This design comes from an exercise in tuning for small area and a short achievable clock period on the open sky130 flow, not from production work. At most, simulation tests tie the RTL to the original design; equivalence was not proved. The series may have gaps, and a smaller design here may also do less where the tests do not look. For runs 2 to 4, only the layout was checked, not whether the RTL still works.

**Run 1: full-chip view from the flow's report step**

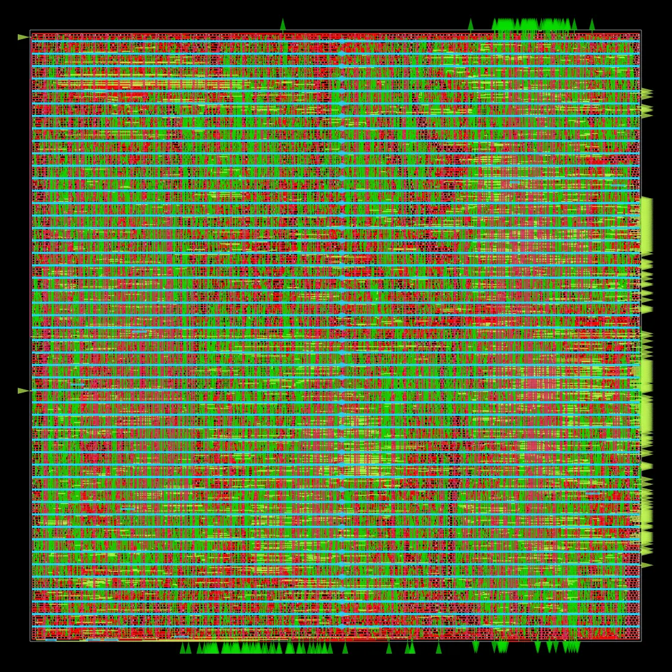
**Run 1: cell classes on the final placement**

Scale: 1 px per um.
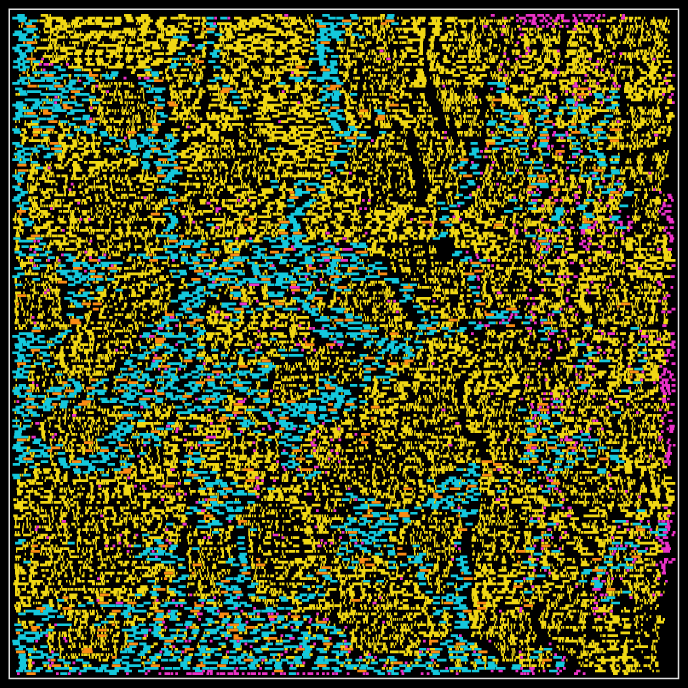
**Run 1: routing view**

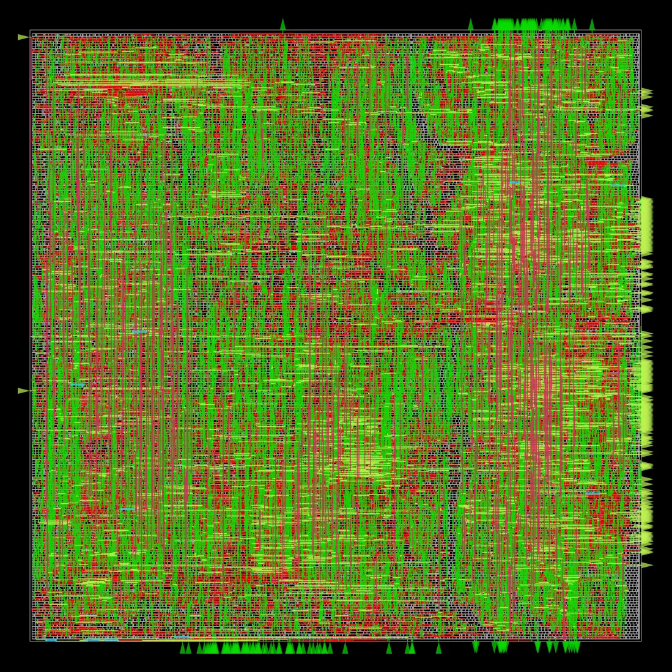
**Run 1: M4 wires**

Scale: 1 px per um.
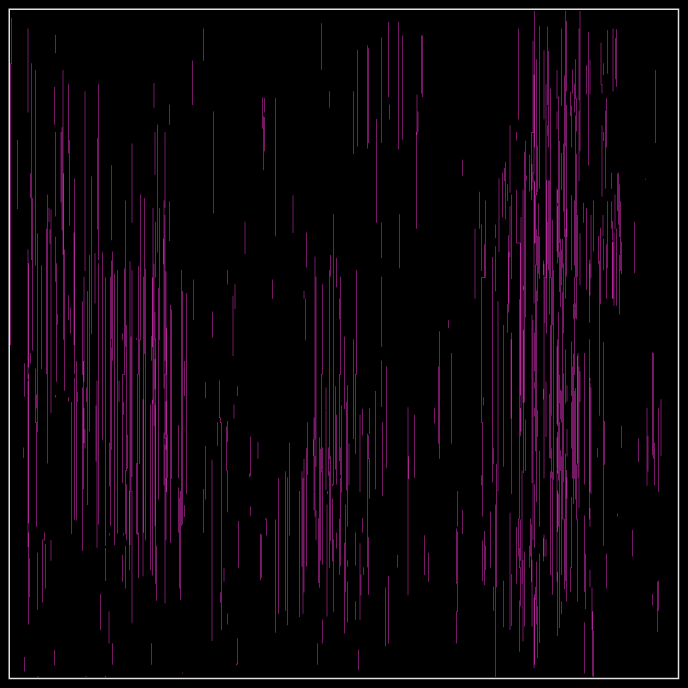
===== flow/run.sh =====
#!/bin/bash
# Own layout flow: the standard flow (standard.sh, unchanged synthesis),
# with two changes to how the layout is made:
#  - the port buffers are buf_4 cells instead of the resizer's default pick;
#  - timing repair (floorplan, CTS, global route) works to a setup slack
#    margin, so that it speeds up the slowest paths although the 100 ns
#    clock is met anyway. The SDC (clock period, I/O delays) is the standard flow's.
# Each tool's full output goes to a log file in this folder.
set -euo pipefail
export BUFFER_PORTS_ARGS="-buffer_cell sky130_fd_sc_hd__buf_4"
export SETUP_SLACK_MARGIN=78.5
bash standard.sh synth > synth.log 2>&1
bash standard.sh > layout.log 2>&1

===== standard.sh =====
#!/bin/bash
# synth_recipe.tcl (not shown) runs the flow's synth.tcl, then flattens the netlist and writes it again
# the make line also repeats each setting of config.mk as NAME=value (left out here)
make -C /OpenROAD-flow-scripts/flow DESIGN_CONFIG=/design/flow/config.mk WORK_HOME=/design/flow/orfs CLKGATE_MAP_FILE= SYNTH_SCRIPT=/design/flow/synth_recipe.tcl "${@:-finish}"

===== config.mk =====
export PLATFORM = sky130hd
export DESIGN_NAME = FFT_R4_16p
export DESIGN_NICKNAME = FFT_R4_16p
export VERILOG_FILES = /design/flow/design.v
export SDC_FILE = /design/flow/constraint.sdc
export NUM_CORES = 8
export LEC_CHECK = 0
export ABC_AREA = 1
export CAP_MARGIN = 50
export CORE_MARGIN = 2
export CORE_UTILIZATION = 40
export PLACE_DENSITY = 0.45
export SLEW_MARGIN = 50

===== constraint.sdc =====
create_clock -name core_clock -period 100.0 [get_ports {clk}]
set_input_delay 20.0000 -clock core_clock [delete_from_list [all_inputs] [get_ports {clk}]]
set_output_delay 20.0000 -clock core_clock [all_outputs]
set_load 0.01 [all_outputs]

===== design.v =====
module radd #(parameter W = 8, parameter K = 2) (input [W-1:0] a, input [W-1:0] b, input ci, output [W-1:0] s, output co);
  localparam N = (W + K - 1) / K;
  wire [N:0] c;
  assign c[0] = ci;
  genvar i;
  generate for (i = 0; i < N; i = i + 1) begin : g
    localparam L = (i == N-1) ? (W - K*(N-1)) : K;
    assign {c[i+1], s[i*K +: L]} = {1'b0, a[i*K +: L]} + {1'b0, b[i*K +: L]} + {{L{1'b0}}, c[i]};
  end endgenerate
  assign co = c[N];
endmodule
module cmpgt31(input [30:0] a, input [30:0] b, output gt);
  wire [31:0] aa = {1'b0, a}, bb = {1'b0, b};
  wire [3:0] g, e;
  genvar k;
  generate for (k = 0; k < 4; k = k + 1) begin : blk
    wire [7:0] x = aa[8*k+7:8*k], y = bb[8*k+7:8*k];
    wire [7:0] d; wire co;
    radd #(8) r(.a(x), .b(~y), .ci(1'b0), .s(d), .co(co));    
    assign g[k] = co;
    assign e[k] = (x == y);
  end endgenerate
  assign gt = g[3] | (e[3] & (g[2] | (e[2] & (g[1] | (e[1] & g[0])))));
endmodule
module csel3 (input [24:0] a, input [24:0] b, input ci, output [24:0] s);
  wire c8, c16;
  wire [7:0] s1a, s1b; wire c1a, c1b;
  wire [8:0] s2a, s2b; wire c2a, c2b;
  radd #(8) lo(.a(a[7:0]), .b(b[7:0]), .ci(ci), .s(s[7:0]), .co(c8));
  radd #(8) m0(.a(a[15:8]), .b(b[15:8]), .ci(1'b0), .s(s1a), .co(c1a));
  radd #(8) m1(.a(a[15:8]), .b(b[15:8]), .ci(1'b1), .s(s1b), .co(c1b));
  radd #(9) h0(.a(a[24:16]), .b(b[24:16]), .ci(1'b0), .s(s2a), .co(c2a));
  radd #(9) h1(.a(a[24:16]), .b(b[24:16]), .ci(1'b1), .s(s2b), .co(c2b));
  assign s[15:8] = c8 ? s1b : s1a;
  assign c16 = c8 ? c1b : c1a;
  assign s[24:16] = c16 ? s2b : s2a;
endmodule
module csel2 #(parameter L = 13, parameter H = 12) (input [L+H-1:0] a, input [L+H-1:0] b, input ci, output [L+H-1:0] s);
  wire cl; wire [H-1:0] s0, s1; wire c0, c1;
  radd #(L) lo(.a(a[L-1:0]), .b(b[L-1:0]), .ci(ci), .s(s[L-1:0]), .co(cl));
  radd #(H) h0(.a(a[L+H-1:L]), .b(b[L+H-1:L]), .ci(1'b0), .s(s0), .co(c0));
  radd #(H) h1(.a(a[L+H-1:L]), .b(b[L+H-1:L]), .ci(1'b1), .s(s1), .co(c1));
  assign s[L+H-1:L] = cl ? s1 : s0;
endmodule
module fadd (
    input  wire [31:0] a,
    input  wire [31:0] b,
    input  wire        sub,
    output wire [31:0] r
);
  wire        sa = a[31];
  wire        sb = b[31] ^ sub;
  wire [30:0] dummy0;
  wire        gt;
  radd #(31) cmp(.a(a[30:0]), .b(~b[30:0]), .ci(1'b0), .s(dummy0), .co(gt));
  wire [30:0] big = gt ? a[30:0] : b[30:0];
  wire [22:0] smm = gt ? b[22:0] : a[22:0];
  wire [30:23] sml;
  wire [7:0]  dab, dba; wire dco1, dco2;
  radd #(8) ed0(.a(a[30:23]), .b(~b[30:23]), .ci(1'b1), .s(dab), .co(dco1));
  radd #(8) ed2(.a(b[30:23]), .b(~a[30:23]), .ci(1'b1), .s(dba), .co(dco2));
  wire [7:0]  d = gt ? dab : dba;
  wire [23:0] al  = (|d[7:5]) ? 24'd0 : ({1'b1, smm} >> d[4:0]);
  wire        es  = sa ^ sb;
  wire [24:0] s; wire sco;
  csel2 #(13,12) ad(.a({2'b01, big[22:0]}), .b({1'b0, al} ^ {25{es}}), .ci(es), .s(s));
  wire        z16 = ~|s[24:9];
  wire [24:0] n1  = z16 ? {s[8:0], 16'd0} : s;
  wire        z8  = ~|n1[24:17];
  wire [24:0] n2  = z8 ? {n1[16:0], 8'd0} : n1;
  wire        z4  = ~|n2[24:21];
  wire [24:0] n3  = z4 ? {n2[20:0], 4'd0} : n2;
  wire        z2  = ~|n3[24:23];
  wire [24:0] n4  = z2 ? {n3[22:0], 2'd0} : n3;
  wire        z1  = ~n4[24];
  wire [24:0] n5  = z1 ? {n4[23:0], 1'd0} : n4;
  wire [4:0]  z   = {z16, z8, z4, z2, z1};
  wire [9:0]  ed; wire edco;
  radd #(10) ed1(.a({2'b00, big[30:23]}), .b(~{5'd0, z}), .ci(1'b1), .s(ed), .co(edco));
  wire [9:0]  ee = ed + 10'd1;
  wire [30:0] mag = ee[9] ? 31'd0 : {ee[7:0], n5[23:1]};
  wire zero = ~|s;
  wire sign = gt ? sa : sb;
  assign r = zero ? 32'd0 : {sign, mag};
endmodule
module fadd_a (
    input  wire [31:0] a,
    input  wire [31:0] b,
    input  wire        sub,
    output wire [33:0] m
);
  wire        sa = a[31];
  wire        sb = b[31] ^ sub;
  wire [30:0] dummy0;
  wire        gt;
  radd #(31) cmp(.a(a[30:0]), .b(~b[30:0]), .ci(1'b0), .s(dummy0), .co(gt));
  wire [30:0] big = gt ? a[30:0] : b[30:0];
  wire [22:0] smm = gt ? b[22:0] : a[22:0];
  wire [7:0]  dab, dba; wire dco1, dco2;
  radd #(8) ed0(.a(a[30:23]), .b(~b[30:23]), .ci(1'b1), .s(dab), .co(dco1));
  radd #(8) ed2(.a(b[30:23]), .b(~a[30:23]), .ci(1'b1), .s(dba), .co(dco2));
  wire [7:0]  d = gt ? dab : dba;
  wire [23:0] al = (|d[7:5]) ? 24'd0 : ({1'b1, smm} >> d[4:0]);
  wire        es = sa ^ sb;
  wire [24:0] s; wire sco;
  csel2 #(13,12) ad(.a({2'b01, big[22:0]}), .b({1'b0, al} ^ {25{es}}), .ci(es), .s(s));
  assign m = {gt ? sa : sb, big[30:23], s};
endmodule
module fadd_b (
    input  wire [33:0] m,
    output wire [31:0] r
);
  wire [24:0] s = m[24:0];
  wire [7:0]  eb = m[32:25];
  wire        z16 = ~|s[24:9];
  wire [24:0] n1  = z16 ? {s[8:0], 16'd0} : s;
  wire        z8  = ~|n1[24:17];
  wire [24:0] n2  = z8 ? {n1[16:0], 8'd0} : n1;
  wire        z4  = ~|n2[24:21];
  wire [24:0] n3  = z4 ? {n2[20:0], 4'd0} : n2;
  wire        z2  = ~|n3[24:23];
  wire [24:0] n4  = z2 ? {n3[22:0], 2'd0} : n3;
  wire        z1  = ~n4[24];
  wire [24:0] n5  = z1 ? {n4[23:0], 1'd0} : n4;
  wire [4:0]  z   = {z16, z8, z4, z2, z1};
  wire [9:0]  ed; wire edco;
  radd #(10) ed1(.a({2'b00, eb}), .b(~{5'd0, z}), .ci(1'b1), .s(ed), .co(edco));
  wire [9:0]  ee = ed + 10'd1;
  wire [30:0] mag = ee[9] ? 31'd0 : {ee[7:0], n5[23:1]};
  assign r = (~|s) ? 32'd0 : {m[33], mag};
endmodule
module fmul (
    input  wire [31:0] a,
    input  wire [31:0] b,
    output wire [31:0] r
);
  wire [13:0] ma = {1'b1, a[22:10]};
  wire [13:0] mb = {1'b1, b[22:10]};
  wire [27:0] p;
  wire [13:0] sum [0:13];
  wire [13:0] car [0:13];
  genvar i, j;
  generate
    for (j = 0; j < 14; j = j + 1) begin : r0
      assign sum[0][j] = ma[j] & mb[0];
      assign car[0][j] = 1'b0;
    end
    for (i = 1; i < 14; i = i + 1) begin : rows
      for (j = 0; j < 14; j = j + 1) begin : cols
        wire x = ma[j] & mb[i];
        wire y = (j == 13) ? 1'b0 : sum[i-1][j+1];
        wire z = car[i-1][j];
        assign sum[i][j] = x ^ y ^ z;
        assign car[i][j] = (x & y) | (x & z) | (y & z);
      end
    end
    for (i = 0; i < 14; i = i + 1) begin : lo
      assign p[i] = sum[i][0];
    end
  endgenerate
  wire [14:0] c;
  assign c[0] = 1'b0;
  generate
    for (j = 0; j < 13; j = j + 1) begin : fin
      wire y = sum[13][j+1];
      wire z = car[13][j];
      assign p[14+j] = y ^ z ^ c[j];
      assign c[j+1] = (y & z) | (y & c[j]) | (z & c[j]);
    end
  endgenerate
  assign p[27] = car[13][13] ^ c[13];
  wire [8:0]  es = {1'b0, a[30:23]} + {1'b0, b[30:23]};
  wire [7:0]  e  = p[27] ? (es[7:0] - 8'd126) : (es[7:0] - 8'd127);
  assign r = {a[31] ^ b[31], e, p[27] ? p[26:4] : p[25:3]};
endmodule
module FFT_R4_16p (
    input wire clk, reset,
    input wire in_valid,
    input wire signed [31:0] in_data_real,
    input wire signed [31:0] in_data_im,
    output wire out_valid,
    output wire signed [31:0] bf2_output_0_real, bf2_output_1_real, bf2_output_2_real, bf2_output_3_real,
    output wire signed [31:0] bf2_output_0_im, bf2_output_1_im, bf2_output_2_im, bf2_output_3_im
);
  reg  [3:0]  cnt;                  
  reg  [63:0] t0d, t1d, t2d, t3d;   
  reg  [3:0]  t0n, t1n, t2n;        
  reg         t0v, t1v, t2v;
  reg  [1:0]  hc;                   
  reg  [3:0]  sel;                  
  reg  [1:0]  sn1;                  
  wire [1:0] hn = hc + 2'd1;
  wire ns0 = in_valid & (cnt[1:0] == hn);
  wire ns1 = t0v & (t0n[1:0] == hn);
  wire ns2 = t1v & (t1n[1:0] == hn);
  wire ns3 = t2v & (t2n[1:0] == hn);
  always @(posedge clk or posedge reset) begin
    if (reset) begin
      cnt <= 4'd0;
      t0v <= 1'b0; t1v <= 1'b0; t2v <= 1'b0;
      hc  <= 2'd0;
      sel <= 4'd0;
    end else begin
      if (in_valid) cnt <= cnt + 4'd1;
      t0v <= in_valid;
      t1v <= t0v; t2v <= t1v;
      hc  <= hn;
      sel <= {ns3, ns2, ns1, ns0};
    end
  end
  always @(posedge clk) begin
    t0d <= {in_data_real, in_data_im};
    t0n <= cnt;
    t1d <= t0d; t1n <= t0n;
    t2d <= t1d; t2n <= t1n;
    t3d <= t2d;
    sn1 <= ns0 ? cnt[3:2] : ns1 ? t0n[3:2] : ns2 ? t1n[3:2] : t2n[3:2];
  end
  wire        sv = |sel;
  wire [63:0] sx = ({64{sel[0]}} & t0d) | ({64{sel[1]}} & t1d) |
                   ({64{sel[2]}} & t2d) | ({64{sel[3]}} & t3d);
  reg [67:0] m0_0, m0_1, m0_2, m0_3;
  reg [63:0] r1_0, r1_1, r1_2, r1_3;
  reg [63:0] r2_0, r2_1, r2_2, r2_3;
  reg [63:0] r3_0, r3_1, r3_2, r3_3;    
  reg [63:0] y2_0, y2_1, y2_2, y2_3;    
  reg [63:0] y3_0, y3_1, y3_2, y3_3;    
  wire [31:0] xr = sx[63:32], xi = sx[31:0];
  wire first = (sn1 == 2'd1);
  wire [63:0] a0 = r3_0;
  wire [63:0] a1 = first ? r3_0 : r3_1;
  wire [63:0] a2 = first ? r3_0 : r3_2;
  wire [63:0] a3 = first ? r3_0 : r3_3;
  wire [33:0] u0r, u0i, u1r, u1i, u2r, u2i, u3r, u3i;
  fadd_a f1_0r(.a(a0[63:32]), .b(xr), .sub(1'b0), .m(u0r));
  fadd_a f1_0i(.a(a0[31:0]),  .b(xi), .sub(1'b0), .m(u0i));
  fadd_a f1_1r(.a(a1[63:32]), .b(sn1[0] ? xi : xr), .sub(sn1 != 2'd1), .m(u1r));
  fadd_a f1_1i(.a(a1[31:0]),  .b(sn1[0] ? xr : xi), .sub(sn1 != 2'd3), .m(u1i));
  fadd_a f1_2r(.a(a2[63:32]), .b(xr), .sub(sn1[0]), .m(u2r));
  fadd_a f1_2i(.a(a2[31:0]),  .b(xi), .sub(sn1[0]), .m(u2i));
  fadd_a f1_3r(.a(a3[63:32]), .b(sn1[0] ? xi : xr), .sub(sn1 != 2'd3), .m(u3r));
  fadd_a f1_3i(.a(a3[31:0]),  .b(sn1[0] ? xr : xi), .sub(sn1 != 2'd1), .m(u3i));
  wire upd  = sv & (sn1 != 2'd0);
  wire init = sv & (sn1 == 2'd0);
  wire last = sv & (sn1 == 2'd3);
  reg  last_d;
  wire [63:0] p0 = init ? sx : r3_0;
  wire [31:0] w0r, w0i, w1r, w1i, w2r, w2i, w3r, w3i;
  fadd_b g0r(.m(m0_0[67:34]), .r(w0r));
  fadd_b g0i(.m(m0_0[33:0]),  .r(w0i));
  fadd_b g1r(.m(m0_1[67:34]), .r(w1r));
  fadd_b g1i(.m(m0_1[33:0]),  .r(w1i));
  fadd_b g2r(.m(m0_2[67:34]), .r(w2r));
  fadd_b g2i(.m(m0_2[33:0]),  .r(w2i));
  fadd_b g3r(.m(m0_3[67:34]), .r(w3r));
  fadd_b g3i(.m(m0_3[33:0]),  .r(w3i));
  always @(posedge clk) begin
    m0_0 <= upd ? {u0r, u0i} : {p0[63:55], 2'b01, p0[54:32], p0[31:23], 2'b01, p0[22:0]};
    m0_1 <= upd ? {u1r, u1i} : {r3_1[63:55], 2'b01, r3_1[54:32], r3_1[31:23], 2'b01, r3_1[22:0]};
    m0_2 <= upd ? {u2r, u2i} : {r3_2[63:55], 2'b01, r3_2[54:32], r3_2[31:23], 2'b01, r3_2[22:0]};
    m0_3 <= upd ? {u3r, u3i} : {r3_3[63:55], 2'b01, r3_3[54:32], r3_3[31:23], 2'b01, r3_3[22:0]};
    r1_0 <= {w0r, w0i}; r1_1 <= {w1r, w1i}; r1_2 <= {w2r, w2i}; r1_3 <= {w3r, w3i};
    r2_0 <= r1_0; r2_1 <= r1_1; r2_2 <= r1_2; r2_3 <= r1_3;
    r3_0 <= r2_0; r3_1 <= r2_1; r3_2 <= r2_2; r3_3 <= r2_3;
    last_d <= last;
    y2_0 <= y2_3; y3_0 <= y3_3;
    y2_1 <= last_d ? {w2r, w2i} : y2_0;
    y3_1 <= last_d ? {w3r, w3i} : y3_0;
    y2_2 <= y2_1; y3_2 <= y3_1;
    y2_3 <= y2_2; y3_3 <= y3_2;
  end
  reg        dact;        
  reg [3:0]  dc;          
  wire done = last & (hc == 2'd3);    
  always @(posedge clk or posedge reset) begin
    if (reset) begin
      dact <= 1'b0;
      dc   <= 4'd0;
    end else begin
      if (done) begin
        dact <= 1'b1;
        dc   <= 4'd0;
      end else if (dact) begin
        dc <= dc + 4'd1;
        if (dc == 4'd15) dact <= 1'b0;
      end
    end
  end
  reg [63:0] yv;
  always @(*) begin
    case (dc[3:2])
      2'd0: yv = r3_0;
      2'd1: yv = r3_1;
      2'd2: yv = y2_3;
      default: yv = y3_3;
    endcase
  end
  reg [31:0] c_lmm, c_lpm;
  always @(*) begin
    case (dc)
      4'd5:  begin c_lmm = 32'h3fa73eab; c_lpm = 32'h3f0a8c16; end  
      4'd6,
      4'd9:  begin c_lmm = 32'h3fb50481; c_lpm = 32'h00000000; end  
      4'd7,
      4'd13: begin c_lmm = 32'h3fa73eab; c_lpm = 32'hbf0a8c16; end  
      4'd10: begin c_lmm = 32'h3f800000; c_lpm = 32'hbf800000; end  
      4'd11,
      4'd14: begin c_lmm = 32'h00000000; c_lpm = 32'hbfb50481; end  
      4'd15: begin c_lmm = 32'hbfa73eab; c_lpm = 32'hbf0a8c16; end  
      default: begin c_lmm = 32'h3f800000; c_lpm = 32'h3f800000; end  
    endcase
  end
  wire [31:0] w_diff, w_m1, w_m2;
  fadd tw_d (.a(yv[63:32]), .b(yv[31:0]), .sub(1'b1), .r(w_diff));    
  fmul tw_m1(.a(c_lmm), .b(yv[31:0]),  .r(w_m1));                     
  fmul tw_m2(.a(c_lpm), .b(yv[63:32]), .r(w_m2));                     
  reg [31:0] p_diff, p_m1, p_m2;
  reg [3:0]  p_dc;
  reg        p_v;
  reg [1:0]  p_q;
  always @(posedge clk or posedge reset) begin
    if (reset) p_v <= 1'b0;
    else       p_v <= dact;
  end
  always @(posedge clk) begin
    p_diff <= w_diff; p_m1 <= w_m1; p_m2 <= w_m2; p_dc <= dc; p_q <= dc[1:0];
  end
  wire [31:0] w_m3, w_zr, w_zi;
  reg [31:0] p_l;
  always @(*) begin
    case (p_dc)
      4'd5, 4'd15:  p_l = {p_dc[3], 31'h3f6c84b6};    
      4'd6, 4'd9:   p_l = 32'h3f350481;               
      4'd7, 4'd13:  p_l = 32'h3ec3f141;               
      4'd10:        p_l = 32'h00000000;               
      4'd11, 4'd14: p_l = 32'hbf350481;               
      default:      p_l = 32'h3f800000;               
    endcase
  end
  fmul tw_m3(.a(p_l), .b(p_diff), .r(w_m3));                           
  reg [31:0] q_m1, q_m2, q_m3;
  reg        q_v;
  reg [1:0]  q_q;
  always @(posedge clk or posedge reset) begin
    if (reset) q_v <= 1'b0;
    else       q_v <= p_v;
  end
  always @(posedge clk) begin
    q_m1 <= p_m1; q_m2 <= p_m2; q_m3 <= w_m3; q_q <= p_q;
  end
  fadd tw_r (.a(q_m1), .b(q_m3), .sub(1'b0), .r(w_zr));
  fadd tw_i (.a(q_m2), .b(q_m3), .sub(1'b1), .r(w_zi));
  reg [31:0] zr, zi;
  reg        z_v;
  reg [1:0]  z_q;
  always @(posedge clk or posedge reset) begin
    if (reset) z_v <= 1'b0;
    else       z_v <= q_v;
  end
  always @(posedge clk) begin
    zr <= w_zr; zi <= w_zi; z_q <= q_q;
  end
  reg [63:0] o0, o1, o2, o3;
  reg        ov;
  wire [31:0] v0r, v0i, v1r, v1i, v2r, v2i, v3r, v3i;
  fadd f2_0r(.a(o0[63:32]), .b(zr), .sub(1'b0), .r(v0r));
  fadd f2_0i(.a(o0[31:0]),  .b(zi), .sub(1'b0), .r(v0i));
  fadd f2_1r(.a(o1[63:32]), .b(z_q[0] ? zi : zr), .sub(z_q != 2'd1), .r(v1r));
  fadd f2_1i(.a(o1[31:0]),  .b(z_q[0] ? zr : zi), .sub(z_q != 2'd3), .r(v1i));
  fadd f2_2r(.a(o2[63:32]), .b(zr), .sub(z_q[0]), .r(v2r));
  fadd f2_2i(.a(o2[31:0]),  .b(zi), .sub(z_q[0]), .r(v2i));
  fadd f2_3r(.a(o3[63:32]), .b(z_q[0] ? zi : zr), .sub(z_q != 2'd3), .r(v3r));
  fadd f2_3i(.a(o3[31:0]),  .b(z_q[0] ? zr : zi), .sub(z_q != 2'd1), .r(v3i));
  wire sini = (z_q == 2'd0);
  always @(posedge clk) begin
    o0 <= sini ? {zr, zi} : {v0r, v0i};
    o1 <= sini ? {zr, zi} : {v1r, v1i};
    o2 <= sini ? {zr, zi} : {v2r, v2i};
    o3 <= sini ? {zr, zi} : {v3r, v3i};
  end
  always @(posedge clk or posedge reset) begin
    if (reset) ov <= 1'b0;
    else       ov <= z_v & (z_q == 2'd3);
  end
  assign out_valid = ov;
  assign bf2_output_0_real = o0[63:32];
  assign bf2_output_0_im   = o0[31:0];
  assign bf2_output_1_real = o1[63:32];
  assign bf2_output_1_im   = o1[31:0];
  assign bf2_output_2_real = o2[63:32];
  assign bf2_output_2_im   = o2[31:0];
  assign bf2_output_3_real = o3[63:32];
  assign bf2_output_3_im   = o3[31:0];
endmodule

==> qor.txt, run 1 <==
Status -> finished clean
Final Cell Area -> 199000 sq um
IO Port Bufs -> 323
Sequential share of cell area -> 24.2%
Num CTS Buffers -> 276
Setup repair bufs after CTS -> 221
Worst Reg2Reg Path Length in Cells -> 120
Synth warn -> 2
Detail Route Antenna Nets -> 0
CP startpoint -> o3[31]
Vias per inst -> 5.25
WP buf/inv -> 1
Tap cells -> 5880
Fillcell total -> 46040
Repair and plain buffers -> 1071
Synth Cell Area -> 176000 sq um
Largest net degree at the start of global routing -> 121
Highest routed layer -> met5
Crit share post-route -> 21.6%
Clock Sinks -> 2355
Clock buffers -> 376
Origin of the worst min-delay path -> r1_1[63]
Grt peak-use layer -> met2
WS Path Type -> reg2out
Max-slew violations -> 0
Total length of routed met3 wires -> 40500 um
Hold Path Sink -> r2_1[63]
Delay-heaviest family, CP -> flip-flops
Reg2reg start -> z_q[0]
Minimum hold slack -> 0.272 ns
Max-cap violations -> 0
Hold Crit Depth -> 0
Post-synth top cells -> nand2_1, o21ai_0, inv_1, dfxtp_1, nor2_1
Startpoint types -> flop
Number of global-route vias before repair -> 155896
Synth top area share -> 26.4%
Worst r2r dst -> o3[38]
Area of the multi-input gates -> 113000 sq um
Hold Vio Cnt, Final -> 0
CP max-delay cell -> edfxtp_1
Netlist cell types -> 85
Share of cells above drive strength 1 -> 9.19%
Final net count -> 27353
Crit path DAT -> 1.65 ns
Max-slew headroom -> 42.5%
Ant diodes -> 18
Syn-to-layout area delta -> 13.0%
GR Util met3 -> 4.11%
## Picture notes: 'full-chip view from the flow's report step'
# rows: 243
io pins: 324
Final Util: 45.4%
Die Wd: 668 um
die height: 668 um

## Picture notes: 'cell classes on the final placement'
class	colour	cells	share of their area
flops	cyan	2355	25%
combinational and other logic	yellow	21246	65%
clock drivers and dummy loads	orange	494	4.9%
other buffers and delay cells	magenta	1071	4.6%

## Picture notes: 'routing view'
met2 WL post-DR: 338000 um
routed via count: 162954
wire per inst: 24.0 um
met1 wire length: 319000 um
Post-Route WL: 744000 um

## Picture notes: 'M4 wires'
nets with wire on the layer	434
longest straight run	284 um
wire length on this layer	46.6 mm

-- run 1: worst reg2reg max path, delay by kind of cell (launching register included) --
family / cells / cell delay [ns]
compound gates: 16 / 2.78
xor+xnor: 3 / 0.67
fa+ha+maj: 18 / 6.38
buf+inv: 14 / 3.03
flops: 1 / 0.56
mux: 1 / 0.39
simple gates: 68 / 5.75
-- run 1: state kept, by name (all words and copies together), names as in the netlist, 68 cells and up --
signal and flops:
m0_2 68, m0_1 68, m0_0 68, m0_3 68
-- run 1: cell families after synthesis --
group | synth area share, %
xor gates and xnor gates | 3.88
adders and majority gates | 20.8
other | 0.00213
AOI/OAI and AO/OA | 17.6
buffers and inverters | 9.72
and+or+nand+nor | 20.0
muxes | 1.10
DFF | 26.9
-- run 1: placed cells by master (no fill, tap or decap), types with 246 or more instances in the layout --
cell type and n:
o211ai_1 319, o21ai_1 312, inv_1 3149, a31oi_1 277, buf_4 884, fa_1 985
o21ai_0 3588, dfxtp_4 246, nor2_1 1677, a21oi_1 605, xor2_1 640, nand3_1 263
ha_1 1326, dfxtp_1 2071, clkbuf_16 284, nand2_1 6472
**Run 1: zoomed window**

Region (154, 488) to (179, 513) um. Cells in grey, sequential cells in the stronger grey; small squares are vias.
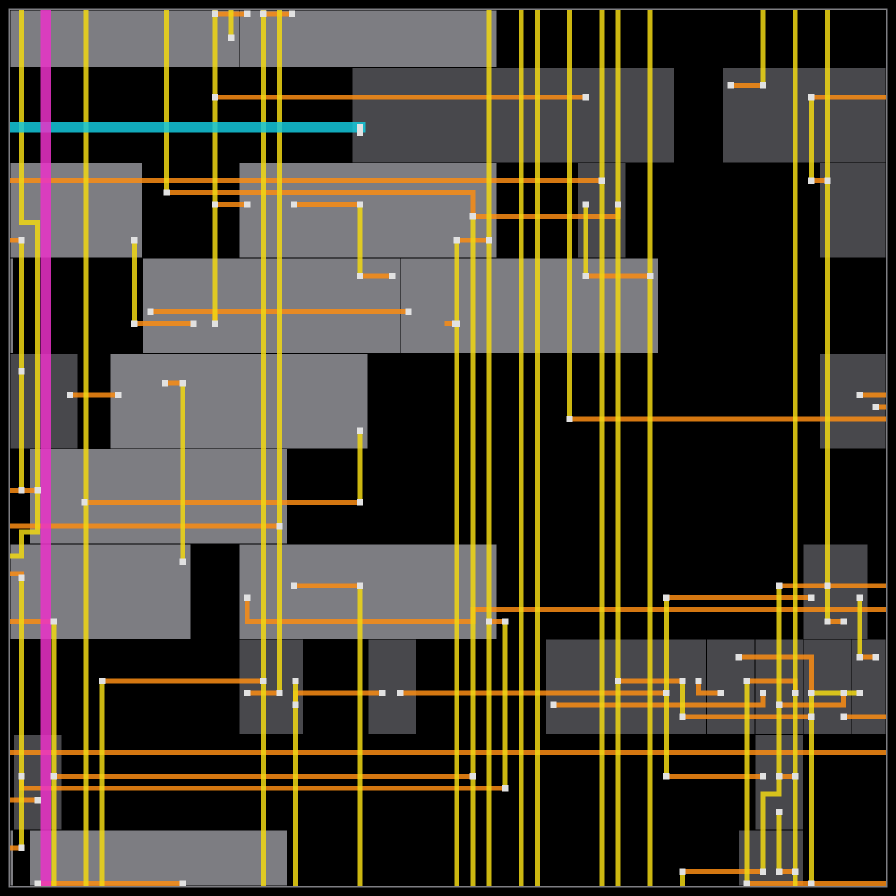

==> run 1 -> run 2 <==
--- a/design.v
+++ b/design.v
@@ -1,11 +1,10 @@
-module radd #(parameter W = 8, parameter K = 2) (input [W-1:0] a, input [W-1:0] b, input ci, output [W-1:0] s, output co);
-  localparam N = (W + K - 1) / K;
-  wire [N:0] c;
+module radd #(parameter W = 8) (input [W-1:0] a, input [W-1:0] b, input ci, output [W-1:0] s, output co);
+  wire [W:0] c;
   assign c[0] = ci;
   genvar i;
-  generate for (i = 0; i < N; i = i + 1) begin : g
-    localparam L = (i == N-1) ? (W - K*(N-1)) : K;
-    assign {c[i+1], s[i*K +: L]} = {1'b0, a[i*K +: L]} + {1'b0, b[i*K +: L]} + {{L{1'b0}}, c[i]};
+  generate for (i = 0; i < W; i = i + 1) begin : g
+    assign s[i]   = a[i] ^ b[i] ^ c[i];
+    assign c[i+1] = (a[i] & b[i]) | (a[i] & c[i]) | (b[i] & c[i]);
   end endgenerate
-  assign co = c[N];
+  assign co = c[W];
 endmodule
**Run 2: zoomed window**

Region (153, 485) to (178, 510) um. Cells in grey, sequential cells in the stronger grey; small squares are vias.
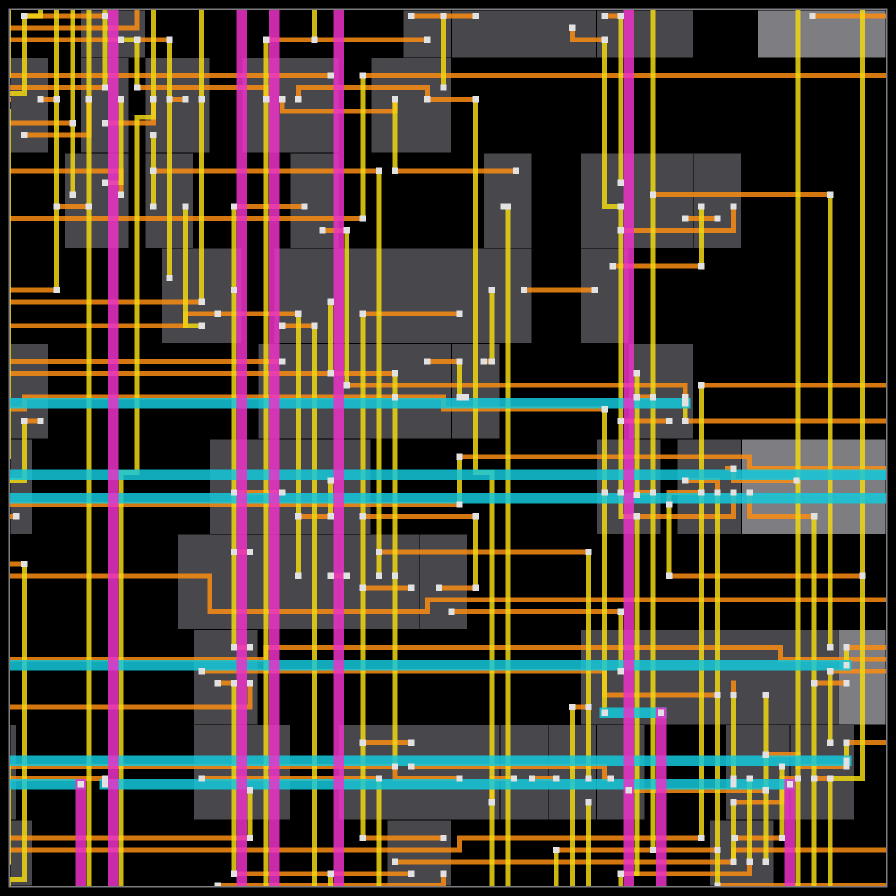
layer	colour
metal 4	magenta
metal 2	yellow
metal 3	cyan
metal 1	orange
cells with their middle in the window	35
netlist names of flops here include	m0_3 (1)
most frequent	inv_1 (7), o21ai_0 (7), nand2_1 (4)
sequential cells in the window	1

**Run 2: routed metal, one colour a layer**

Scale: 1 px per um. Two of the layers only.
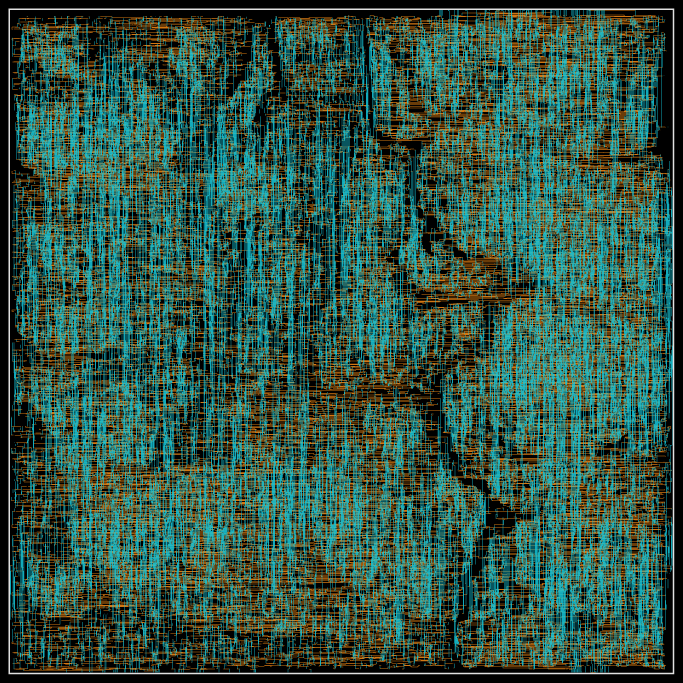
layer	colour	wire length
metal 1	orange	318 mm
metal 2	cyan	335 mm
GRT Total Usage: 33.0%
routed via count: 170213

**Run 2: M4 wires**

Scale: 1 px per um.
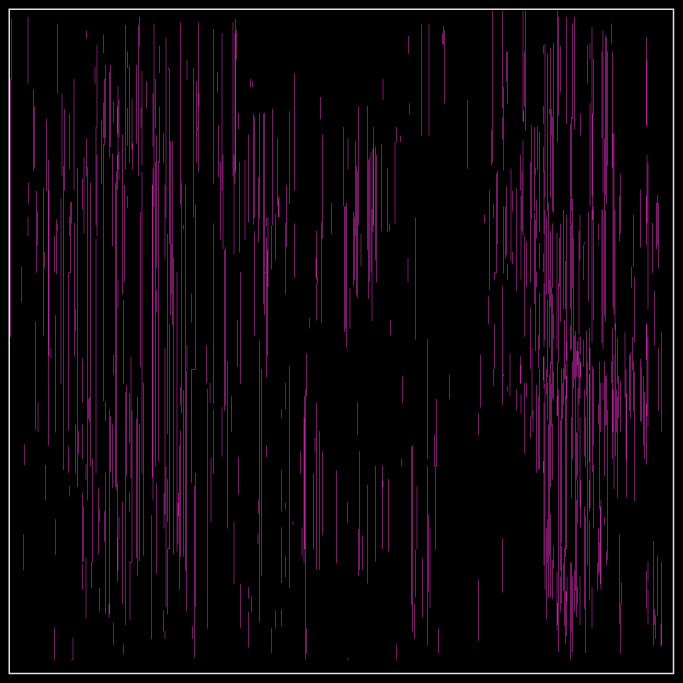
wire length on this layer	50.9 mm
nets with wire on the layer	493
share of all routed wire	6.8%

==> run 2 against run 1 <==
  * Synthesized cell count is 3.1% higher
  * Synthesized area fell by 1.5%
  * Highest routed layer unchanged
  * Global-route usage is 0.46 points higher
  * Critical path type unchanged
  * Clock skew up 0.020 ns
==> qor.txt, run 2 <==
Status -> finished clean (unchanged)
Delay-heaviest family, CP -> flip-flops (unchanged)
Synth top area share -> 26.8% (was 26.4%)
Worst r2r dst -> o3[0] (was o3[38])
Tap cells -> 5710 (was 5880)
Die height -> 663 um (was 668 um)
Share of cells above drive strength 1 -> 9.28% (was 9.19%)
WS Path Type -> reg2out (unchanged)
Minimum hold slack -> 0.296 ns (was 0.272 ns)
Detail Route Antenna Nets -> 0 (unchanged)
Final Util -> 45.2% (was 45.4%)
Sequential share of cell area -> 24.7% (was 24.2%)
Post-synth top cells -> nand2_1, inv_1, o21ai_0, dfxtp_1, nand3_1 (was nand2_1, o21ai_0, inv_1, dfxtp_1, nor2_1)
Max-slew headroom -> 44.7% (was 42.5%)
Starting Density -> 40.2% (about the same)
Max-slew violations -> 0 (unchanged)
Synth warn -> 2 (unchanged)
Repair and plain buffers -> 958 (was 1071)
Vias per inst -> 5.39 (was 5.25)
Hold Vio Cnt, Final -> 0 (unchanged)
Commonest non-fill, non-tap cell in the layout -> nand2_1 (unchanged)
Ant diodes -> 23 (was 18)
Most frequent cells in the layout -> nand2_1, inv_1, o21ai_0, dfxtp_1, nand3_1 (was nand2_1, o21ai_0, inv_1, dfxtp_1, nor2_1)
Io pins -> 324 (unchanged)
Hold Path Sink -> y3_3[43] (was r2_1[63])
Largest net degree at the start of global routing -> 136 (was 121)
Origin of the worst min-delay path -> y3_2[43] (was r1_1[63])
Worst Reg2Reg Path Length in Cells -> 122 (was 120)
Num CTS Buffers -> 277 (was 276)
Max-cap violations -> 0 (unchanged)
Clock buffers -> 368 (was 376)
Post-Route WL -> 752000 um (was 744000 um)
Area of the multi-input gates -> 110000 sq um (was 113000 sq um)
WP buf/inv -> 1 (unchanged)
Crit path DAT -> 1.59 ns (was 1.65 ns)
Hold Crit Depth -> 0 (unchanged)
Reg2reg start -> z_q[0] (unchanged)
CP max-delay cell -> edfxtp_1 (unchanged)
Wire per inst -> 23.8 um (was 24.0 um)
Number of global-route vias before repair -> 160870 (was 155896)
Clock Sinks -> 2355 (unchanged)
Startpoint types -> flop (unchanged)
Crit share post-route -> 21.6% (about the same)
IO Port Bufs -> 323 (unchanged)
Synth Cell Area -> 174000 sq um (was 176000 sq um)
Netlist cell types -> 92 (was 85)
Fillcell total -> 45780 (was 46040)
Final Cell Area -> 195000 sq um (was 199000 sq um)
-- run 2: cell types whose count changed in the layout (fill, tap and decap cells not counted), moves of 92 or more --
cell / delta
ha_1: -728
o22ai_1: +128
o221ai_1: +102
a31oi_1: -92
inv_1: -116
nand2_1: +867
o211ai_1: -95
nand3_1: +1655
o21ai_0: -818
nand2_2: +113
nor2_1: -154
-- run 2: cells by family after synthesis --
logic type,Yosys count,share of synthesized area [%]
adder cells (fa/ha/maj),1522,14.9
other,1,0.00216
AO/OA/AOI/OAI,4790,15.6
buffers and inverters,4365,9.94
XOR/XNOR,735,3.72
flip-flops,2355,27.3
AND/OR/NAND/NOR,11680,28.0
multiplexers,99,0.574
-- run 2: per-layer routing --
layer | GRT usage, % | part of all wire, %
met1 | 42.6 | 42
met2 | 52.9 | 45
met3 | 4.31 | 6.3
met4 | 19.1 | 6.8
met5 | 0 | 0.0057
-- run 2: timing repair --
action,4_1_cts,5_1_grt
cloned,0,2
endpoints found under the hold margin,0,0
setup endpoints to repair,253,174
buffers inserted,163,1
pin swaps,0,1
resized for setup,566,40
**Run 2: routing view**

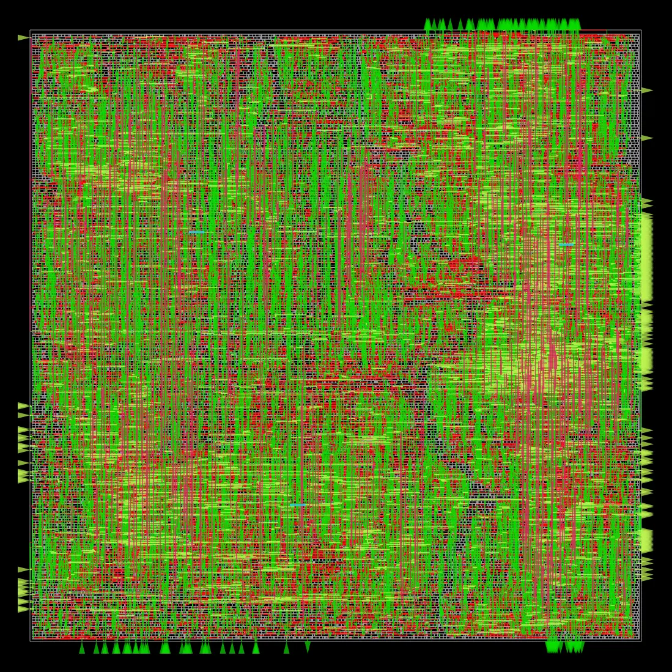

==> run 2 -> run 3 <==
--- a/design.v
+++ b/design.v
@@ -36,9 +36,2 @@
 endmodule
-module csel2 #(parameter L = 13, parameter H = 12) (input [L+H-1:0] a, input [L+H-1:0] b, input ci, output [L+H-1:0] s);
-  wire cl; wire [H-1:0] s0, s1; wire c0, c1;
-  radd #(L) lo(.a(a[L-1:0]), .b(b[L-1:0]), .ci(ci), .s(s[L-1:0]), .co(cl));
-  radd #(H) h0(.a(a[L+H-1:L]), .b(b[L+H-1:L]), .ci(1'b0), .s(s0), .co(c0));
-  radd #(H) h1(.a(a[L+H-1:L]), .b(b[L+H-1:L]), .ci(1'b1), .s(s1), .co(c1));
-  assign s[L+H-1:L] = cl ? s1 : s0;
-endmodule
 module fadd (
@@ -51,8 +44,6 @@
   wire        sb = b[31] ^ sub;
-  wire [30:0] dummy0;
   wire        gt;
-  radd #(31) cmp(.a(a[30:0]), .b(~b[30:0]), .ci(1'b0), .s(dummy0), .co(gt));
+  cmpgt31 cmp(.a(a[30:0]), .b(b[30:0]), .gt(gt));
   wire [30:0] big = gt ? a[30:0] : b[30:0];
   wire [22:0] smm = gt ? b[22:0] : a[22:0];
-  wire [30:23] sml;
   wire [7:0]  dab, dba; wire dco1, dco2;
@@ -61,24 +52,19 @@
   wire [7:0]  d = gt ? dab : dba;
-  wire [23:0] al  = (|d[7:5]) ? 24'd0 : ({1'b1, smm} >> d[4:0]);
-  wire        es  = sa ^ sb;
-  wire [24:0] s; wire sco;
-  csel2 #(13,12) ad(.a({2'b01, big[22:0]}), .b({1'b0, al} ^ {25{es}}), .ci(es), .s(s));
-  wire        z16 = ~|s[24:9];
-  wire [24:0] n1  = z16 ? {s[8:0], 16'd0} : s;
-  wire        z8  = ~|n1[24:17];
-  wire [24:0] n2  = z8 ? {n1[16:0], 8'd0} : n1;
-  wire        z4  = ~|n2[24:21];
-  wire [24:0] n3  = z4 ? {n2[20:0], 4'd0} : n2;
-  wire        z2  = ~|n3[24:23];
-  wire [24:0] n4  = z2 ? {n3[22:0], 2'd0} : n3;
-  wire        z1  = ~n4[24];
-  wire [24:0] n5  = z1 ? {n4[23:0], 1'd0} : n4;
-  wire [4:0]  z   = {z16, z8, z4, z2, z1};
+  wire [23:0] al = (|d[7:5]) ? 24'd0 : ({1'b1, smm} >> d[4:0]);
+  wire        es = sa ^ sb;
+  wire [24:0] s;
+  csel3 ad(.a({2'b01, big[22:0]}), .b({1'b0, al} ^ {25{es}}), .ci(es), .s(s));
+  reg [4:0] z;
+  integer i;
+  always @(*) begin
+    z = 5'd24;
+    for (i = 0; i <= 24; i = i + 1)
+      if (s[i]) z = 5'd24 - i[4:0];
+  end
+  wire [24:0] n5 = s << z;
+  wire [8:0]  e1 = {1'b0, big[30:23]} + 9'd1;
   wire [9:0]  ed; wire edco;
-  radd #(10) ed1(.a({2'b00, big[30:23]}), .b(~{5'd0, z}), .ci(1'b1), .s(ed), .co(edco));
-  wire [9:0]  ee = ed + 10'd1;
-  wire [30:0] mag = ee[9] ? 31'd0 : {ee[7:0], n5[23:1]};
-  wire zero = ~|s;
-  wire sign = gt ? sa : sb;
-  assign r = zero ? 32'd0 : {sign, mag};
+  radd #(10) ed1(.a({1'b0, e1}), .b(~{5'd0, z}), .ci(1'b1), .s(ed), .co(edco));
+  wire [30:0] mag = ed[9] ? 31'd0 : {ed[7:0], n5[23:1]};
+  assign r = (~|s) ? 32'd0 : {gt ? sa : sb, mag};
 endmodule
@@ -104,3 +90,3 @@
   wire [24:0] s; wire sco;
-  csel2 #(13,12) ad(.a({2'b01, big[22:0]}), .b({1'b0, al} ^ {25{es}}), .ci(es), .s(s));
+  csel3 ad(.a({2'b01, big[22:0]}), .b({1'b0, al} ^ {25{es}}), .ci(es), .s(s));
   assign m = {gt ? sa : sb, big[30:23], s};
==> run.sh (new file) <==
#!/bin/bash
# synth_recipe.tcl (not shown) runs the flow's synth.tcl, then flattens the netlist and writes it again
# the make line also repeats each setting of config.mk as NAME=value (left out here)
make -C /OpenROAD-flow-scripts/flow DESIGN_CONFIG=/design/flow/config.mk WORK_HOME=/design/flow/orfs CLKGATE_MAP_FILE= SYNTH_SCRIPT=/design/flow/synth_recipe.tcl finish
--- a/config.mk
+++ b/config.mk
@@ -12,2 +12,3 @@
 export PLACE_DENSITY = 0.45
+export SETUP_SLACK_MARGIN = 0.5
 export SLEW_MARGIN = 50
removed: flow/run.sh
removed: standard.sh
**Run 3: routing view**

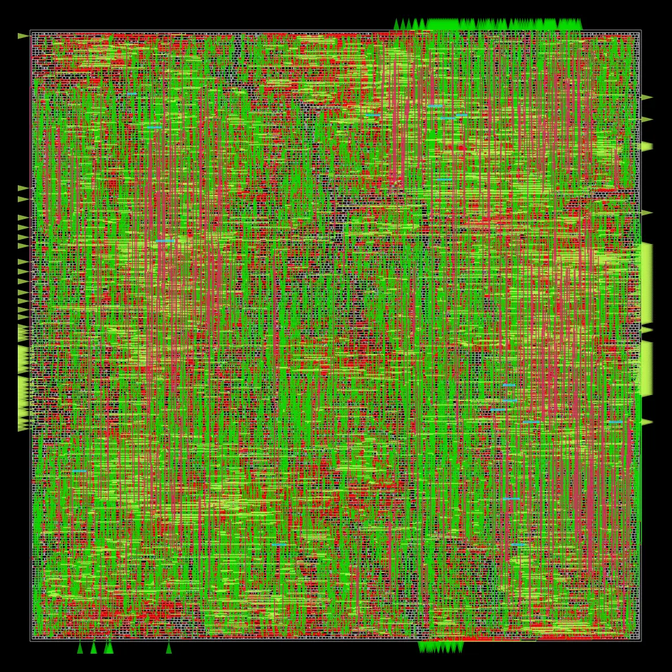
routed via count: 181274
met1 wire length: 350000 um
highest routed layer: met5
wire per inst: 25.1 um

**Run 3: cell classes on the final placement**

Scale: 1 px per um.
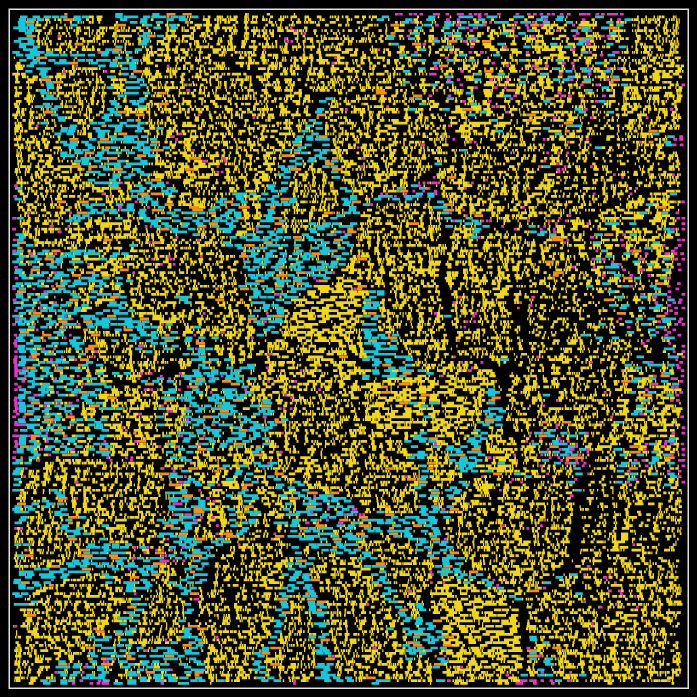
class	colour	cells	share of their area
clock drivers and dummy loads	orange	496	4.8%
other buffers and delay cells	magenta	792	3.6%
flops	cyan	2355	24%
combinational and other logic	yellow	23495	67%
Core Area: 452000 sq um
# rows: 247
sequential share of cell area: 23.6%
Final Cell Area: 201000 sq um
Final Util: 44.4%

**Run 3: routed metal, one colour a layer**

Scale: 1 px per um. Two of the layers only.
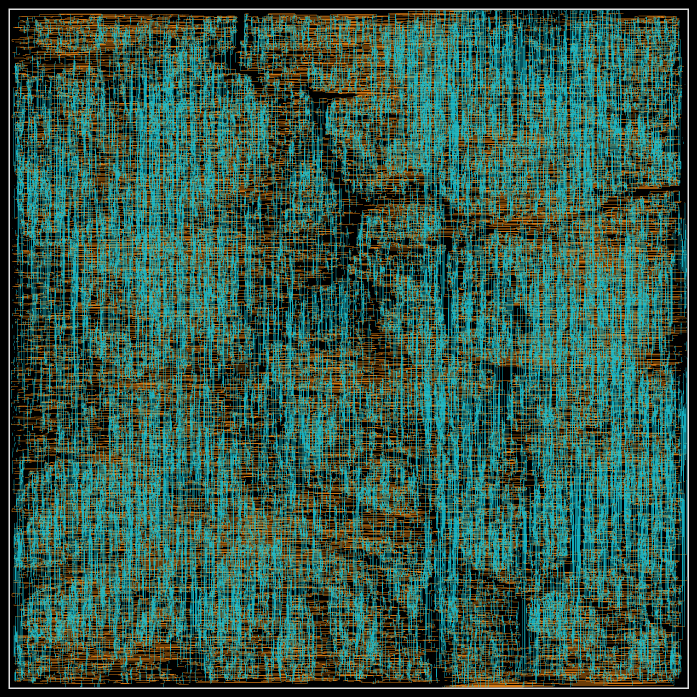
layer	colour	wire length
metal 1	orange	350 mm
metal 2	cyan	370 mm

==> run 3 against run 2 <==
  * Clock-buffer cell count increased by 1
  * Synthesized cell count increased by 5.8%
  * Clock skew decreased by 0.037 ns
==> qor.txt, run 3 <==
Worst Reg2Reg Path Length in Cells -> 73 (was 122)
Setup repair bufs after CTS -> 0 (was 163)
Die Wd -> 677 um (was 663 um)
GRT Total Usage -> 34.9% (was 33.0%)
Clock buffers -> 369 (was 368)
Grt peak-use layer -> met2 (unchanged)
CP startpoint -> o3[33] (was o0[63])
Met2 GRT Util -> 55.9% (was 52.9%)
Synth Cell Area -> 181000 sq um (was 174000 sq um)
Post-synth top cells -> nand2_1, inv_1, o21ai_0, dfxtp_1, nand3_1 (unchanged)
Max-cap violations -> 0 (unchanged)
Reg2reg start -> z_q[0] (unchanged)
Crit share post-route -> 22.4% (was 21.6%)
Cts repair resizes -> 0 (was 566)
Num CTS Buffers -> 277 (unchanged)
Largest net degree at the start of global routing -> 110 (was 136)
Detail Route Antenna Nets -> 0 (unchanged)
Number of global-route vias before repair -> 169845 (was 160870)
Startpoint types -> flop (unchanged)
Max-slew headroom -> 43.5% (was 44.7%)
Crit path DAT -> 2.43 ns (was 1.59 ns)
Tap cells -> 5976 (was 5710)
Synth top area share -> 25.7% (was 26.8%)
Clock Sinks -> 2355 (unchanged)
Vias per inst -> 5.47 (was 5.39)
WS Path Type -> reg2out (unchanged)
IO Port Bufs -> 323 (unchanged)
Area of the multi-input gates -> 117000 sq um (was 110000 sq um)
Most frequent cells in the layout -> nand2_1, inv_1, o21ai_0, dfxtp_1, nand3_1 (unchanged)
Synth warn -> 3 (was 2)
Max-slew violations -> 0 (unchanged)
Die height -> 677 um (was 663 um)
Minimum hold slack -> 0.292 ns (was 0.296 ns)
Share of cells above drive strength 1 -> 5.73% (was 9.28%)
Netlist cell types -> 83 (was 92)
Syn-to-layout area delta -> 10.7% (was 12.3%)
Post-Route WL -> 832000 um (was 752000 um)
Delay-heaviest family, CP -> buffers and inverters (was flip-flops)
Origin of the worst min-delay path -> p_m1[8] (was y3_2[43])
Final Skew -> 0.0886 ns (was 0.125 ns)
Final net count -> 28730 (was 27185)
CP max-delay cell -> clkdlybuf4s50_1 (was edfxtp_1)
Critical Path RT -> 80.00 ns (about the same)
WP buf/inv -> 1 (unchanged)
Status -> finished clean (unchanged)
Setup TNS -> 0 ns (unchanged)
Met2 WL post-DR -> 370000 um (was 335000 um)
Io pins -> 324 (unchanged)
Ant diodes -> 30 (was 23)
Total length of routed met3 wires -> 54100 um (was 47200 um)
Final worst slack -> 77.57 ns (was 78.41 ns)
Starting Density -> 40.1% (was 40.2%)
DRT iter0 DRCs -> 17678 (was 15907)
Commonest non-fill, non-tap cell in the layout -> nand2_1 (unchanged)
## run 3: cell count changes after synthesis, moves of 130 or more
| cell | before | now |
|---|---|---|
| nand2_1 | 7377 | 7701 |
| o21ai_1 | 192 | 322 |
| inv_1 | 3067 | 3316 |
| a21oi_1 | 540 | 673 |
| ha_1 | 607 | 933 |
| nand3_1 | 1921 | 2294 |
## run 3: kinds of logic after synthesis
family / count (synthesis) / share of synthesized area [%]
buf+inv: 4637 / 9.96
xor+xnor: 688 / 3.36
mux: 130 / 0.718
fa+ha+maj: 1744 / 15.4
simple gates: 12312 / 28.3
flops: 2355 / 26.1
compound gates: 5165 / 16.2
other cells: 1 / 0.00207
**Run 3: zoomed window**

Region (157, 496) to (182, 521) um. Cells in grey, sequential cells in the stronger grey; small squares are vias.
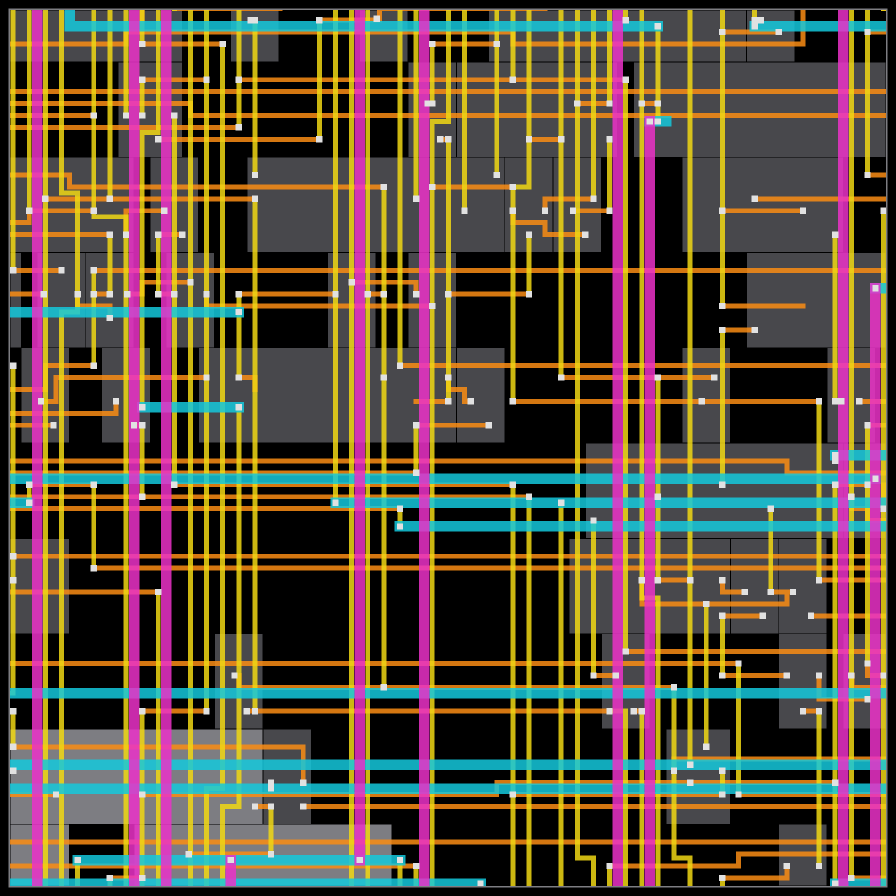

==> run 3 -> run 4 <==
--- a/design.v
+++ b/design.v
@@ -1,71 +1 @@
-module radd #(parameter W = 8) (input [W-1:0] a, input [W-1:0] b, input ci, output [W-1:0] s, output co);
-  wire [W:0] c;
-  assign c[0] = ci;
-  genvar i;
-  generate for (i = 0; i < W; i = i + 1) begin : g
-    assign s[i]   = a[i] ^ b[i] ^ c[i];
-    assign c[i+1] = (a[i] & b[i]) | (a[i] & c[i]) | (b[i] & c[i]);
-  end endgenerate
-  assign co = c[W];
-endmodule
-module cmpgt31(input [30:0] a, input [30:0] b, output gt);
-  wire [31:0] aa = {1'b0, a}, bb = {1'b0, b};
-  wire [3:0] g, e;
-  genvar k;
-  generate for (k = 0; k < 4; k = k + 1) begin : blk
-    wire [7:0] x = aa[8*k+7:8*k], y = bb[8*k+7:8*k];
-    wire [7:0] d; wire co;
-    radd #(8) r(.a(x), .b(~y), .ci(1'b0), .s(d), .co(co));    
-    assign g[k] = co;
-    assign e[k] = (x == y);
-  end endgenerate
-  assign gt = g[3] | (e[3] & (g[2] | (e[2] & (g[1] | (e[1] & g[0])))));
-endmodule
-module csel3 (input [24:0] a, input [24:0] b, input ci, output [24:0] s);
-  wire c8, c16;
-  wire [7:0] s1a, s1b; wire c1a, c1b;
-  wire [8:0] s2a, s2b; wire c2a, c2b;
-  radd #(8) lo(.a(a[7:0]), .b(b[7:0]), .ci(ci), .s(s[7:0]), .co(c8));
-  radd #(8) m0(.a(a[15:8]), .b(b[15:8]), .ci(1'b0), .s(s1a), .co(c1a));
-  radd #(8) m1(.a(a[15:8]), .b(b[15:8]), .ci(1'b1), .s(s1b), .co(c1b));
-  radd #(9) h0(.a(a[24:16]), .b(b[24:16]), .ci(1'b0), .s(s2a), .co(c2a));
-  radd #(9) h1(.a(a[24:16]), .b(b[24:16]), .ci(1'b1), .s(s2b), .co(c2b));
-  assign s[15:8] = c8 ? s1b : s1a;
-  assign c16 = c8 ? c1b : c1a;
-  assign s[24:16] = c16 ? s2b : s2a;
-endmodule
-module fadd (
-    input  wire [31:0] a,
-    input  wire [31:0] b,
-    input  wire        sub,
-    output wire [31:0] r
-);
-  wire        sa = a[31];
-  wire        sb = b[31] ^ sub;
-  wire        gt;
-  cmpgt31 cmp(.a(a[30:0]), .b(b[30:0]), .gt(gt));
-  wire [30:0] big = gt ? a[30:0] : b[30:0];
-  wire [22:0] smm = gt ? b[22:0] : a[22:0];
-  wire [7:0]  dab, dba; wire dco1, dco2;
-  radd #(8) ed0(.a(a[30:23]), .b(~b[30:23]), .ci(1'b1), .s(dab), .co(dco1));
-  radd #(8) ed2(.a(b[30:23]), .b(~a[30:23]), .ci(1'b1), .s(dba), .co(dco2));
-  wire [7:0]  d = gt ? dab : dba;
-  wire [23:0] al = (|d[7:5]) ? 24'd0 : ({1'b1, smm} >> d[4:0]);
-  wire        es = sa ^ sb;
-  wire [24:0] s;
-  csel3 ad(.a({2'b01, big[22:0]}), .b({1'b0, al} ^ {25{es}}), .ci(es), .s(s));
-  reg [4:0] z;
-  integer i;
-  always @(*) begin
-    z = 5'd24;
-    for (i = 0; i <= 24; i = i + 1)
-      if (s[i]) z = 5'd24 - i[4:0];
-  end
-  wire [24:0] n5 = s << z;
-  wire [8:0]  e1 = {1'b0, big[30:23]} + 9'd1;
-  wire [9:0]  ed; wire edco;
-  radd #(10) ed1(.a({1'b0, e1}), .b(~{5'd0, z}), .ci(1'b1), .s(ed), .co(edco));
-  wire [30:0] mag = ed[9] ? 31'd0 : {ed[7:0], n5[23:1]};
-  assign r = (~|s) ? 32'd0 : {gt ? sa : sb, mag};
-endmodule
 module fadd_a (
@@ -76,17 +6,13 @@
 );
-  wire        sa = a[31];
-  wire        sb = b[31] ^ sub;
-  wire [30:0] dummy0;
-  wire        gt;
-  radd #(31) cmp(.a(a[30:0]), .b(~b[30:0]), .ci(1'b0), .s(dummy0), .co(gt));
+  wire        sa  = a[31];
+  wire        sb  = b[31] ^ sub;
+  wire        gt  = a[30:0] > b[30:0];
   wire [30:0] big = gt ? a[30:0] : b[30:0];
   wire [22:0] smm = gt ? b[22:0] : a[22:0];
-  wire [7:0]  dab, dba; wire dco1, dco2;
-  radd #(8) ed0(.a(a[30:23]), .b(~b[30:23]), .ci(1'b1), .s(dab), .co(dco1));
-  radd #(8) ed2(.a(b[30:23]), .b(~a[30:23]), .ci(1'b1), .s(dba), .co(dco2));
-  wire [7:0]  d = gt ? dab : dba;
-  wire [23:0] al = (|d[7:5]) ? 24'd0 : ({1'b1, smm} >> d[4:0]);
-  wire        es = sa ^ sb;
-  wire [24:0] s; wire sco;
-  csel3 ad(.a({2'b01, big[22:0]}), .b({1'b0, al} ^ {25{es}}), .ci(es), .s(s));
+  wire [7:0]  dab = a[30:23] - b[30:23];
+  wire [7:0]  dba = b[30:23] - a[30:23];
+  wire [7:0]  d   = gt ? dab : dba;
+  wire [23:0] al  = (|d[7:5]) ? 24'd0 : ({1'b1, smm} >> d[4:0]);
+  wire        es  = sa ^ sb;
+  wire [24:0] s   = {2'b01, big[22:0]} + ({1'b0, al} ^ {25{es}}) + {24'd0, es};
   assign m = {gt ? sa : sb, big[30:23], s};
@@ -97,4 +23,3 @@
 );
-  wire [24:0] s = m[24:0];
-  wire [7:0]  eb = m[32:25];
+  wire [24:0] s   = m[24:0];
   wire        z16 = ~|s[24:9];
@@ -109,6 +34,3 @@
   wire [24:0] n5  = z1 ? {n4[23:0], 1'd0} : n4;
-  wire [4:0]  z   = {z16, z8, z4, z2, z1};
-  wire [9:0]  ed; wire edco;
-  radd #(10) ed1(.a({2'b00, eb}), .b(~{5'd0, z}), .ci(1'b1), .s(ed), .co(edco));
-  wire [9:0]  ee = ed + 10'd1;
+  wire [9:0]  ee  = {2'b00, m[32:25]} + 10'd1 - {5'd0, z16, z8, z4, z2, z1};
   wire [30:0] mag = ee[9] ? 31'd0 : {ee[7:0], n5[23:1]};
@@ -116,2 +38,12 @@
 endmodule
+module fadd (
+    input  wire [31:0] a,
+    input  wire [31:0] b,
+    input  wire        sub,
+    output wire [31:0] r
+);
+  wire [33:0] m;
+  fadd_a u_a(.a(a), .b(b), .sub(sub), .m(m));
+  fadd_b u_b(.m(m), .r(r));
+endmodule
 module fmul (
==> flow/run.sh (new file) <==
#!/bin/bash
# Own layout flow: the standard flow (standard.sh) with these changes to
# how the layout is made:
#  - synthesis is ORFS's, run through synth_recipe.tcl as standard (so
#    -nofsm -noshare, flattening and renaming as standard), with two
#    changes to the mapping of the combinational logic: ABC uses
#    flow/abc_area.script (area-oriented amap) instead of ORFS's
#    abc_area.script, and adders keep Yosys's default carry network
#    (SYNTH_OPERATIONS_ARGS set, so no Kogge-Stone -extra-map). Registers
#    are mapped before either step, as in the standard synthesis, so they
#    keep their names, count and cell types;
#  - the port buffers are buf_4 cells instead of the resizer's default pick;
#  - timing repair (floorplan, CTS, global route) works to a setup slack
#    margin, so that it speeds up the slowest paths although the 100 ns
#    clock is met anyway. The SDC (clock period, I/O delays) is the standard flow's.
# Each tool's full output goes to a log file in this folder.
set -euo pipefail
HERE=$(pwd)
rm -rf "$HERE/scripts_abc"
cp -r "$FLOW_HOME/scripts" "$HERE/scripts_abc"
cp "$HERE/flow/abc_area.script" "$HERE/scripts_abc/abc_area.script"
SCRIPTS_DIR="$HERE/scripts_abc" SYNTH_OPERATIONS_ARGS="-nofsm" bash standard.sh synth > synth.log 2>&1
export BUFFER_PORTS_ARGS="-buffer_cell sky130_fd_sc_hd__buf_4"
export SETUP_SLACK_MARGIN=78.4
bash standard.sh > layout.log 2>&1
==> flow/abc_area.script (new file) <==
&get -n
&st
&syn3
&dch -f
&put
amap
strash
dch -f
amap
topo
stime -c
buffer -c
upsize -c
dnsize -c
==> standard.sh (new file) <==
#!/bin/bash
# synth_recipe.tcl (not shown) runs the flow's synth.tcl, then flattens the netlist and writes it again
# the make line also repeats each setting of config.mk as NAME=value (left out here)
make -C /OpenROAD-flow-scripts/flow DESIGN_CONFIG=/design/flow/config.mk WORK_HOME=/design/flow/orfs CLKGATE_MAP_FILE= SYNTH_SCRIPT=/design/flow/synth_recipe.tcl "${@:-finish}"
--- a/config.mk
+++ b/config.mk
@@ -12,3 +12,2 @@
 export PLACE_DENSITY = 0.45
-export SETUP_SLACK_MARGIN = 0.5
 export SLEW_MARGIN = 50
removed: run.sh
**Run 4: zoomed window**

Region (147, 466) to (172, 491) um. Cells in grey, sequential cells in the stronger grey; small squares are vias.
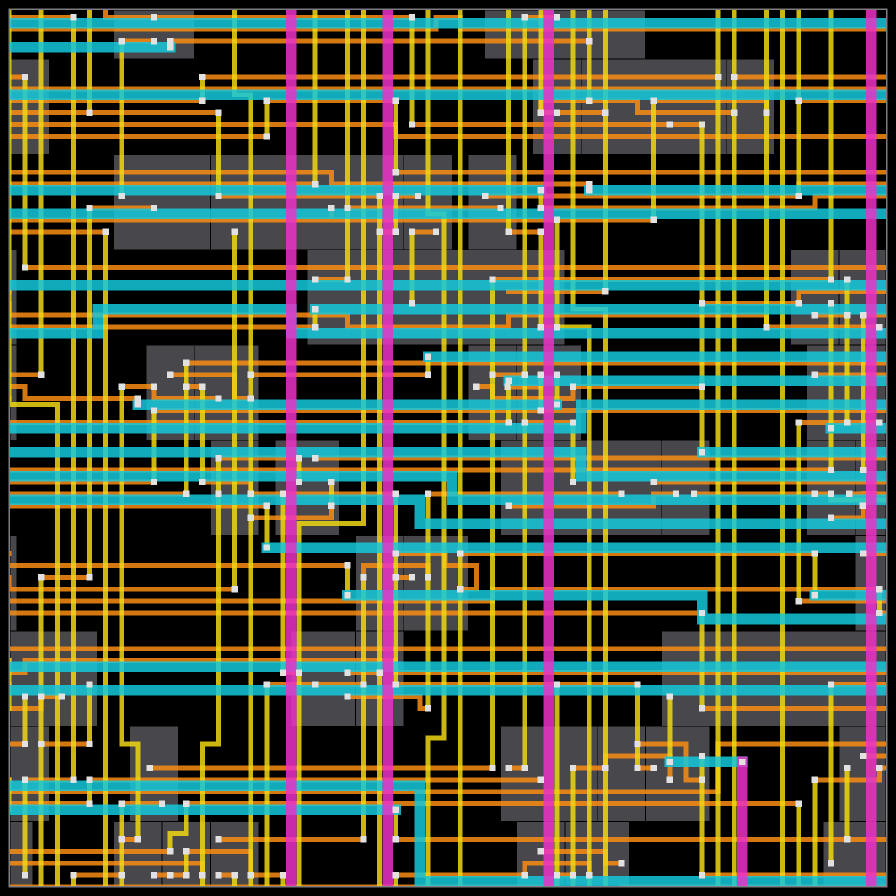
layer	colour
metal 4	magenta
metal 3	cyan
metal 1	orange
metal 2	yellow
cells with their middle in the window	37
most frequent	nor2_1 (8), nand2_1 (6), o21ai_0 (6)
sequential cells in the window	0

**Run 4: M4 wires**

Scale: 1 px per um.
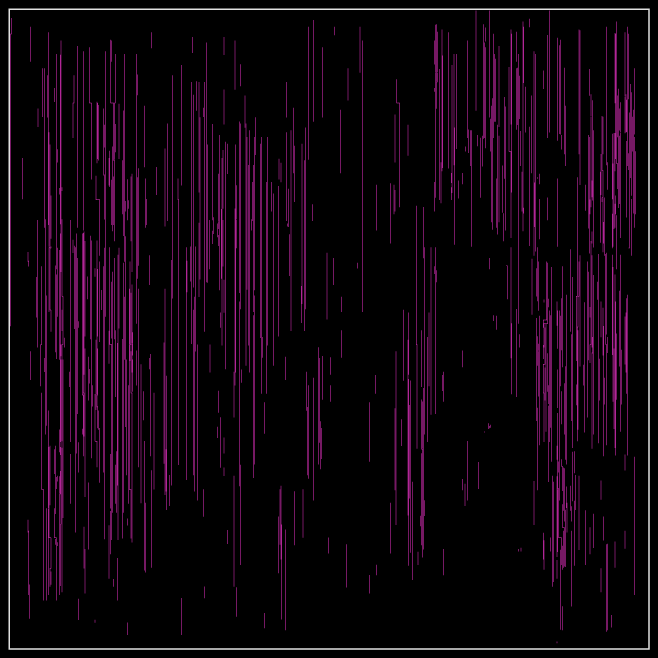
longest straight run	292 um
wire length on this layer	51.2 mm
main direction	vertical
share of all routed wire	7.2%

**Run 4: routing view**

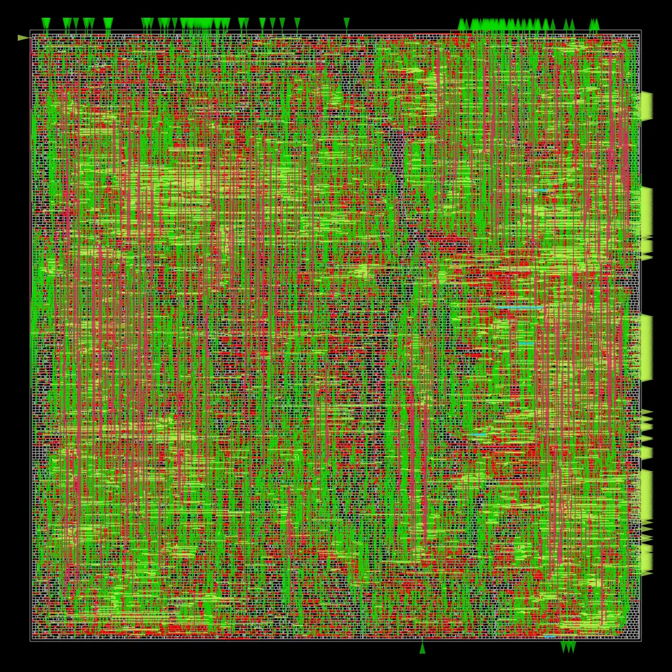
wire per inst: 28.2 um
total length of routed met3 wires: 48700 um
routed via count: 152329

==> run 4 against run 3 <==
  * Still clean
  * Via count down 16%
  * Sequential cell count unchanged
  * Final cell count down 24%
  * Highest routed layer unchanged
==> qor.txt, run 4 <==
Post-synth top cells -> o22ai_1, dfxtp_1, inv_1, nor2_1, ha_1 (was nand2_1, inv_1, o21ai_0, dfxtp_1, nand3_1)
Repair and plain buffers -> 848 (was 792)
Final Cell Area -> 181000 sq um (was 201000 sq um)
Synth Area in Adders -> 21.3% (was 15.4%)
Die height -> 638 um (was 677 um)
Max-slew violations -> 0 (unchanged)
Worst r2r dst -> o1[32] (was o1[12])
Hold Path Sink -> r3_3[53] (was q_m1[8])
Largest net degree at the start of global routing -> 121 (was 110)
Post-Route WL -> 713000 um (was 832000 um)
Final Util -> 45.2% (was 44.4%)
Final Skew -> 0.0675 ns (was 0.0886 ns)
Hold Vio Cnt, Final -> 0 (unchanged)
Delay-heaviest family, CP -> flip-flops (was buffers and inverters)
Final non-filler cell total -> 25286 (was 33144)
Io pins -> 324 (unchanged)
Share of cells above drive strength 1 -> 10.1% (was 5.73%)
Die Wd -> 638 um (was 677 um)
Starting Density -> 40.2% (was 40.1%)
Worst Reg2Reg Path Length in Cells -> 83 (was 73)
Detail Route Antenna Nets -> 0 (unchanged)
Fillcell total -> 40428 (was 48107)
Main combinational cell family by area after synthesis -> compound AO/OA/AOI/OAI gates (was simple AND/OR/NAND/NOR gates)
IO Port Bufs -> 323 (unchanged)
Num CTS Buffers -> 273 (was 277)
Ant diodes -> 13 (was 30)
Setup TNS -> 0 ns (unchanged)
Core Area -> 400000 sq um (was 452000 sq um)
WP buf/inv -> 1 (unchanged)
Mapped Cells -> 19771 (was 27032)
Syn-to-layout area delta -> 12.5% (was 10.7%)
WS Path Type -> reg2out (unchanged)
Synth top area share -> 28.9% (was 25.7%)
Critical Path RT -> 80.00 ns (about the same)
Status -> finished clean (unchanged)
Most frequent cells in the layout -> o22ai_1, dfxtp_1, inv_1, nor2_1, ha_1 (was nand2_1, inv_1, o21ai_0, dfxtp_1, nand3_1)
Sequential share of cell area -> 26.2% (was 23.6%)
Number of global-route vias before repair -> 144000 (was 169845)
Crit share post-route -> 21.6% (was 22.4%)
GRT Total Usage -> 33.8% (was 34.9%)
Mux contribution to synthesized area -> 0% (was 0.718%)
Simple-gate area share of the yosys netlist -> 11.7% (was 28.3%)
Tap cells -> 5265 (was 5976)
# rows -> 232 (was 247)
Minimum hold slack -> 0.283 ns (was 0.292 ns)
DRT iter0 DRCs -> 15461 (was 17678)
Commonest non-fill, non-tap cell in the layout -> o22ai_1 (was nand2_1)
Final net count -> 22101 (was 28730)
Final worst slack -> 78.41 ns (was 77.57 ns)
[run 4: layer usage]
layer / vias to the layer above / wire length (um) / global-route usage, %
li1: 71974 / - / -
met1: 72701 / 304000 / 44.4
met2: 6208 / 309000 / 52.1
met3: 1436 / 48700 / 5.22
met4: 10 / 51200 / 20.6
met5: - / 92 / 0
[run 4: worst max path at each step]
| stage | start | to | slack [ns] | depth (start not counted) |
|---|---|---|---|---|
| 2_1_floorplan | in_valid | sn1[0] | 78.95 | 3 |
| 3_3_place_gp | in_valid | sn1[0] | 78.76 | 4 |
| 3_5_place_dp | in_valid | sn1[0] | 78.96 | 4 |
| 4_1_cts | o0[31] | bf2_output_0_im[31] | 78.36 | 1 |
| 5_1_grt | o0[31] | bf2_output_0_im[31] | 78.40 | 1 |
| 6_report | o3[34] | bf2_output_3_real[2] | 78.41 | 1 |
[run 4: what timing repair did]
action / CTS / global route
buffers inserted: 1 / 1
gates resized for setup: 46 / 3
endpoints found under the setup margin: 47 / 3
**Run 4: cell classes on the final placement**

Scale: 1 px per um.
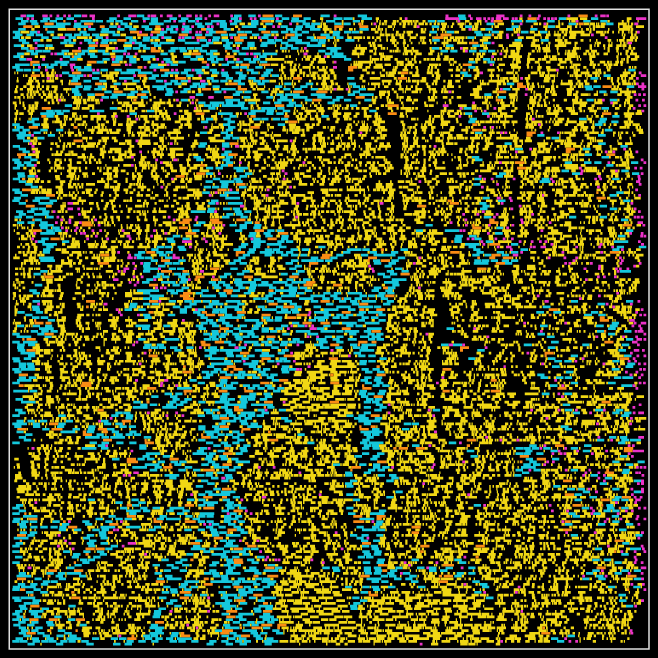

==> run 4 -> run 5 <==
--- a/design.v
+++ b/design.v
@@ -17,3 +17,3 @@
   wire [24:0] s   = {2'b01, big[22:0]} + ({1'b0, al} ^ {25{es}}) + {24'd0, es};
-  assign m = {gt ? sa : sb, big[30:23], s};
+  assign m = {sa ^ (~gt & es), big[30:23], s};
 endmodule
**Run 5: cell classes on the final placement**

Scale: 1 px per um.
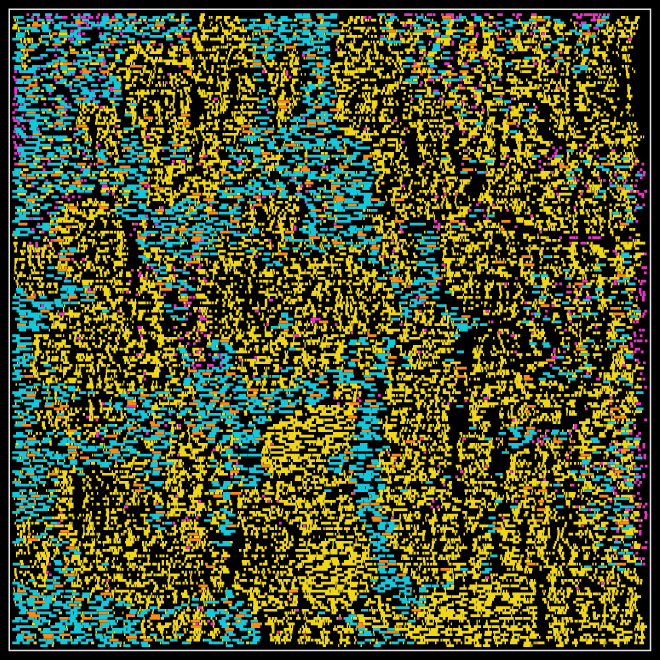
class	colour	cells	share of their area
clock drivers and dummy loads	orange	481	5.4%
flops	cyan	2355	27%
other buffers and delay cells	magenta	831	3.7%
combinational and other logic	yellow	16368	64%
Final Cell Area: 181000 sq um
Core Area: 403000 sq um
# rows: 233
sequential share of cell area: 26.1%

**Run 5: routed metal, one colour a layer**

Scale: 1 px per um. Two of the layers only.
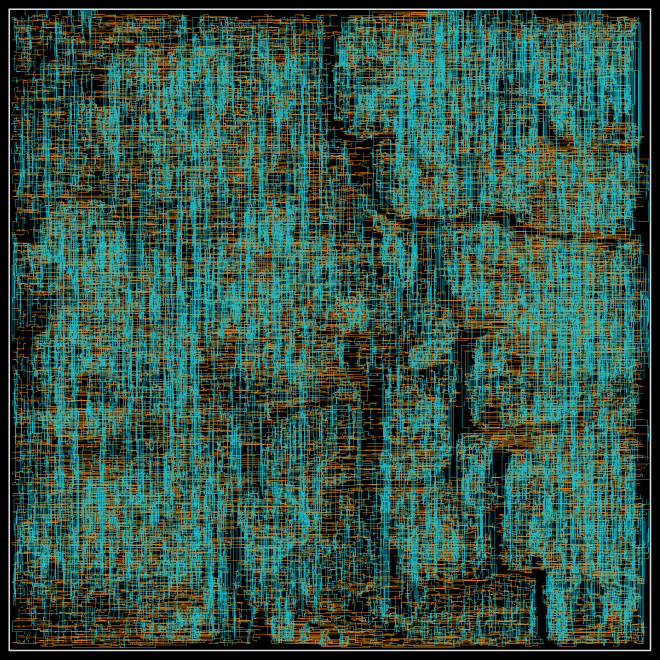
layer	colour	wire length
metal 2	cyan	314 mm
metal 1	orange	295 mm
GRT Total Usage: 33.1%
Post-Route WL: 702000 um
wire per inst: 27.6 um
routed via count: 150896

==> run 5 against run 4 <==
  * Global-route usage decreased by 0.67 points
  * First-iteration DRC count fell by 6.6%
  * Clock skew increased by 0.023 ns
  * Die area increased by 0.47%
  * Critical endpoint is now bf2_output_3_real[10]
  * Largest cell class unchanged
  * Clock-buffer cell count shrank 11
  * Still clean
  * Sequential cell count is the same
  * Worst hold slack got worse by 0.0012 ns
==> qor.txt, run 5 <==
Status -> finished clean (unchanged)
Num CTS Buffers -> 273 (unchanged)
Syn-to-layout area delta -> 12.2% (was 12.5%)
WS Path Type -> reg2out (unchanged)
Netlist cell types -> 118 (was 104)
Compound-Gate Fraction of Synth Area -> 29.7% (about the same)
Simple-gate area share of the yosys netlist -> 11.9% (was 11.7%)
Largest net degree at the start of global routing -> 148 (was 121)
Synth top area share -> 28.9% (about the same)
Tap cells -> 5405 (was 5265)
Commonest non-fill, non-tap cell in the layout -> o22ai_1 (unchanged)
DRT iter0 DRCs -> 14436 (was 15461)
Ant diodes -> 14 (was 13)
Clock Sinks -> 2355 (unchanged)
Final non-filler cell total -> 25454 (was 25286)
Max-slew headroom -> 46.5% (was 44.5%)
Delay-heaviest family, CP -> flip-flops (unchanged)
Startpoint types -> flop (unchanged)
Final Skew -> 0.0900 ns (was 0.0675 ns)
Die Wd -> 640 um (was 638 um)
Area of the multi-input gates -> 103000 sq um (was 102000 sq um)
Setup repair bufs after CTS -> 0 (was 1)
**Run 5: full-chip view from the flow's report step**

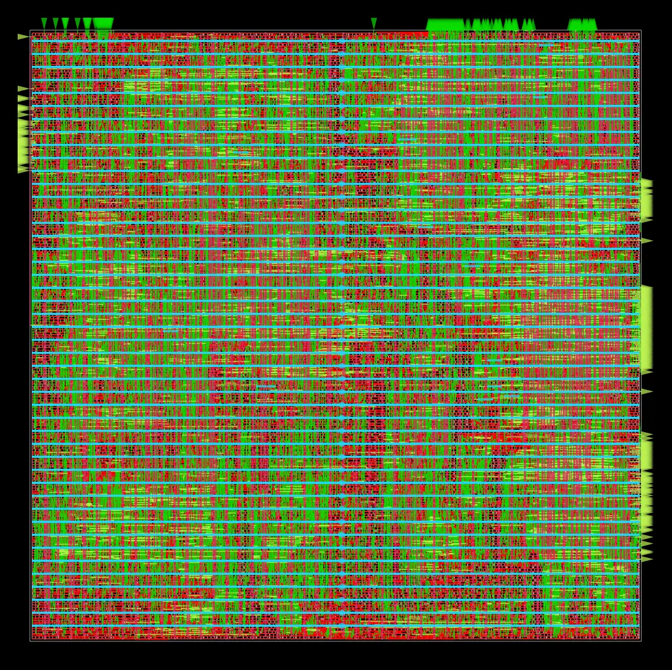
area of the die: 409000 sq um
Final Util: 45.1%

## run 5: final timing paths
check | startpoint | to | slack [ns] | depth (start not counted)
max | o3[42] | bf2_output_3_real[10] | 78.43 | 1
min reg2reg | r1_1[32] | r2_1[32] | 0.28 | 0
max in group asynchronous | reset | dc[2] | 80.19 | 3
min in group asynchronous | reset | t1v | 19.26 | 3
min | r1_1[32] | r2_1[32] | 0.28 | 0
max reg2reg | z_q[0] | o3[51] | 80.55 | 86
## run 5: stage by stage
stage	util (%)	hold WS, ns	instance area (sq um)
2_1_floorplan	-	0.310	162000
4_1_cts	45.0	0.287	181000
5_1_grt	45.1	0.306	181000
3_3_place_gp	42.4	0.309	171000
3_5_place_dp	42.6	0.312	172000
6_report	45.1	0.282	181000
## run 5: logic make-up (layout without fill, tap and decap cells)
group / Yosys count / after routing
compound gates: 7501 / 7501
simple gates: 4388 / 4388
buf+inv: 3334 / 3540
flops: 2355 / 2355
fa+ha+maj: 2242 / 2242
xor+xnor: 8 / 8
other cells: 1 / 15
## run 5: per-layer routing
layer	track usage (%)	wire (um)
met1	42.8	295000
met2	52.8	314000
met3	4.20	43500
met4	19.9	49600
met5	0	166
**Run 5: M4 wires**

Scale: 1 px per um.
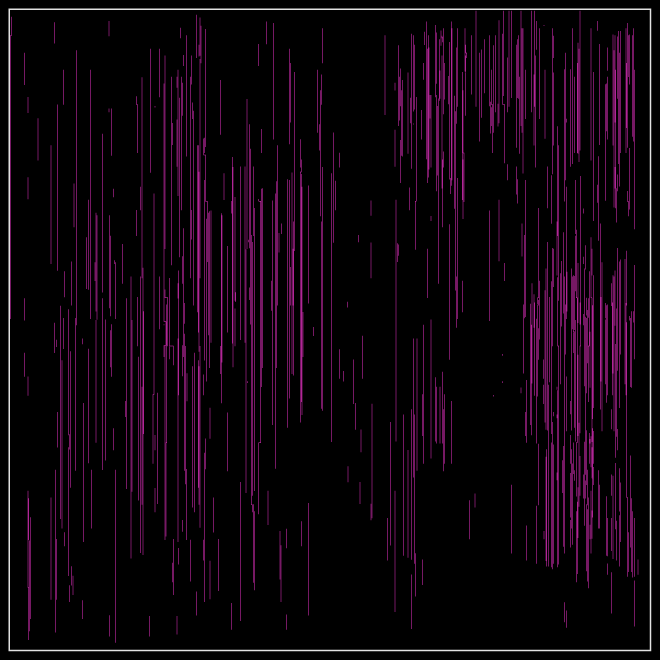

==> run 5 -> run 6 <==
--- a/config.mk
+++ b/config.mk
@@ -8,6 +8,8 @@
 export ABC_AREA = 1
-export CAP_MARGIN = 50
+export CAP_MARGIN = 20
 export CORE_MARGIN = 2
 export CORE_UTILIZATION = 40
+export CTS_CLUSTER_DIAMETER = 60
+export CTS_CLUSTER_SIZE = 30
 export PLACE_DENSITY = 0.45
-export SLEW_MARGIN = 50
+export SLEW_MARGIN = 20
**Run 6: M4 wires**

Scale: 1 px per um.
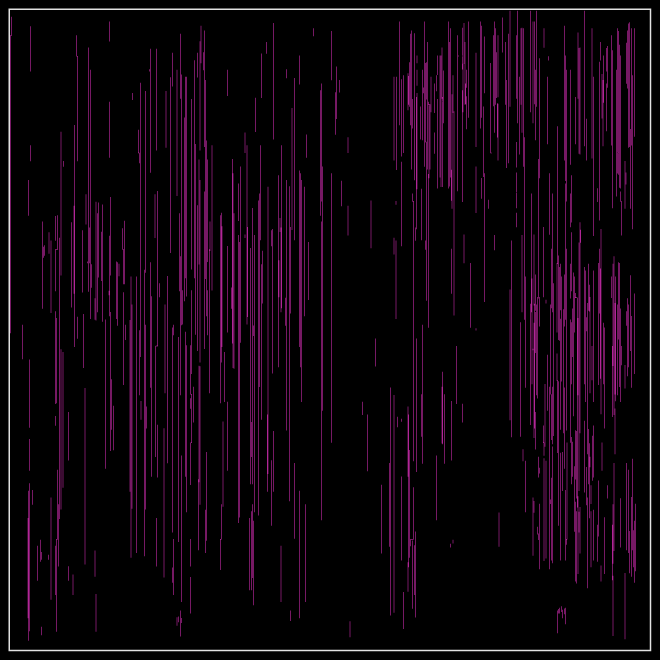
nets with wire on the layer	453
longest straight run	315 um
share of all routed wire	7.1%
wire length on this layer	49.5 mm
main direction	vertical

**Run 6: routed metal, one colour a layer**

Scale: 1 px per um. Two of the layers only.
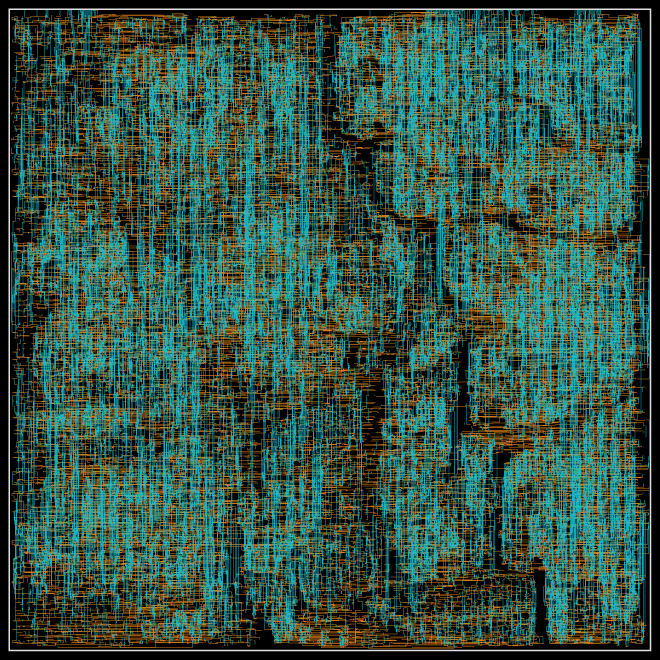
layer	colour	wire length
metal 1	orange	295 mm
metal 2	cyan	313 mm

**Run 6: zoomed window**

Region (147, 467) to (172, 492) um. Cells in grey, sequential cells in the stronger grey; small squares are vias.
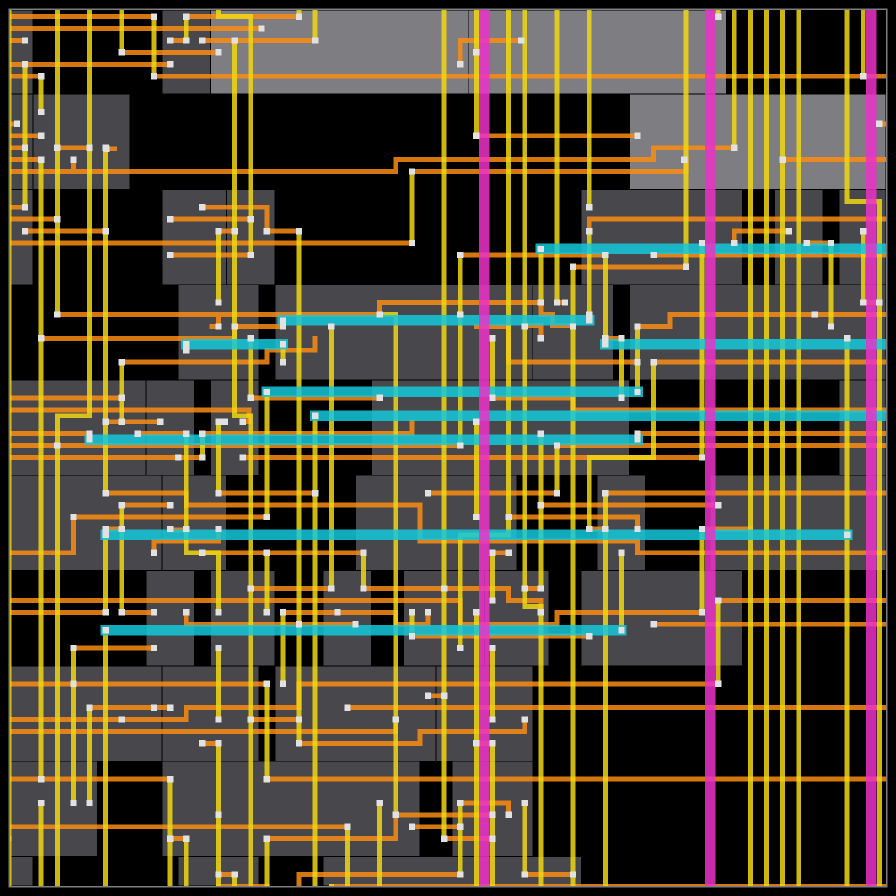
layer	colour
metal 3	cyan
metal 4	magenta
metal 2	yellow
metal 1	orange
sequential cells in the window	3
most frequent	ha_1 (7), fa_1 (5)
cells with their middle in the window	35

==> run 6 against run 5 <==
  * Synthesized cell count unchanged
  * Synthesized area unchanged
  * Final cell count decreased by 0.37%
  * Clock skew increased by 0.040 ns
  * First-iteration DRC count increased by 5.9%
  * Maximum frequency decreased by 0.12%
  * Register-to-register slack got worse by 0.56 ns
  * Sequential cell count unchanged
  * Critical path depth unchanged
  * Core utilization decreased by 0.45 points
  * Critical endpoint is now bf2_output_1_real[22]
  * Largest cell class unchanged
  * Highest routed layer unchanged
==> qor.txt, run 6 <==
Crit path DAT -> 1.60 ns (was 1.57 ns)
Worst path depth -> 1 (unchanged)
Hold Crit Depth -> 0 (unchanged)
Main combinational cell family by area after synthesis -> compound AO/OA/AOI/OAI gates (unchanged)
WP buf/inv -> 1 (unchanged)
Cell Area, Placed -> 171000 sq um (was 172000 sq um)
Post-Route WL -> 700000 um (was 702000 um)
Crit share post-route -> 21.6% (about the same)
Area of the multi-input gates -> 102000 sq um (was 103000 sq um)
Max-slew violations -> 0 (unchanged)
Wire per inst -> 27.6 um (about the same)
Mux contribution to synthesized area -> 0% (unchanged)
Worst Reg2Reg Path Length in Cells -> 80 (was 86)
Area of the die -> 409000 sq um (unchanged)
Status -> finished clean (unchanged)
Hold Vio Cnt, Final -> 0 (unchanged)
GRT Total Usage -> 33.0% (was 33.1%)
Final worst slack -> 78.40 ns (was 78.43 ns)
Hold Path Sink -> r2_2[32] (was r2_1[32])
Max-slew headroom -> 12.4% (was 46.5%)
Number of global-route vias before repair -> 141938 (was 142434)
Vias per inst -> 5.95 (was 5.93)
Max-cap violations -> 0 (unchanged)
Final Cell Area -> 180000 sq um (was 181000 sq um)
Reg2reg start -> z_q[0] (unchanged)
Synth top area share -> 28.9% (unchanged)
Xor/xnor share of the synthesized area -> 0.0433% (unchanged)
Startpoint types -> flop (unchanged)
Post-synth top cells -> o22ai_1, dfxtp_1, nor2_1, inv_1, ha_1 (unchanged)
Critical Path RT -> 80.00 ns (about the same)
Mapped Cells -> 19829 (unchanged)
Fillcell total -> 40723 (was 40371)
Starting Density -> 40.1% (unchanged)
Compound-Gate Fraction of Synth Area -> 29.7% (unchanged)
Final Util -> 44.6% (was 45.1%)
Synth Area in Adders -> 21.2% (unchanged)
Minimum hold slack -> 0.268 ns (was 0.282 ns)
Die Wd -> 640 um (unchanged)
Setup repair bufs after CTS -> 0 (unchanged)
Origin of the worst min-delay path -> r1_2[32] (was r1_1[32])
IO Port Bufs -> 323 (unchanged)
Final net count -> 22055 (was 22138)
Synth warn -> 2 (unchanged)
run 6: changes by cell type in the layout (fill, tap and decap cells not counted), sizes merged:
cell / before / now
bufinv: 31 / 12
buf: 829 / 794
diode: 14 / 17
clkinvlp: 14 / 9
clkbuf: 359 / 241
inv: 2187 / 2276
clkinv: 119 / 111
run 6: worst max-delay path by stage:
stage / from / slack [ns] / to
finish: o1[54] / 78.40 / bf2_output_1_real[22]
floorplan: in_valid / 79.37 / sn1[0]
global placement: in_valid / 79.08 / sn1[0]
CTS: o1[54] / 78.36 / bf2_output_1_real[22]
detailed placement: in_valid / 79.06 / sn1[1]
global route: o3[10] / 78.40 / bf2_output_3_im[10]
run 6: area by class of cell:
cell class,count,area share [%]
well taps,5405,3.77
repair buffers,795,3.34
flip-flops and latches,2355,26.4
clock buffers,241,3.23
repair inverters,1,0.00279
multi-input cells,14140,57.0
clock inverters,179,1.59
diodes,17,0.0237
inverters,2228,4.69
run 6: layer usage:
layer | global-route usage, % | wire [um]
met5 | 0 | 61
met4 | 19.8 | 49500
met3 | 3.83 | 42300
met2 | 52.7 | 313000
met1 | 42.8 | 295000
**Run 6: full-chip view from the flow's report step**

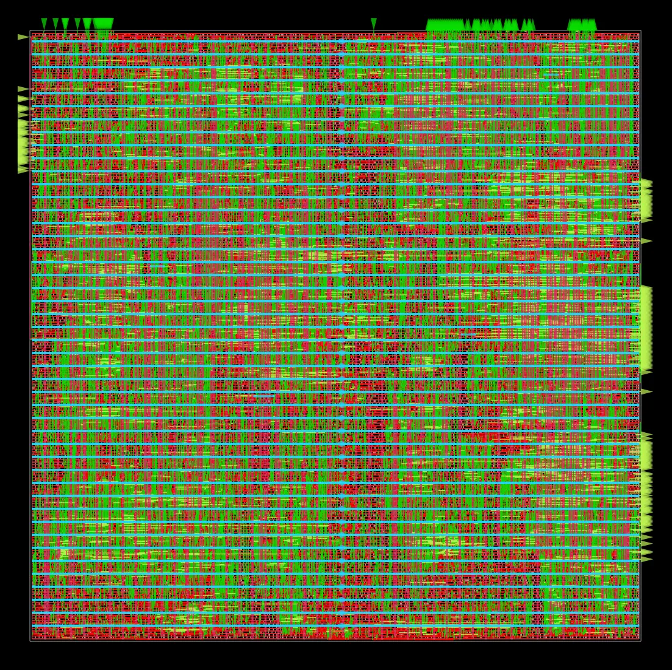

==> run 6 -> run 7 <==
--- a/flow/run.sh
+++ b/flow/run.sh
@@ -23,3 +23,3 @@
 export BUFFER_PORTS_ARGS="-buffer_cell sky130_fd_sc_hd__buf_4"
-export SETUP_SLACK_MARGIN=78.4
+export SETUP_SLACK_MARGIN=78.65
 bash standard.sh > layout.log 2>&1
**Run 7: full-chip view from the flow's report step**

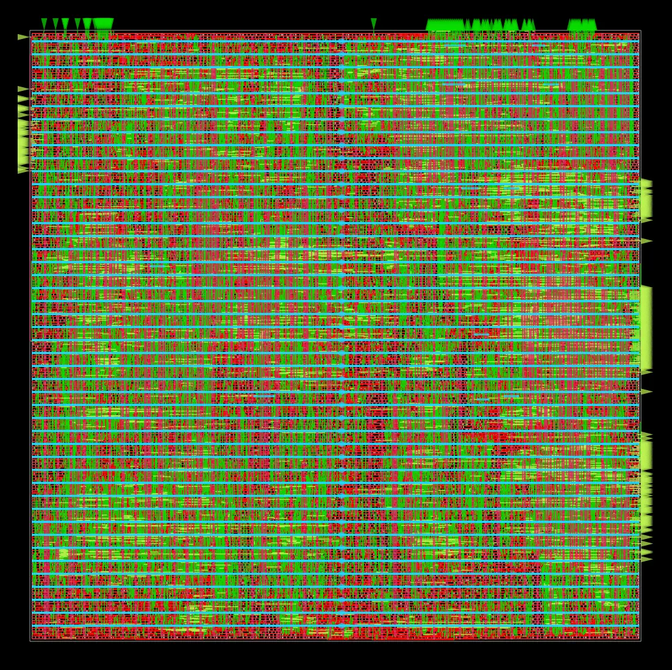
final non-filler cell total: 25612
Post-Route WL: 702000 um
Die Wd: 640 um
Final Util: 45.4%
Final Cell Area: 183000 sq um

**Run 7: M4 wires**

Scale: 1 px per um.
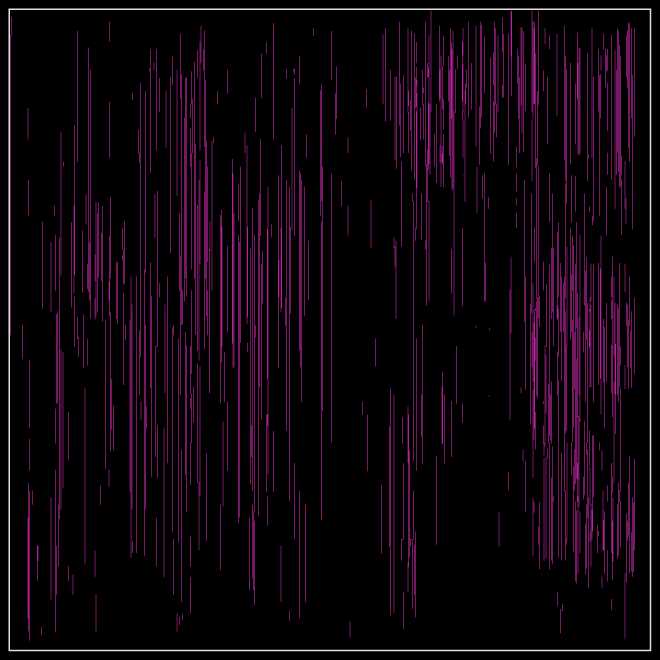
nets with wire on the layer	463
main direction	vertical
wire length on this layer	50.1 mm
longest straight run	315 um

**Run 7: zoomed window**

Region (147, 467) to (172, 492) um. Cells in grey, sequential cells in the stronger grey; small squares are vias.
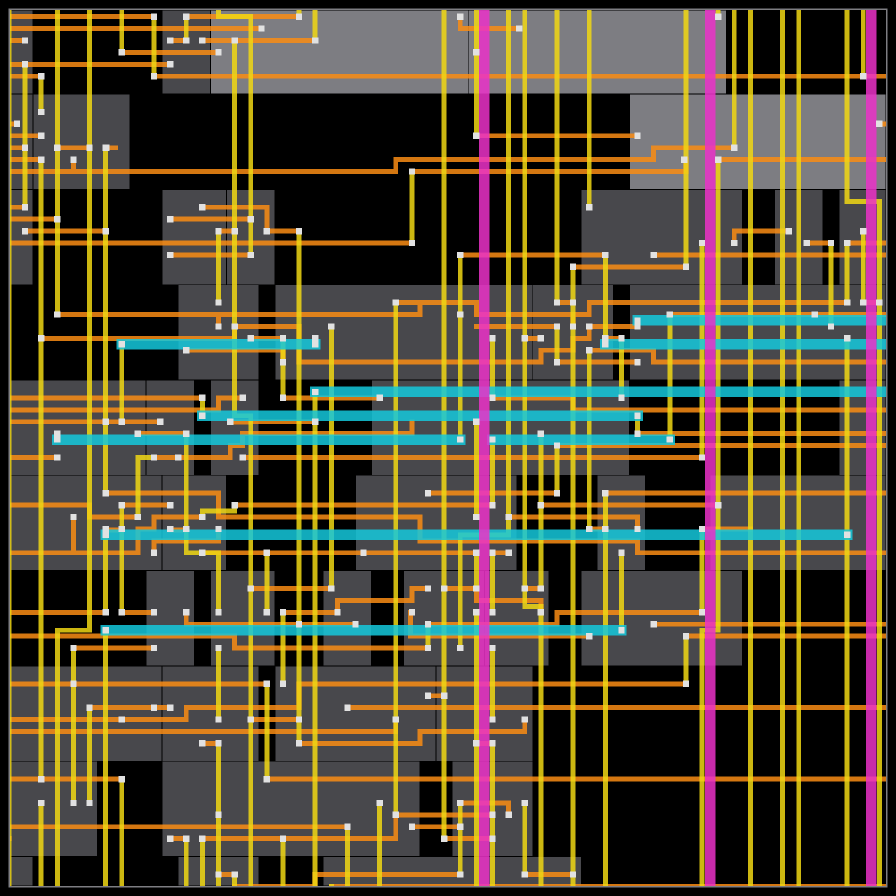
layer	colour
metal 3	cyan
metal 2	yellow
metal 4	magenta
metal 1	orange
cells with their middle in the window	35
most frequent	ha_1 (7), fa_1 (5)
sequential cells in the window	3

==> run 7 against run 6 <==
  * Worst setup slack gained 0.10 ns
  * Register-to-register slack gained 0.15 ns
  * Final cell count grew 0.99%
  * Wire length grew 0.37%
  * Still clean on timing, DRC and antenna
  * Non-clock buffer count grew 254
  * Final area grew 1.8%
  * Critical path type unchanged
  * Synthesized cell count is the same
  * Worst hold slack lost 0.0015 ns
==> qor.txt, run 7 <==
Max-slew headroom -> 14.2% (was 12.4%)
Synth top area share -> 28.9% (unchanged)
Clock Sinks -> 2355 (unchanged)
Setup TNS -> 0 ns (unchanged)
Synth warn -> 2 (unchanged)
Wire per inst -> 27.4 um (was 27.6 um)
# rows -> 233 (unchanged)
R2R setup slack -> 80.14 ns (was 79.99 ns)
Crit path DAT -> 1.50 ns (was 1.60 ns)
Largest net degree at the start of global routing -> 148 (unchanged)
Final net count -> 22309 (was 22055)
WS Path Type -> reg2out (unchanged)
Synth Cell Area -> 162000 sq um (unchanged)
Mapped Cells -> 19829 (unchanged)
Largest area class, layout -> multi-input combinational cells (unchanged)
Synth Area in Adders -> 21.2% (unchanged)
Most frequent cells in the layout -> o22ai_1, nor2_1, inv_1, dfxtp_1, ha_1 (was o22ai_1, dfxtp_1, nor2_1, inv_1, ha_1)
Multi-input combinational area share -> 55.9% (was 57.0%)
Cell Area, Placed -> 171000 sq um (unchanged)
Crit share post-route -> 21.5% (was 21.6%)
Crit path capture -> bf2_output_1_real[22] (unchanged)
Area of the die -> 409000 sq um (unchanged)
Compound-Gate Fraction of Synth Area -> 29.7% (unchanged)
Max-slew violations -> 0 (unchanged)
Simple-gate area share of the yosys netlist -> 11.9% (unchanged)
Fraction of cell area in non-clock buffers -> 4.85% (was 3.34%)
Post-synth top cells -> o22ai_1, dfxtp_1, nor2_1, inv_1, ha_1 (unchanged)
Io pins -> 324 (unchanged)
Status -> finished clean (unchanged)
Commonest non-fill, non-tap cell in the layout -> o22ai_1 (unchanged)
Final worst slack -> 78.50 ns (was 78.40 ns)
Share of cells above drive strength 1 -> 11.2% (was 9.18%)
Num CTS Buffers -> 225 (unchanged)
Max-cap violations -> 0 (unchanged)
GRT Total Usage -> 33.1% (was 33.0%)
Vias per inst -> 5.93 (was 5.95)
Worst path depth -> 1 (unchanged)
Worst Reg2Reg Path Length in Cells -> 86 (was 80)
[run 7: cell count changes in the layout (fill, tap and decap cells not counted)]
cell     before   now
buf_6         4   256
dfxtp_1    2249  2074
buf_8         1     2
dfxtp_4       6   100
buf_4       788   789
dfxtp_2      78   159
nor3_4        0     1
nor2_2       15    14
diode_2      17    14
nor3_2        3     2
nor2_1     2152  2153
[run 7: timing repair]
action	4_1_cts	5_1_grt
setup endpoints to repair	257	323
pin swaps	0	1
resized for setup	610	9
gates cloned	0	1
setup buffers	242	17
hold endpoints to repair	0	0
[run 7: through the flow]
stage          hold WS [ns]
2_1_floorplan         0.310
3_3_place_gp          0.309
3_5_place_dp          0.312
4_1_cts               0.259
5_1_grt               0.262
6_report              0.267
[run 7: kinds of logic after synthesis]
family          count (synthesis)
xor+xnor                        8
flops                        2355
buf+inv                      3334
other cells                     1
simple gates                 4388
compound gates               7501
fa+ha+maj                    2242
[run 7: per-layer routing]
layer / GRT usage, % / part of all wire [%] / wire length (um)
met1: 42.8 / 42 / 295000
met2: 52.9 / 45 / 314000
met3: 4.02 / 6.1 / 43100
met4: 20.1 / 7.1 / 50100
met5: 0 / 0.024 / 170
**Run 7: cell classes on the final placement**

Scale: 1 px per um.
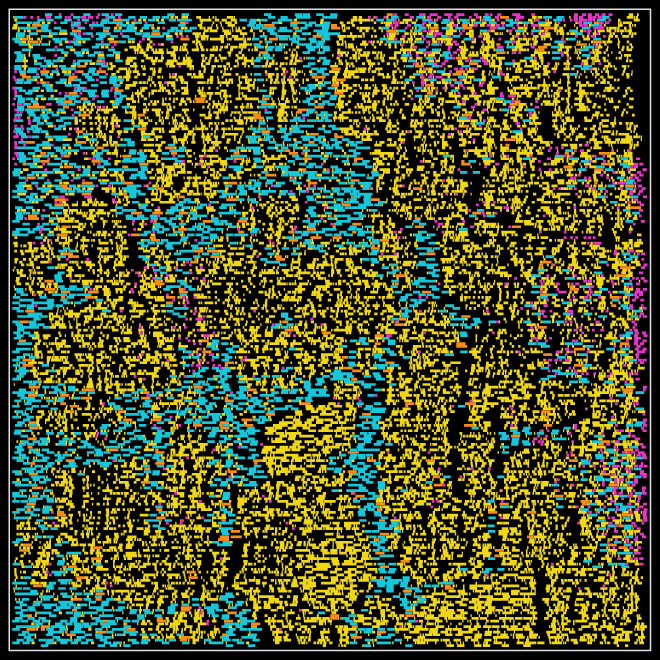

==> run 7 -> run 8 <==
--- a/design.v
+++ b/design.v
@@ -8,8 +8,7 @@
   wire        sb  = b[31] ^ sub;
-  wire        gt  = a[30:0] > b[30:0];
+  wire        gt  = (a[30:23] > b[30:23]) | ((a[30:23] == b[30:23]) & (a[22:0] > b[22:0]));
   wire [30:0] big = gt ? a[30:0] : b[30:0];
   wire [22:0] smm = gt ? b[22:0] : a[22:0];
-  wire [7:0]  dab = a[30:23] - b[30:23];
-  wire [7:0]  dba = b[30:23] - a[30:23];
-  wire [7:0]  d   = gt ? dab : dba;
+  wire [7:0]  se  = gt ? b[30:23] : a[30:23];
+  wire [7:0]  d   = big[30:23] - se;
   wire [23:0] al  = (|d[7:5]) ? 24'd0 : ({1'b1, smm} >> d[4:0]);
--- a/flow/run.sh
+++ b/flow/run.sh
@@ -23,3 +23,3 @@
 export BUFFER_PORTS_ARGS="-buffer_cell sky130_fd_sc_hd__buf_4"
-export SETUP_SLACK_MARGIN=78.65
+export SETUP_SLACK_MARGIN=78.4
 bash standard.sh > layout.log 2>&1
--- a/config.mk
+++ b/config.mk
@@ -10,6 +10,7 @@
 export CORE_MARGIN = 2
-export CORE_UTILIZATION = 40
+export CORE_UTILIZATION = 55
 export CTS_CLUSTER_DIAMETER = 60
 export CTS_CLUSTER_SIZE = 30
-export PLACE_DENSITY = 0.45
+export GPL_TIMING_DRIVEN = 0
+export PLACE_DENSITY = 0.6
 export SLEW_MARGIN = 20
**Run 8: cell classes on the final placement**

Scale: 1 px per um.
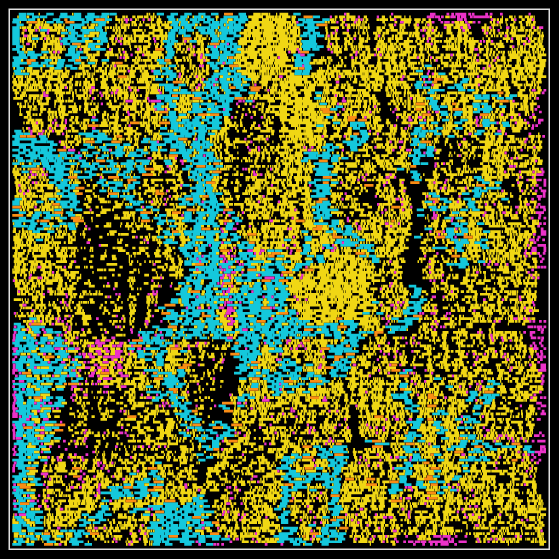
class	colour	cells	share of their area
other buffers and delay cells	magenta	1587	4.9%
flops	cyan	2355	28%
clock drivers and dummy loads	orange	271	3.5%
combinational and other logic	yellow	16049	63%

**Run 8: full-chip view from the flow's report step**

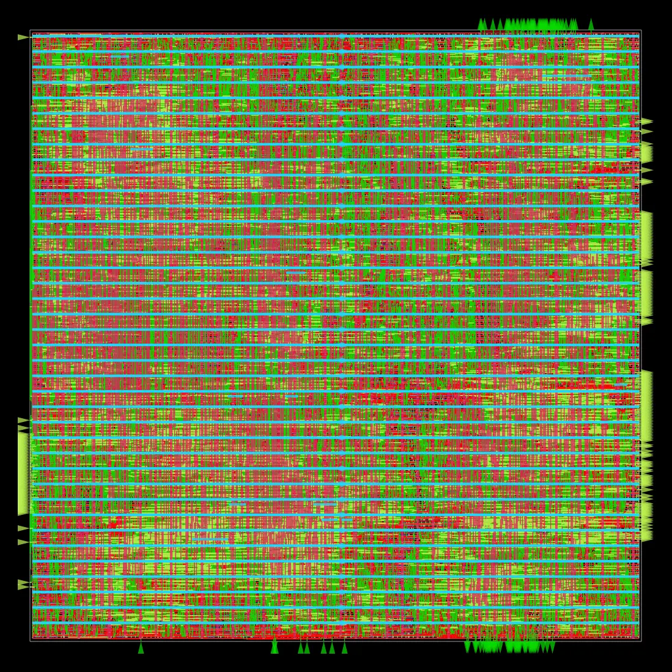
Final Util: 60.7%
Final Cell Area: 173000 sq um

**Run 8: M4 wires**

Scale: 1 px per um.
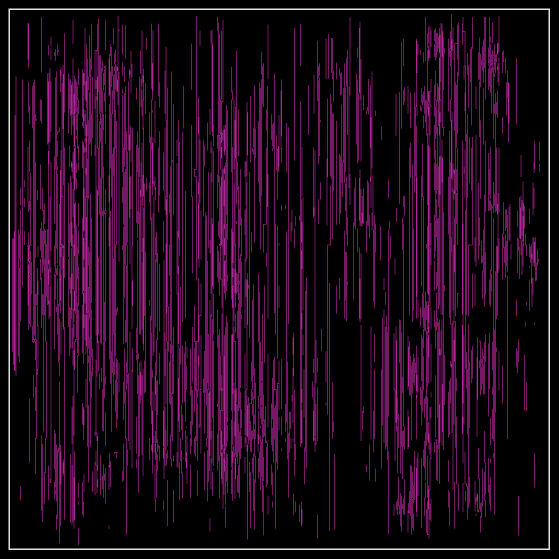
share of all routed wire	11%
longest straight run	345 um
main direction	vertical

==> run 8 against run 7 <==
  * Largest cell class unchanged
  * Maximum frequency down 0.69%
  * Wire length rose by 0.57%
  * Critical path depth is the same
  * Clock-buffer cell count decreased by 79
  * The layout now fails its checks (capacitance limit)
  * Non-clock buffer count is 538 higher
==> qor.txt, run 8 <==
Post-Route WL -> 706000 um (was 702000 um)
Minimum hold slack -> 0.281 ns (was 0.267 ns)
Wire per inst -> 29.4 um (was 27.4 um)
Synth Area in Adders -> 19.3% (was 21.2%)
Compound-Gate Fraction of Synth Area -> 30.6% (was 29.7%)
Synth warn -> 2 (unchanged)
Netlist cell types -> 104 (was 118)
Cts repair resizes -> 75 (was 610)
Hold Vio Cnt, Final -> 0 (unchanged)
Core Area -> 285000 sq um (was 403000 sq um)
Status -> finished with violations (was finished clean)
Max-cap violations -> 1 (was 0)
# rows -> 196 (was 233)
Fillcell total -> 25633 (was 40520)
Max-slew violations -> 2 (was 0)
Starting Density -> 55.2% (was 40.1%)
Area of the die -> 290000 sq um (was 409000 sq um)
Layout Check Failures -> capacitance limit
Final net count -> 22238 (was 22309)
Die Wd -> 539 um (was 640 um)
Crit path DAT -> 1.64 ns (was 1.50 ns)
GRT Total Usage -> 46.5% (was 33.1%)
WS Path Type -> reg2out (unchanged)
Num CTS Buffers -> 156 (was 225)
IO Port Bufs -> 323 (unchanged)
Final non-filler cell total -> 24062 (was 25612)
Vias per inst -> 6.75 (was 5.93)
Io pins -> 324 (unchanged)
Cell Area, Placed -> 167000 sq um (was 171000 sq um)
Synth top area share -> 29.7% (was 28.9%)
Setup repair bufs after CTS -> 0 (was 242)
Share of cells above drive strength 1 -> 7.37% (was 11.2%)
Largest net degree at the start of global routing -> 31 (was 148)
Worst Reg2Reg Path Length in Cells -> 88 (was 86)
Critical Path RT -> 80.00 ns (about the same)
Max-slew headroom -> -6.37% (was 14.2%)
Worst path depth -> 1 (unchanged)
Number of global-route vias before repair -> 149662 (was 143285)
Mapped Cells -> 19541 (was 19829)
R2R setup slack -> 79.29 ns (was 80.14 ns)
Commonest non-fill, non-tap cell in the layout -> o22ai_1 (unchanged)
Xor/xnor share of the synthesized area -> 0.0724% (was 0.0433%)
[run 8: cells by family (layout without fill, tap and decap cells)]
family | Yosys count | count (layout)
compound gates | 7493 | 7493
xor+xnor | 13 | 13
fa+ha+maj | 2022 | 2022
buf+inv | 3355 | 4076
flops | 2355 | 2355
other cells | 1 | 39
simple gates | 4302 | 4302
[run 8: worst max path at each step]
stage / start / end / slack, ns
after floorplan: in_valid / sn1[0] / 79.29
after global placement: dc[2] / p_diff[26] / 76.91
after detailed placement: dc[2] / p_diff[10] / 77.09
after CTS: o3[34] / bf2_output_3_real[2] / 78.40
after global routing: dc[2] / p_diff[18] / 78.33
final: o3[25] / bf2_output_3_im[25] / 78.36
[run 8: routing by layer]
layer  track usage [%]  vias to the layer above  part of all wire [%]
met2              69.7                    11118                    42
met5                 0                        -                 0.028
met4              41.5                       24                    11
li1                  -                    72551                     -
met3              13.4                     3303                    12
met1              54.0                    75505                    35
[run 8: final cells by class]
type                       instances  share of cell area, %
inverter                        2218                   4.82
multi-input combinational      13831                   56.8
buffer                          1137                   2.62
timing repair buffer             450                   2.18
clock buffer                     162                   2.29
tap                             3762                   2.72
sequential                      2355                   27.4
clock inverter                   109                   1.10
antenna                           38                 0.0550
**Run 8: routing view**

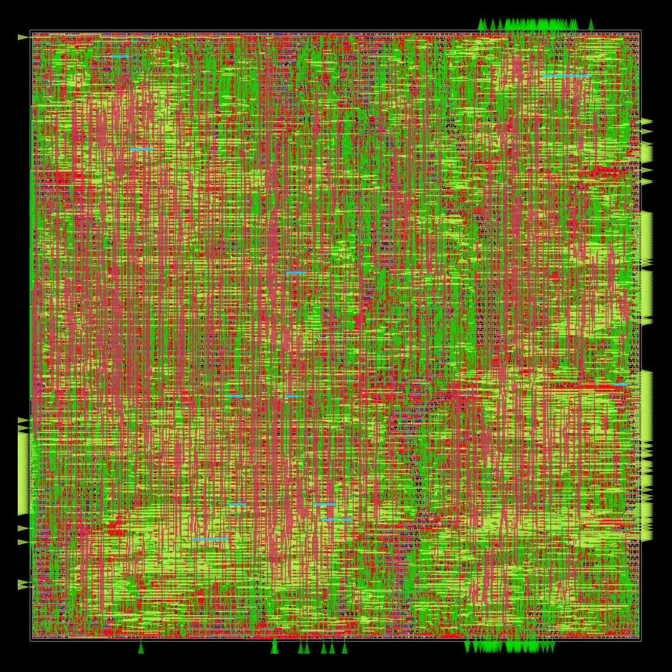

==> run 8 -> run 9 <==
--- a/config.mk
+++ b/config.mk
@@ -8,5 +8,5 @@
 export ABC_AREA = 1
-export CAP_MARGIN = 20
+export CAP_MARGIN = 30
 export CORE_MARGIN = 2
-export CORE_UTILIZATION = 55
+export CORE_UTILIZATION = 50
 export CTS_CLUSTER_DIAMETER = 60
@@ -14,3 +14,3 @@
 export GPL_TIMING_DRIVEN = 0
-export PLACE_DENSITY = 0.6
+export PLACE_DENSITY = 0.55
 export SLEW_MARGIN = 20
**Run 9: routing view**

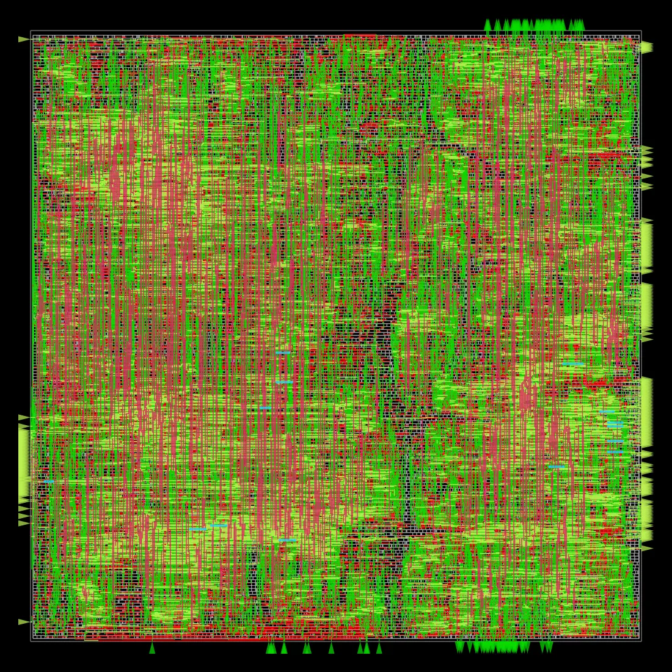
GRT Total Usage: 43.5%
total length of routed met3 wires: 78000 um
met2 WL post-DR: 303000 um
routed via count: 161254

**Run 9: zoomed window**

Region (129, 411) to (154, 436) um. Cells in grey, sequential cells in the stronger grey; small squares are vias.
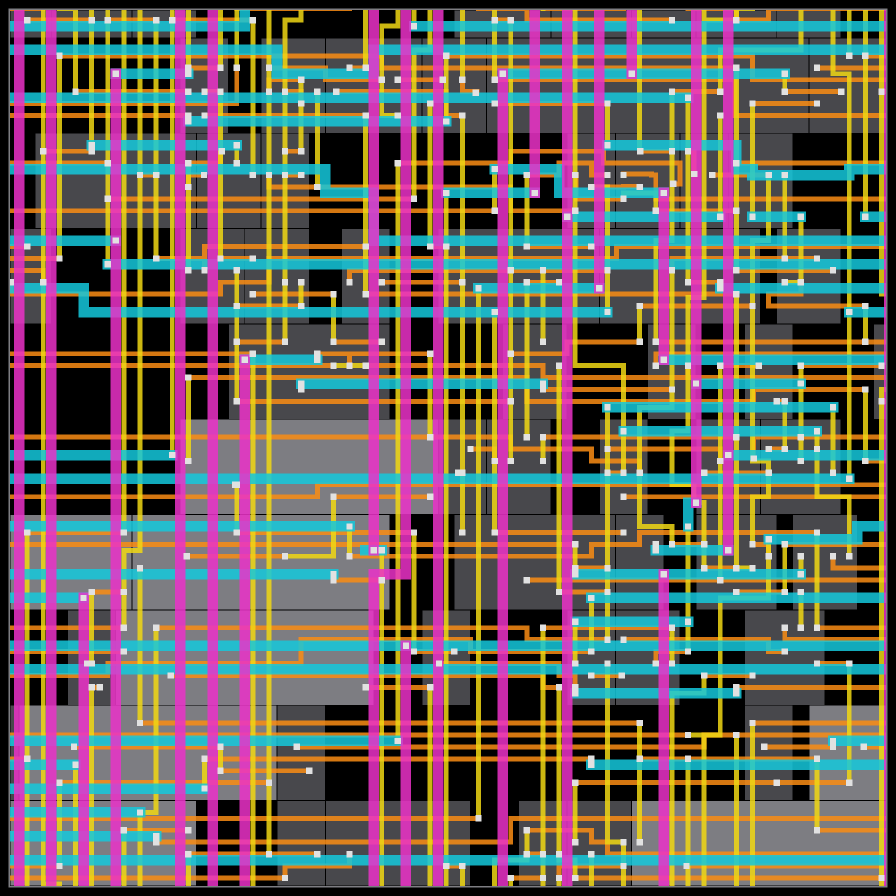
layer	colour
metal 1	orange
metal 2	yellow
metal 4	magenta
metal 3	cyan
cells with their middle in the window	50
sequential cells in the window	6
netlist names of flops here include	r1_2 (3), r2_2 (3)
most frequent	a21oi_1 (8), inv_1 (7)

**Run 9: M4 wires**

Scale: 1 px per um.
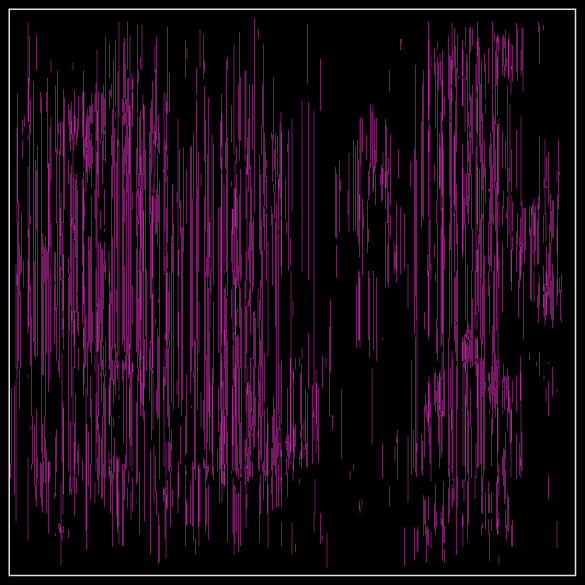
nets with wire on the layer	955
main direction	vertical
Post-Route WL: 721000 um

==> run 9 against run 8 <==
  * Now clean on timing, DRC and antenna
  * Clock-buffer cell count increased by 19
  * Worst setup slack got worse by 0.063 ns
  * Maximum frequency decreased by 0.29%
  * Register-to-register slack improved by 0.35 ns
  * Die area increased by 9.9%
  * Synthesized area unchanged
  * Via count decreased by 0.77%
  * Final cell count increased by 2.0%
  * Critical path type unchanged
  * Largest cell class unchanged
  * Highest routed layer unchanged
==> qor.txt, run 9 <==
Status -> finished clean (was finished with violations)
CP max-delay cell -> dfrtp_4 (was dfxtp_1)
Final non-filler cell total -> 24535 (was 24062)
IO Port Bufs -> 323 (unchanged)
Critical Path RT -> 80.00 ns (about the same)
Vias per inst -> 6.57 (was 6.75)
Reg2reg start -> dc[2] (unchanged)
# rows -> 205 (was 196)
Synth top area share -> 29.7% (unchanged)
Area of the die -> 319000 sq um (was 290000 sq um)
Origin of the worst min-delay path -> y3_2[31] (was r1_2[27])
Mapped Cells -> 19541 (unchanged)
WS Path Type -> reg2out (unchanged)
Minimum hold slack -> 0.300 ns (was 0.281 ns)
Compound-Gate Fraction of Synth Area -> 30.6% (unchanged)
Max-slew headroom -> 13.8% (was -6.37%)
Crit path DAT -> 1.71 ns (was 1.64 ns)
Final Util -> 55.9% (was 60.7%)
Xor/xnor share of the synthesized area -> 0.0724% (unchanged)
Clock Sinks -> 2355 (unchanged)
Final Cell Area -> 175000 sq um (was 173000 sq um)
Delay-heaviest family, CP -> flip-flops (unchanged)
Most frequent cells in the layout -> o22ai_1, dfxtp_1, inv_1, nor2_1, ha_1 (unchanged)
Number of global-route vias before repair -> 148287 (was 149662)
-- run 9: what timing repair did --
item                       in CTS  in global routing
setup endpoints to repair     138                103
pin swaps                       0                  0
gates resized for setup       133                 69
buffers inserted                0                  0
-- run 9: cell type report --
type	instances	area [sq um]	area share (%)
Timing Repair Buffer	508	4300	2.46
Buffer	1137	4520	2.59
Antenna cell	42	105	0.0602
Clock inverter	123	2300	1.32
Multi-Input combinational cell	13831	98200	56.2
Inverter	2218	8330	4.77
Clock buffer	181	4370	2.50
Tap cell	4140	5180	2.96
Sequential cell	2355	47500	27.2
-- run 9: worst paths after layout --
path	end	slack, ns	depth (start not counted)
worst max-delay path	out_valid	78.29	1
max in group asynchronous	dc[0]	80.44	3
min in group asynchronous	cnt[2]	19.00	2
worst min register to register	y3_3[31]	0.30	0
worst min-delay path	y3_3[31]	0.30	0
worst max register to register	p_diff[22]	79.64	87
-- run 9: layer usage --
metal | routed length [um] | vias up | GRT usage [%]
met3 | 78000 | 2887 | 11.5
met2 | 303000 | 10132 | 66.1
met4 | 74700 | 28 | 36.0
met1 | 265000 | 75463 | 51.6
met5 | 175 | - | 0.0149
li1 | - | 72744 | -

port drivers added, routing unchanged:
How much do the figures lean on ideal ports? The routed layouts below were timed once more, with nothing changed but the port constraints.
Step 1 assumes that a clkbuf_16 drives the clock port and a buf_2 every other input.
Step 2 adds t to the input delays and takes it off the output delays; t is the mean of the earliest and latest rising clock arrival at the registers after step 1. Input paths then give back, and output paths get back, about the clock's delay inside the block.
Slacks: ideal / step 1 / step 2; pairs: ideal / step 1.
run | t (ns) | setup slack, ns | hold slack, ns
run 1 | 1.046 | 78.352 / 78.235 / 79.231 | 0.272 / 0.272 / 0.272
run 2 | 1.038 | 78.407 / 78.294 / 79.035 | 0.296 / 0.296 / 0.296
run 3 | 1.062 | 77.565 / 77.446 / 78.507 | 0.292 / 0.292 / 0.292
run 4 | 1.054 | 78.411 / 78.292 / 78.926 | 0.283 / 0.283 / 0.283
run 5 | 1.037 | 78.426 / 78.311 / 79.086 | 0.282 / 0.282 / 0.282
run 6 | 1.060 | 78.401 / 78.282 / 79.086 | 0.268 / 0.268 / 0.268
run 7 | 1.059 | 78.504 / 78.384 / 79.094 | 0.267 / 0.267 / 0.267
run 8 | 1.036 | 78.356 / 78.236 / 79.003 | 0.281 / 0.281 / 0.281
run 9 | 1.020 | 78.293 / 78.182 / 79.095 | 0.300 / 0.300 / 0.300
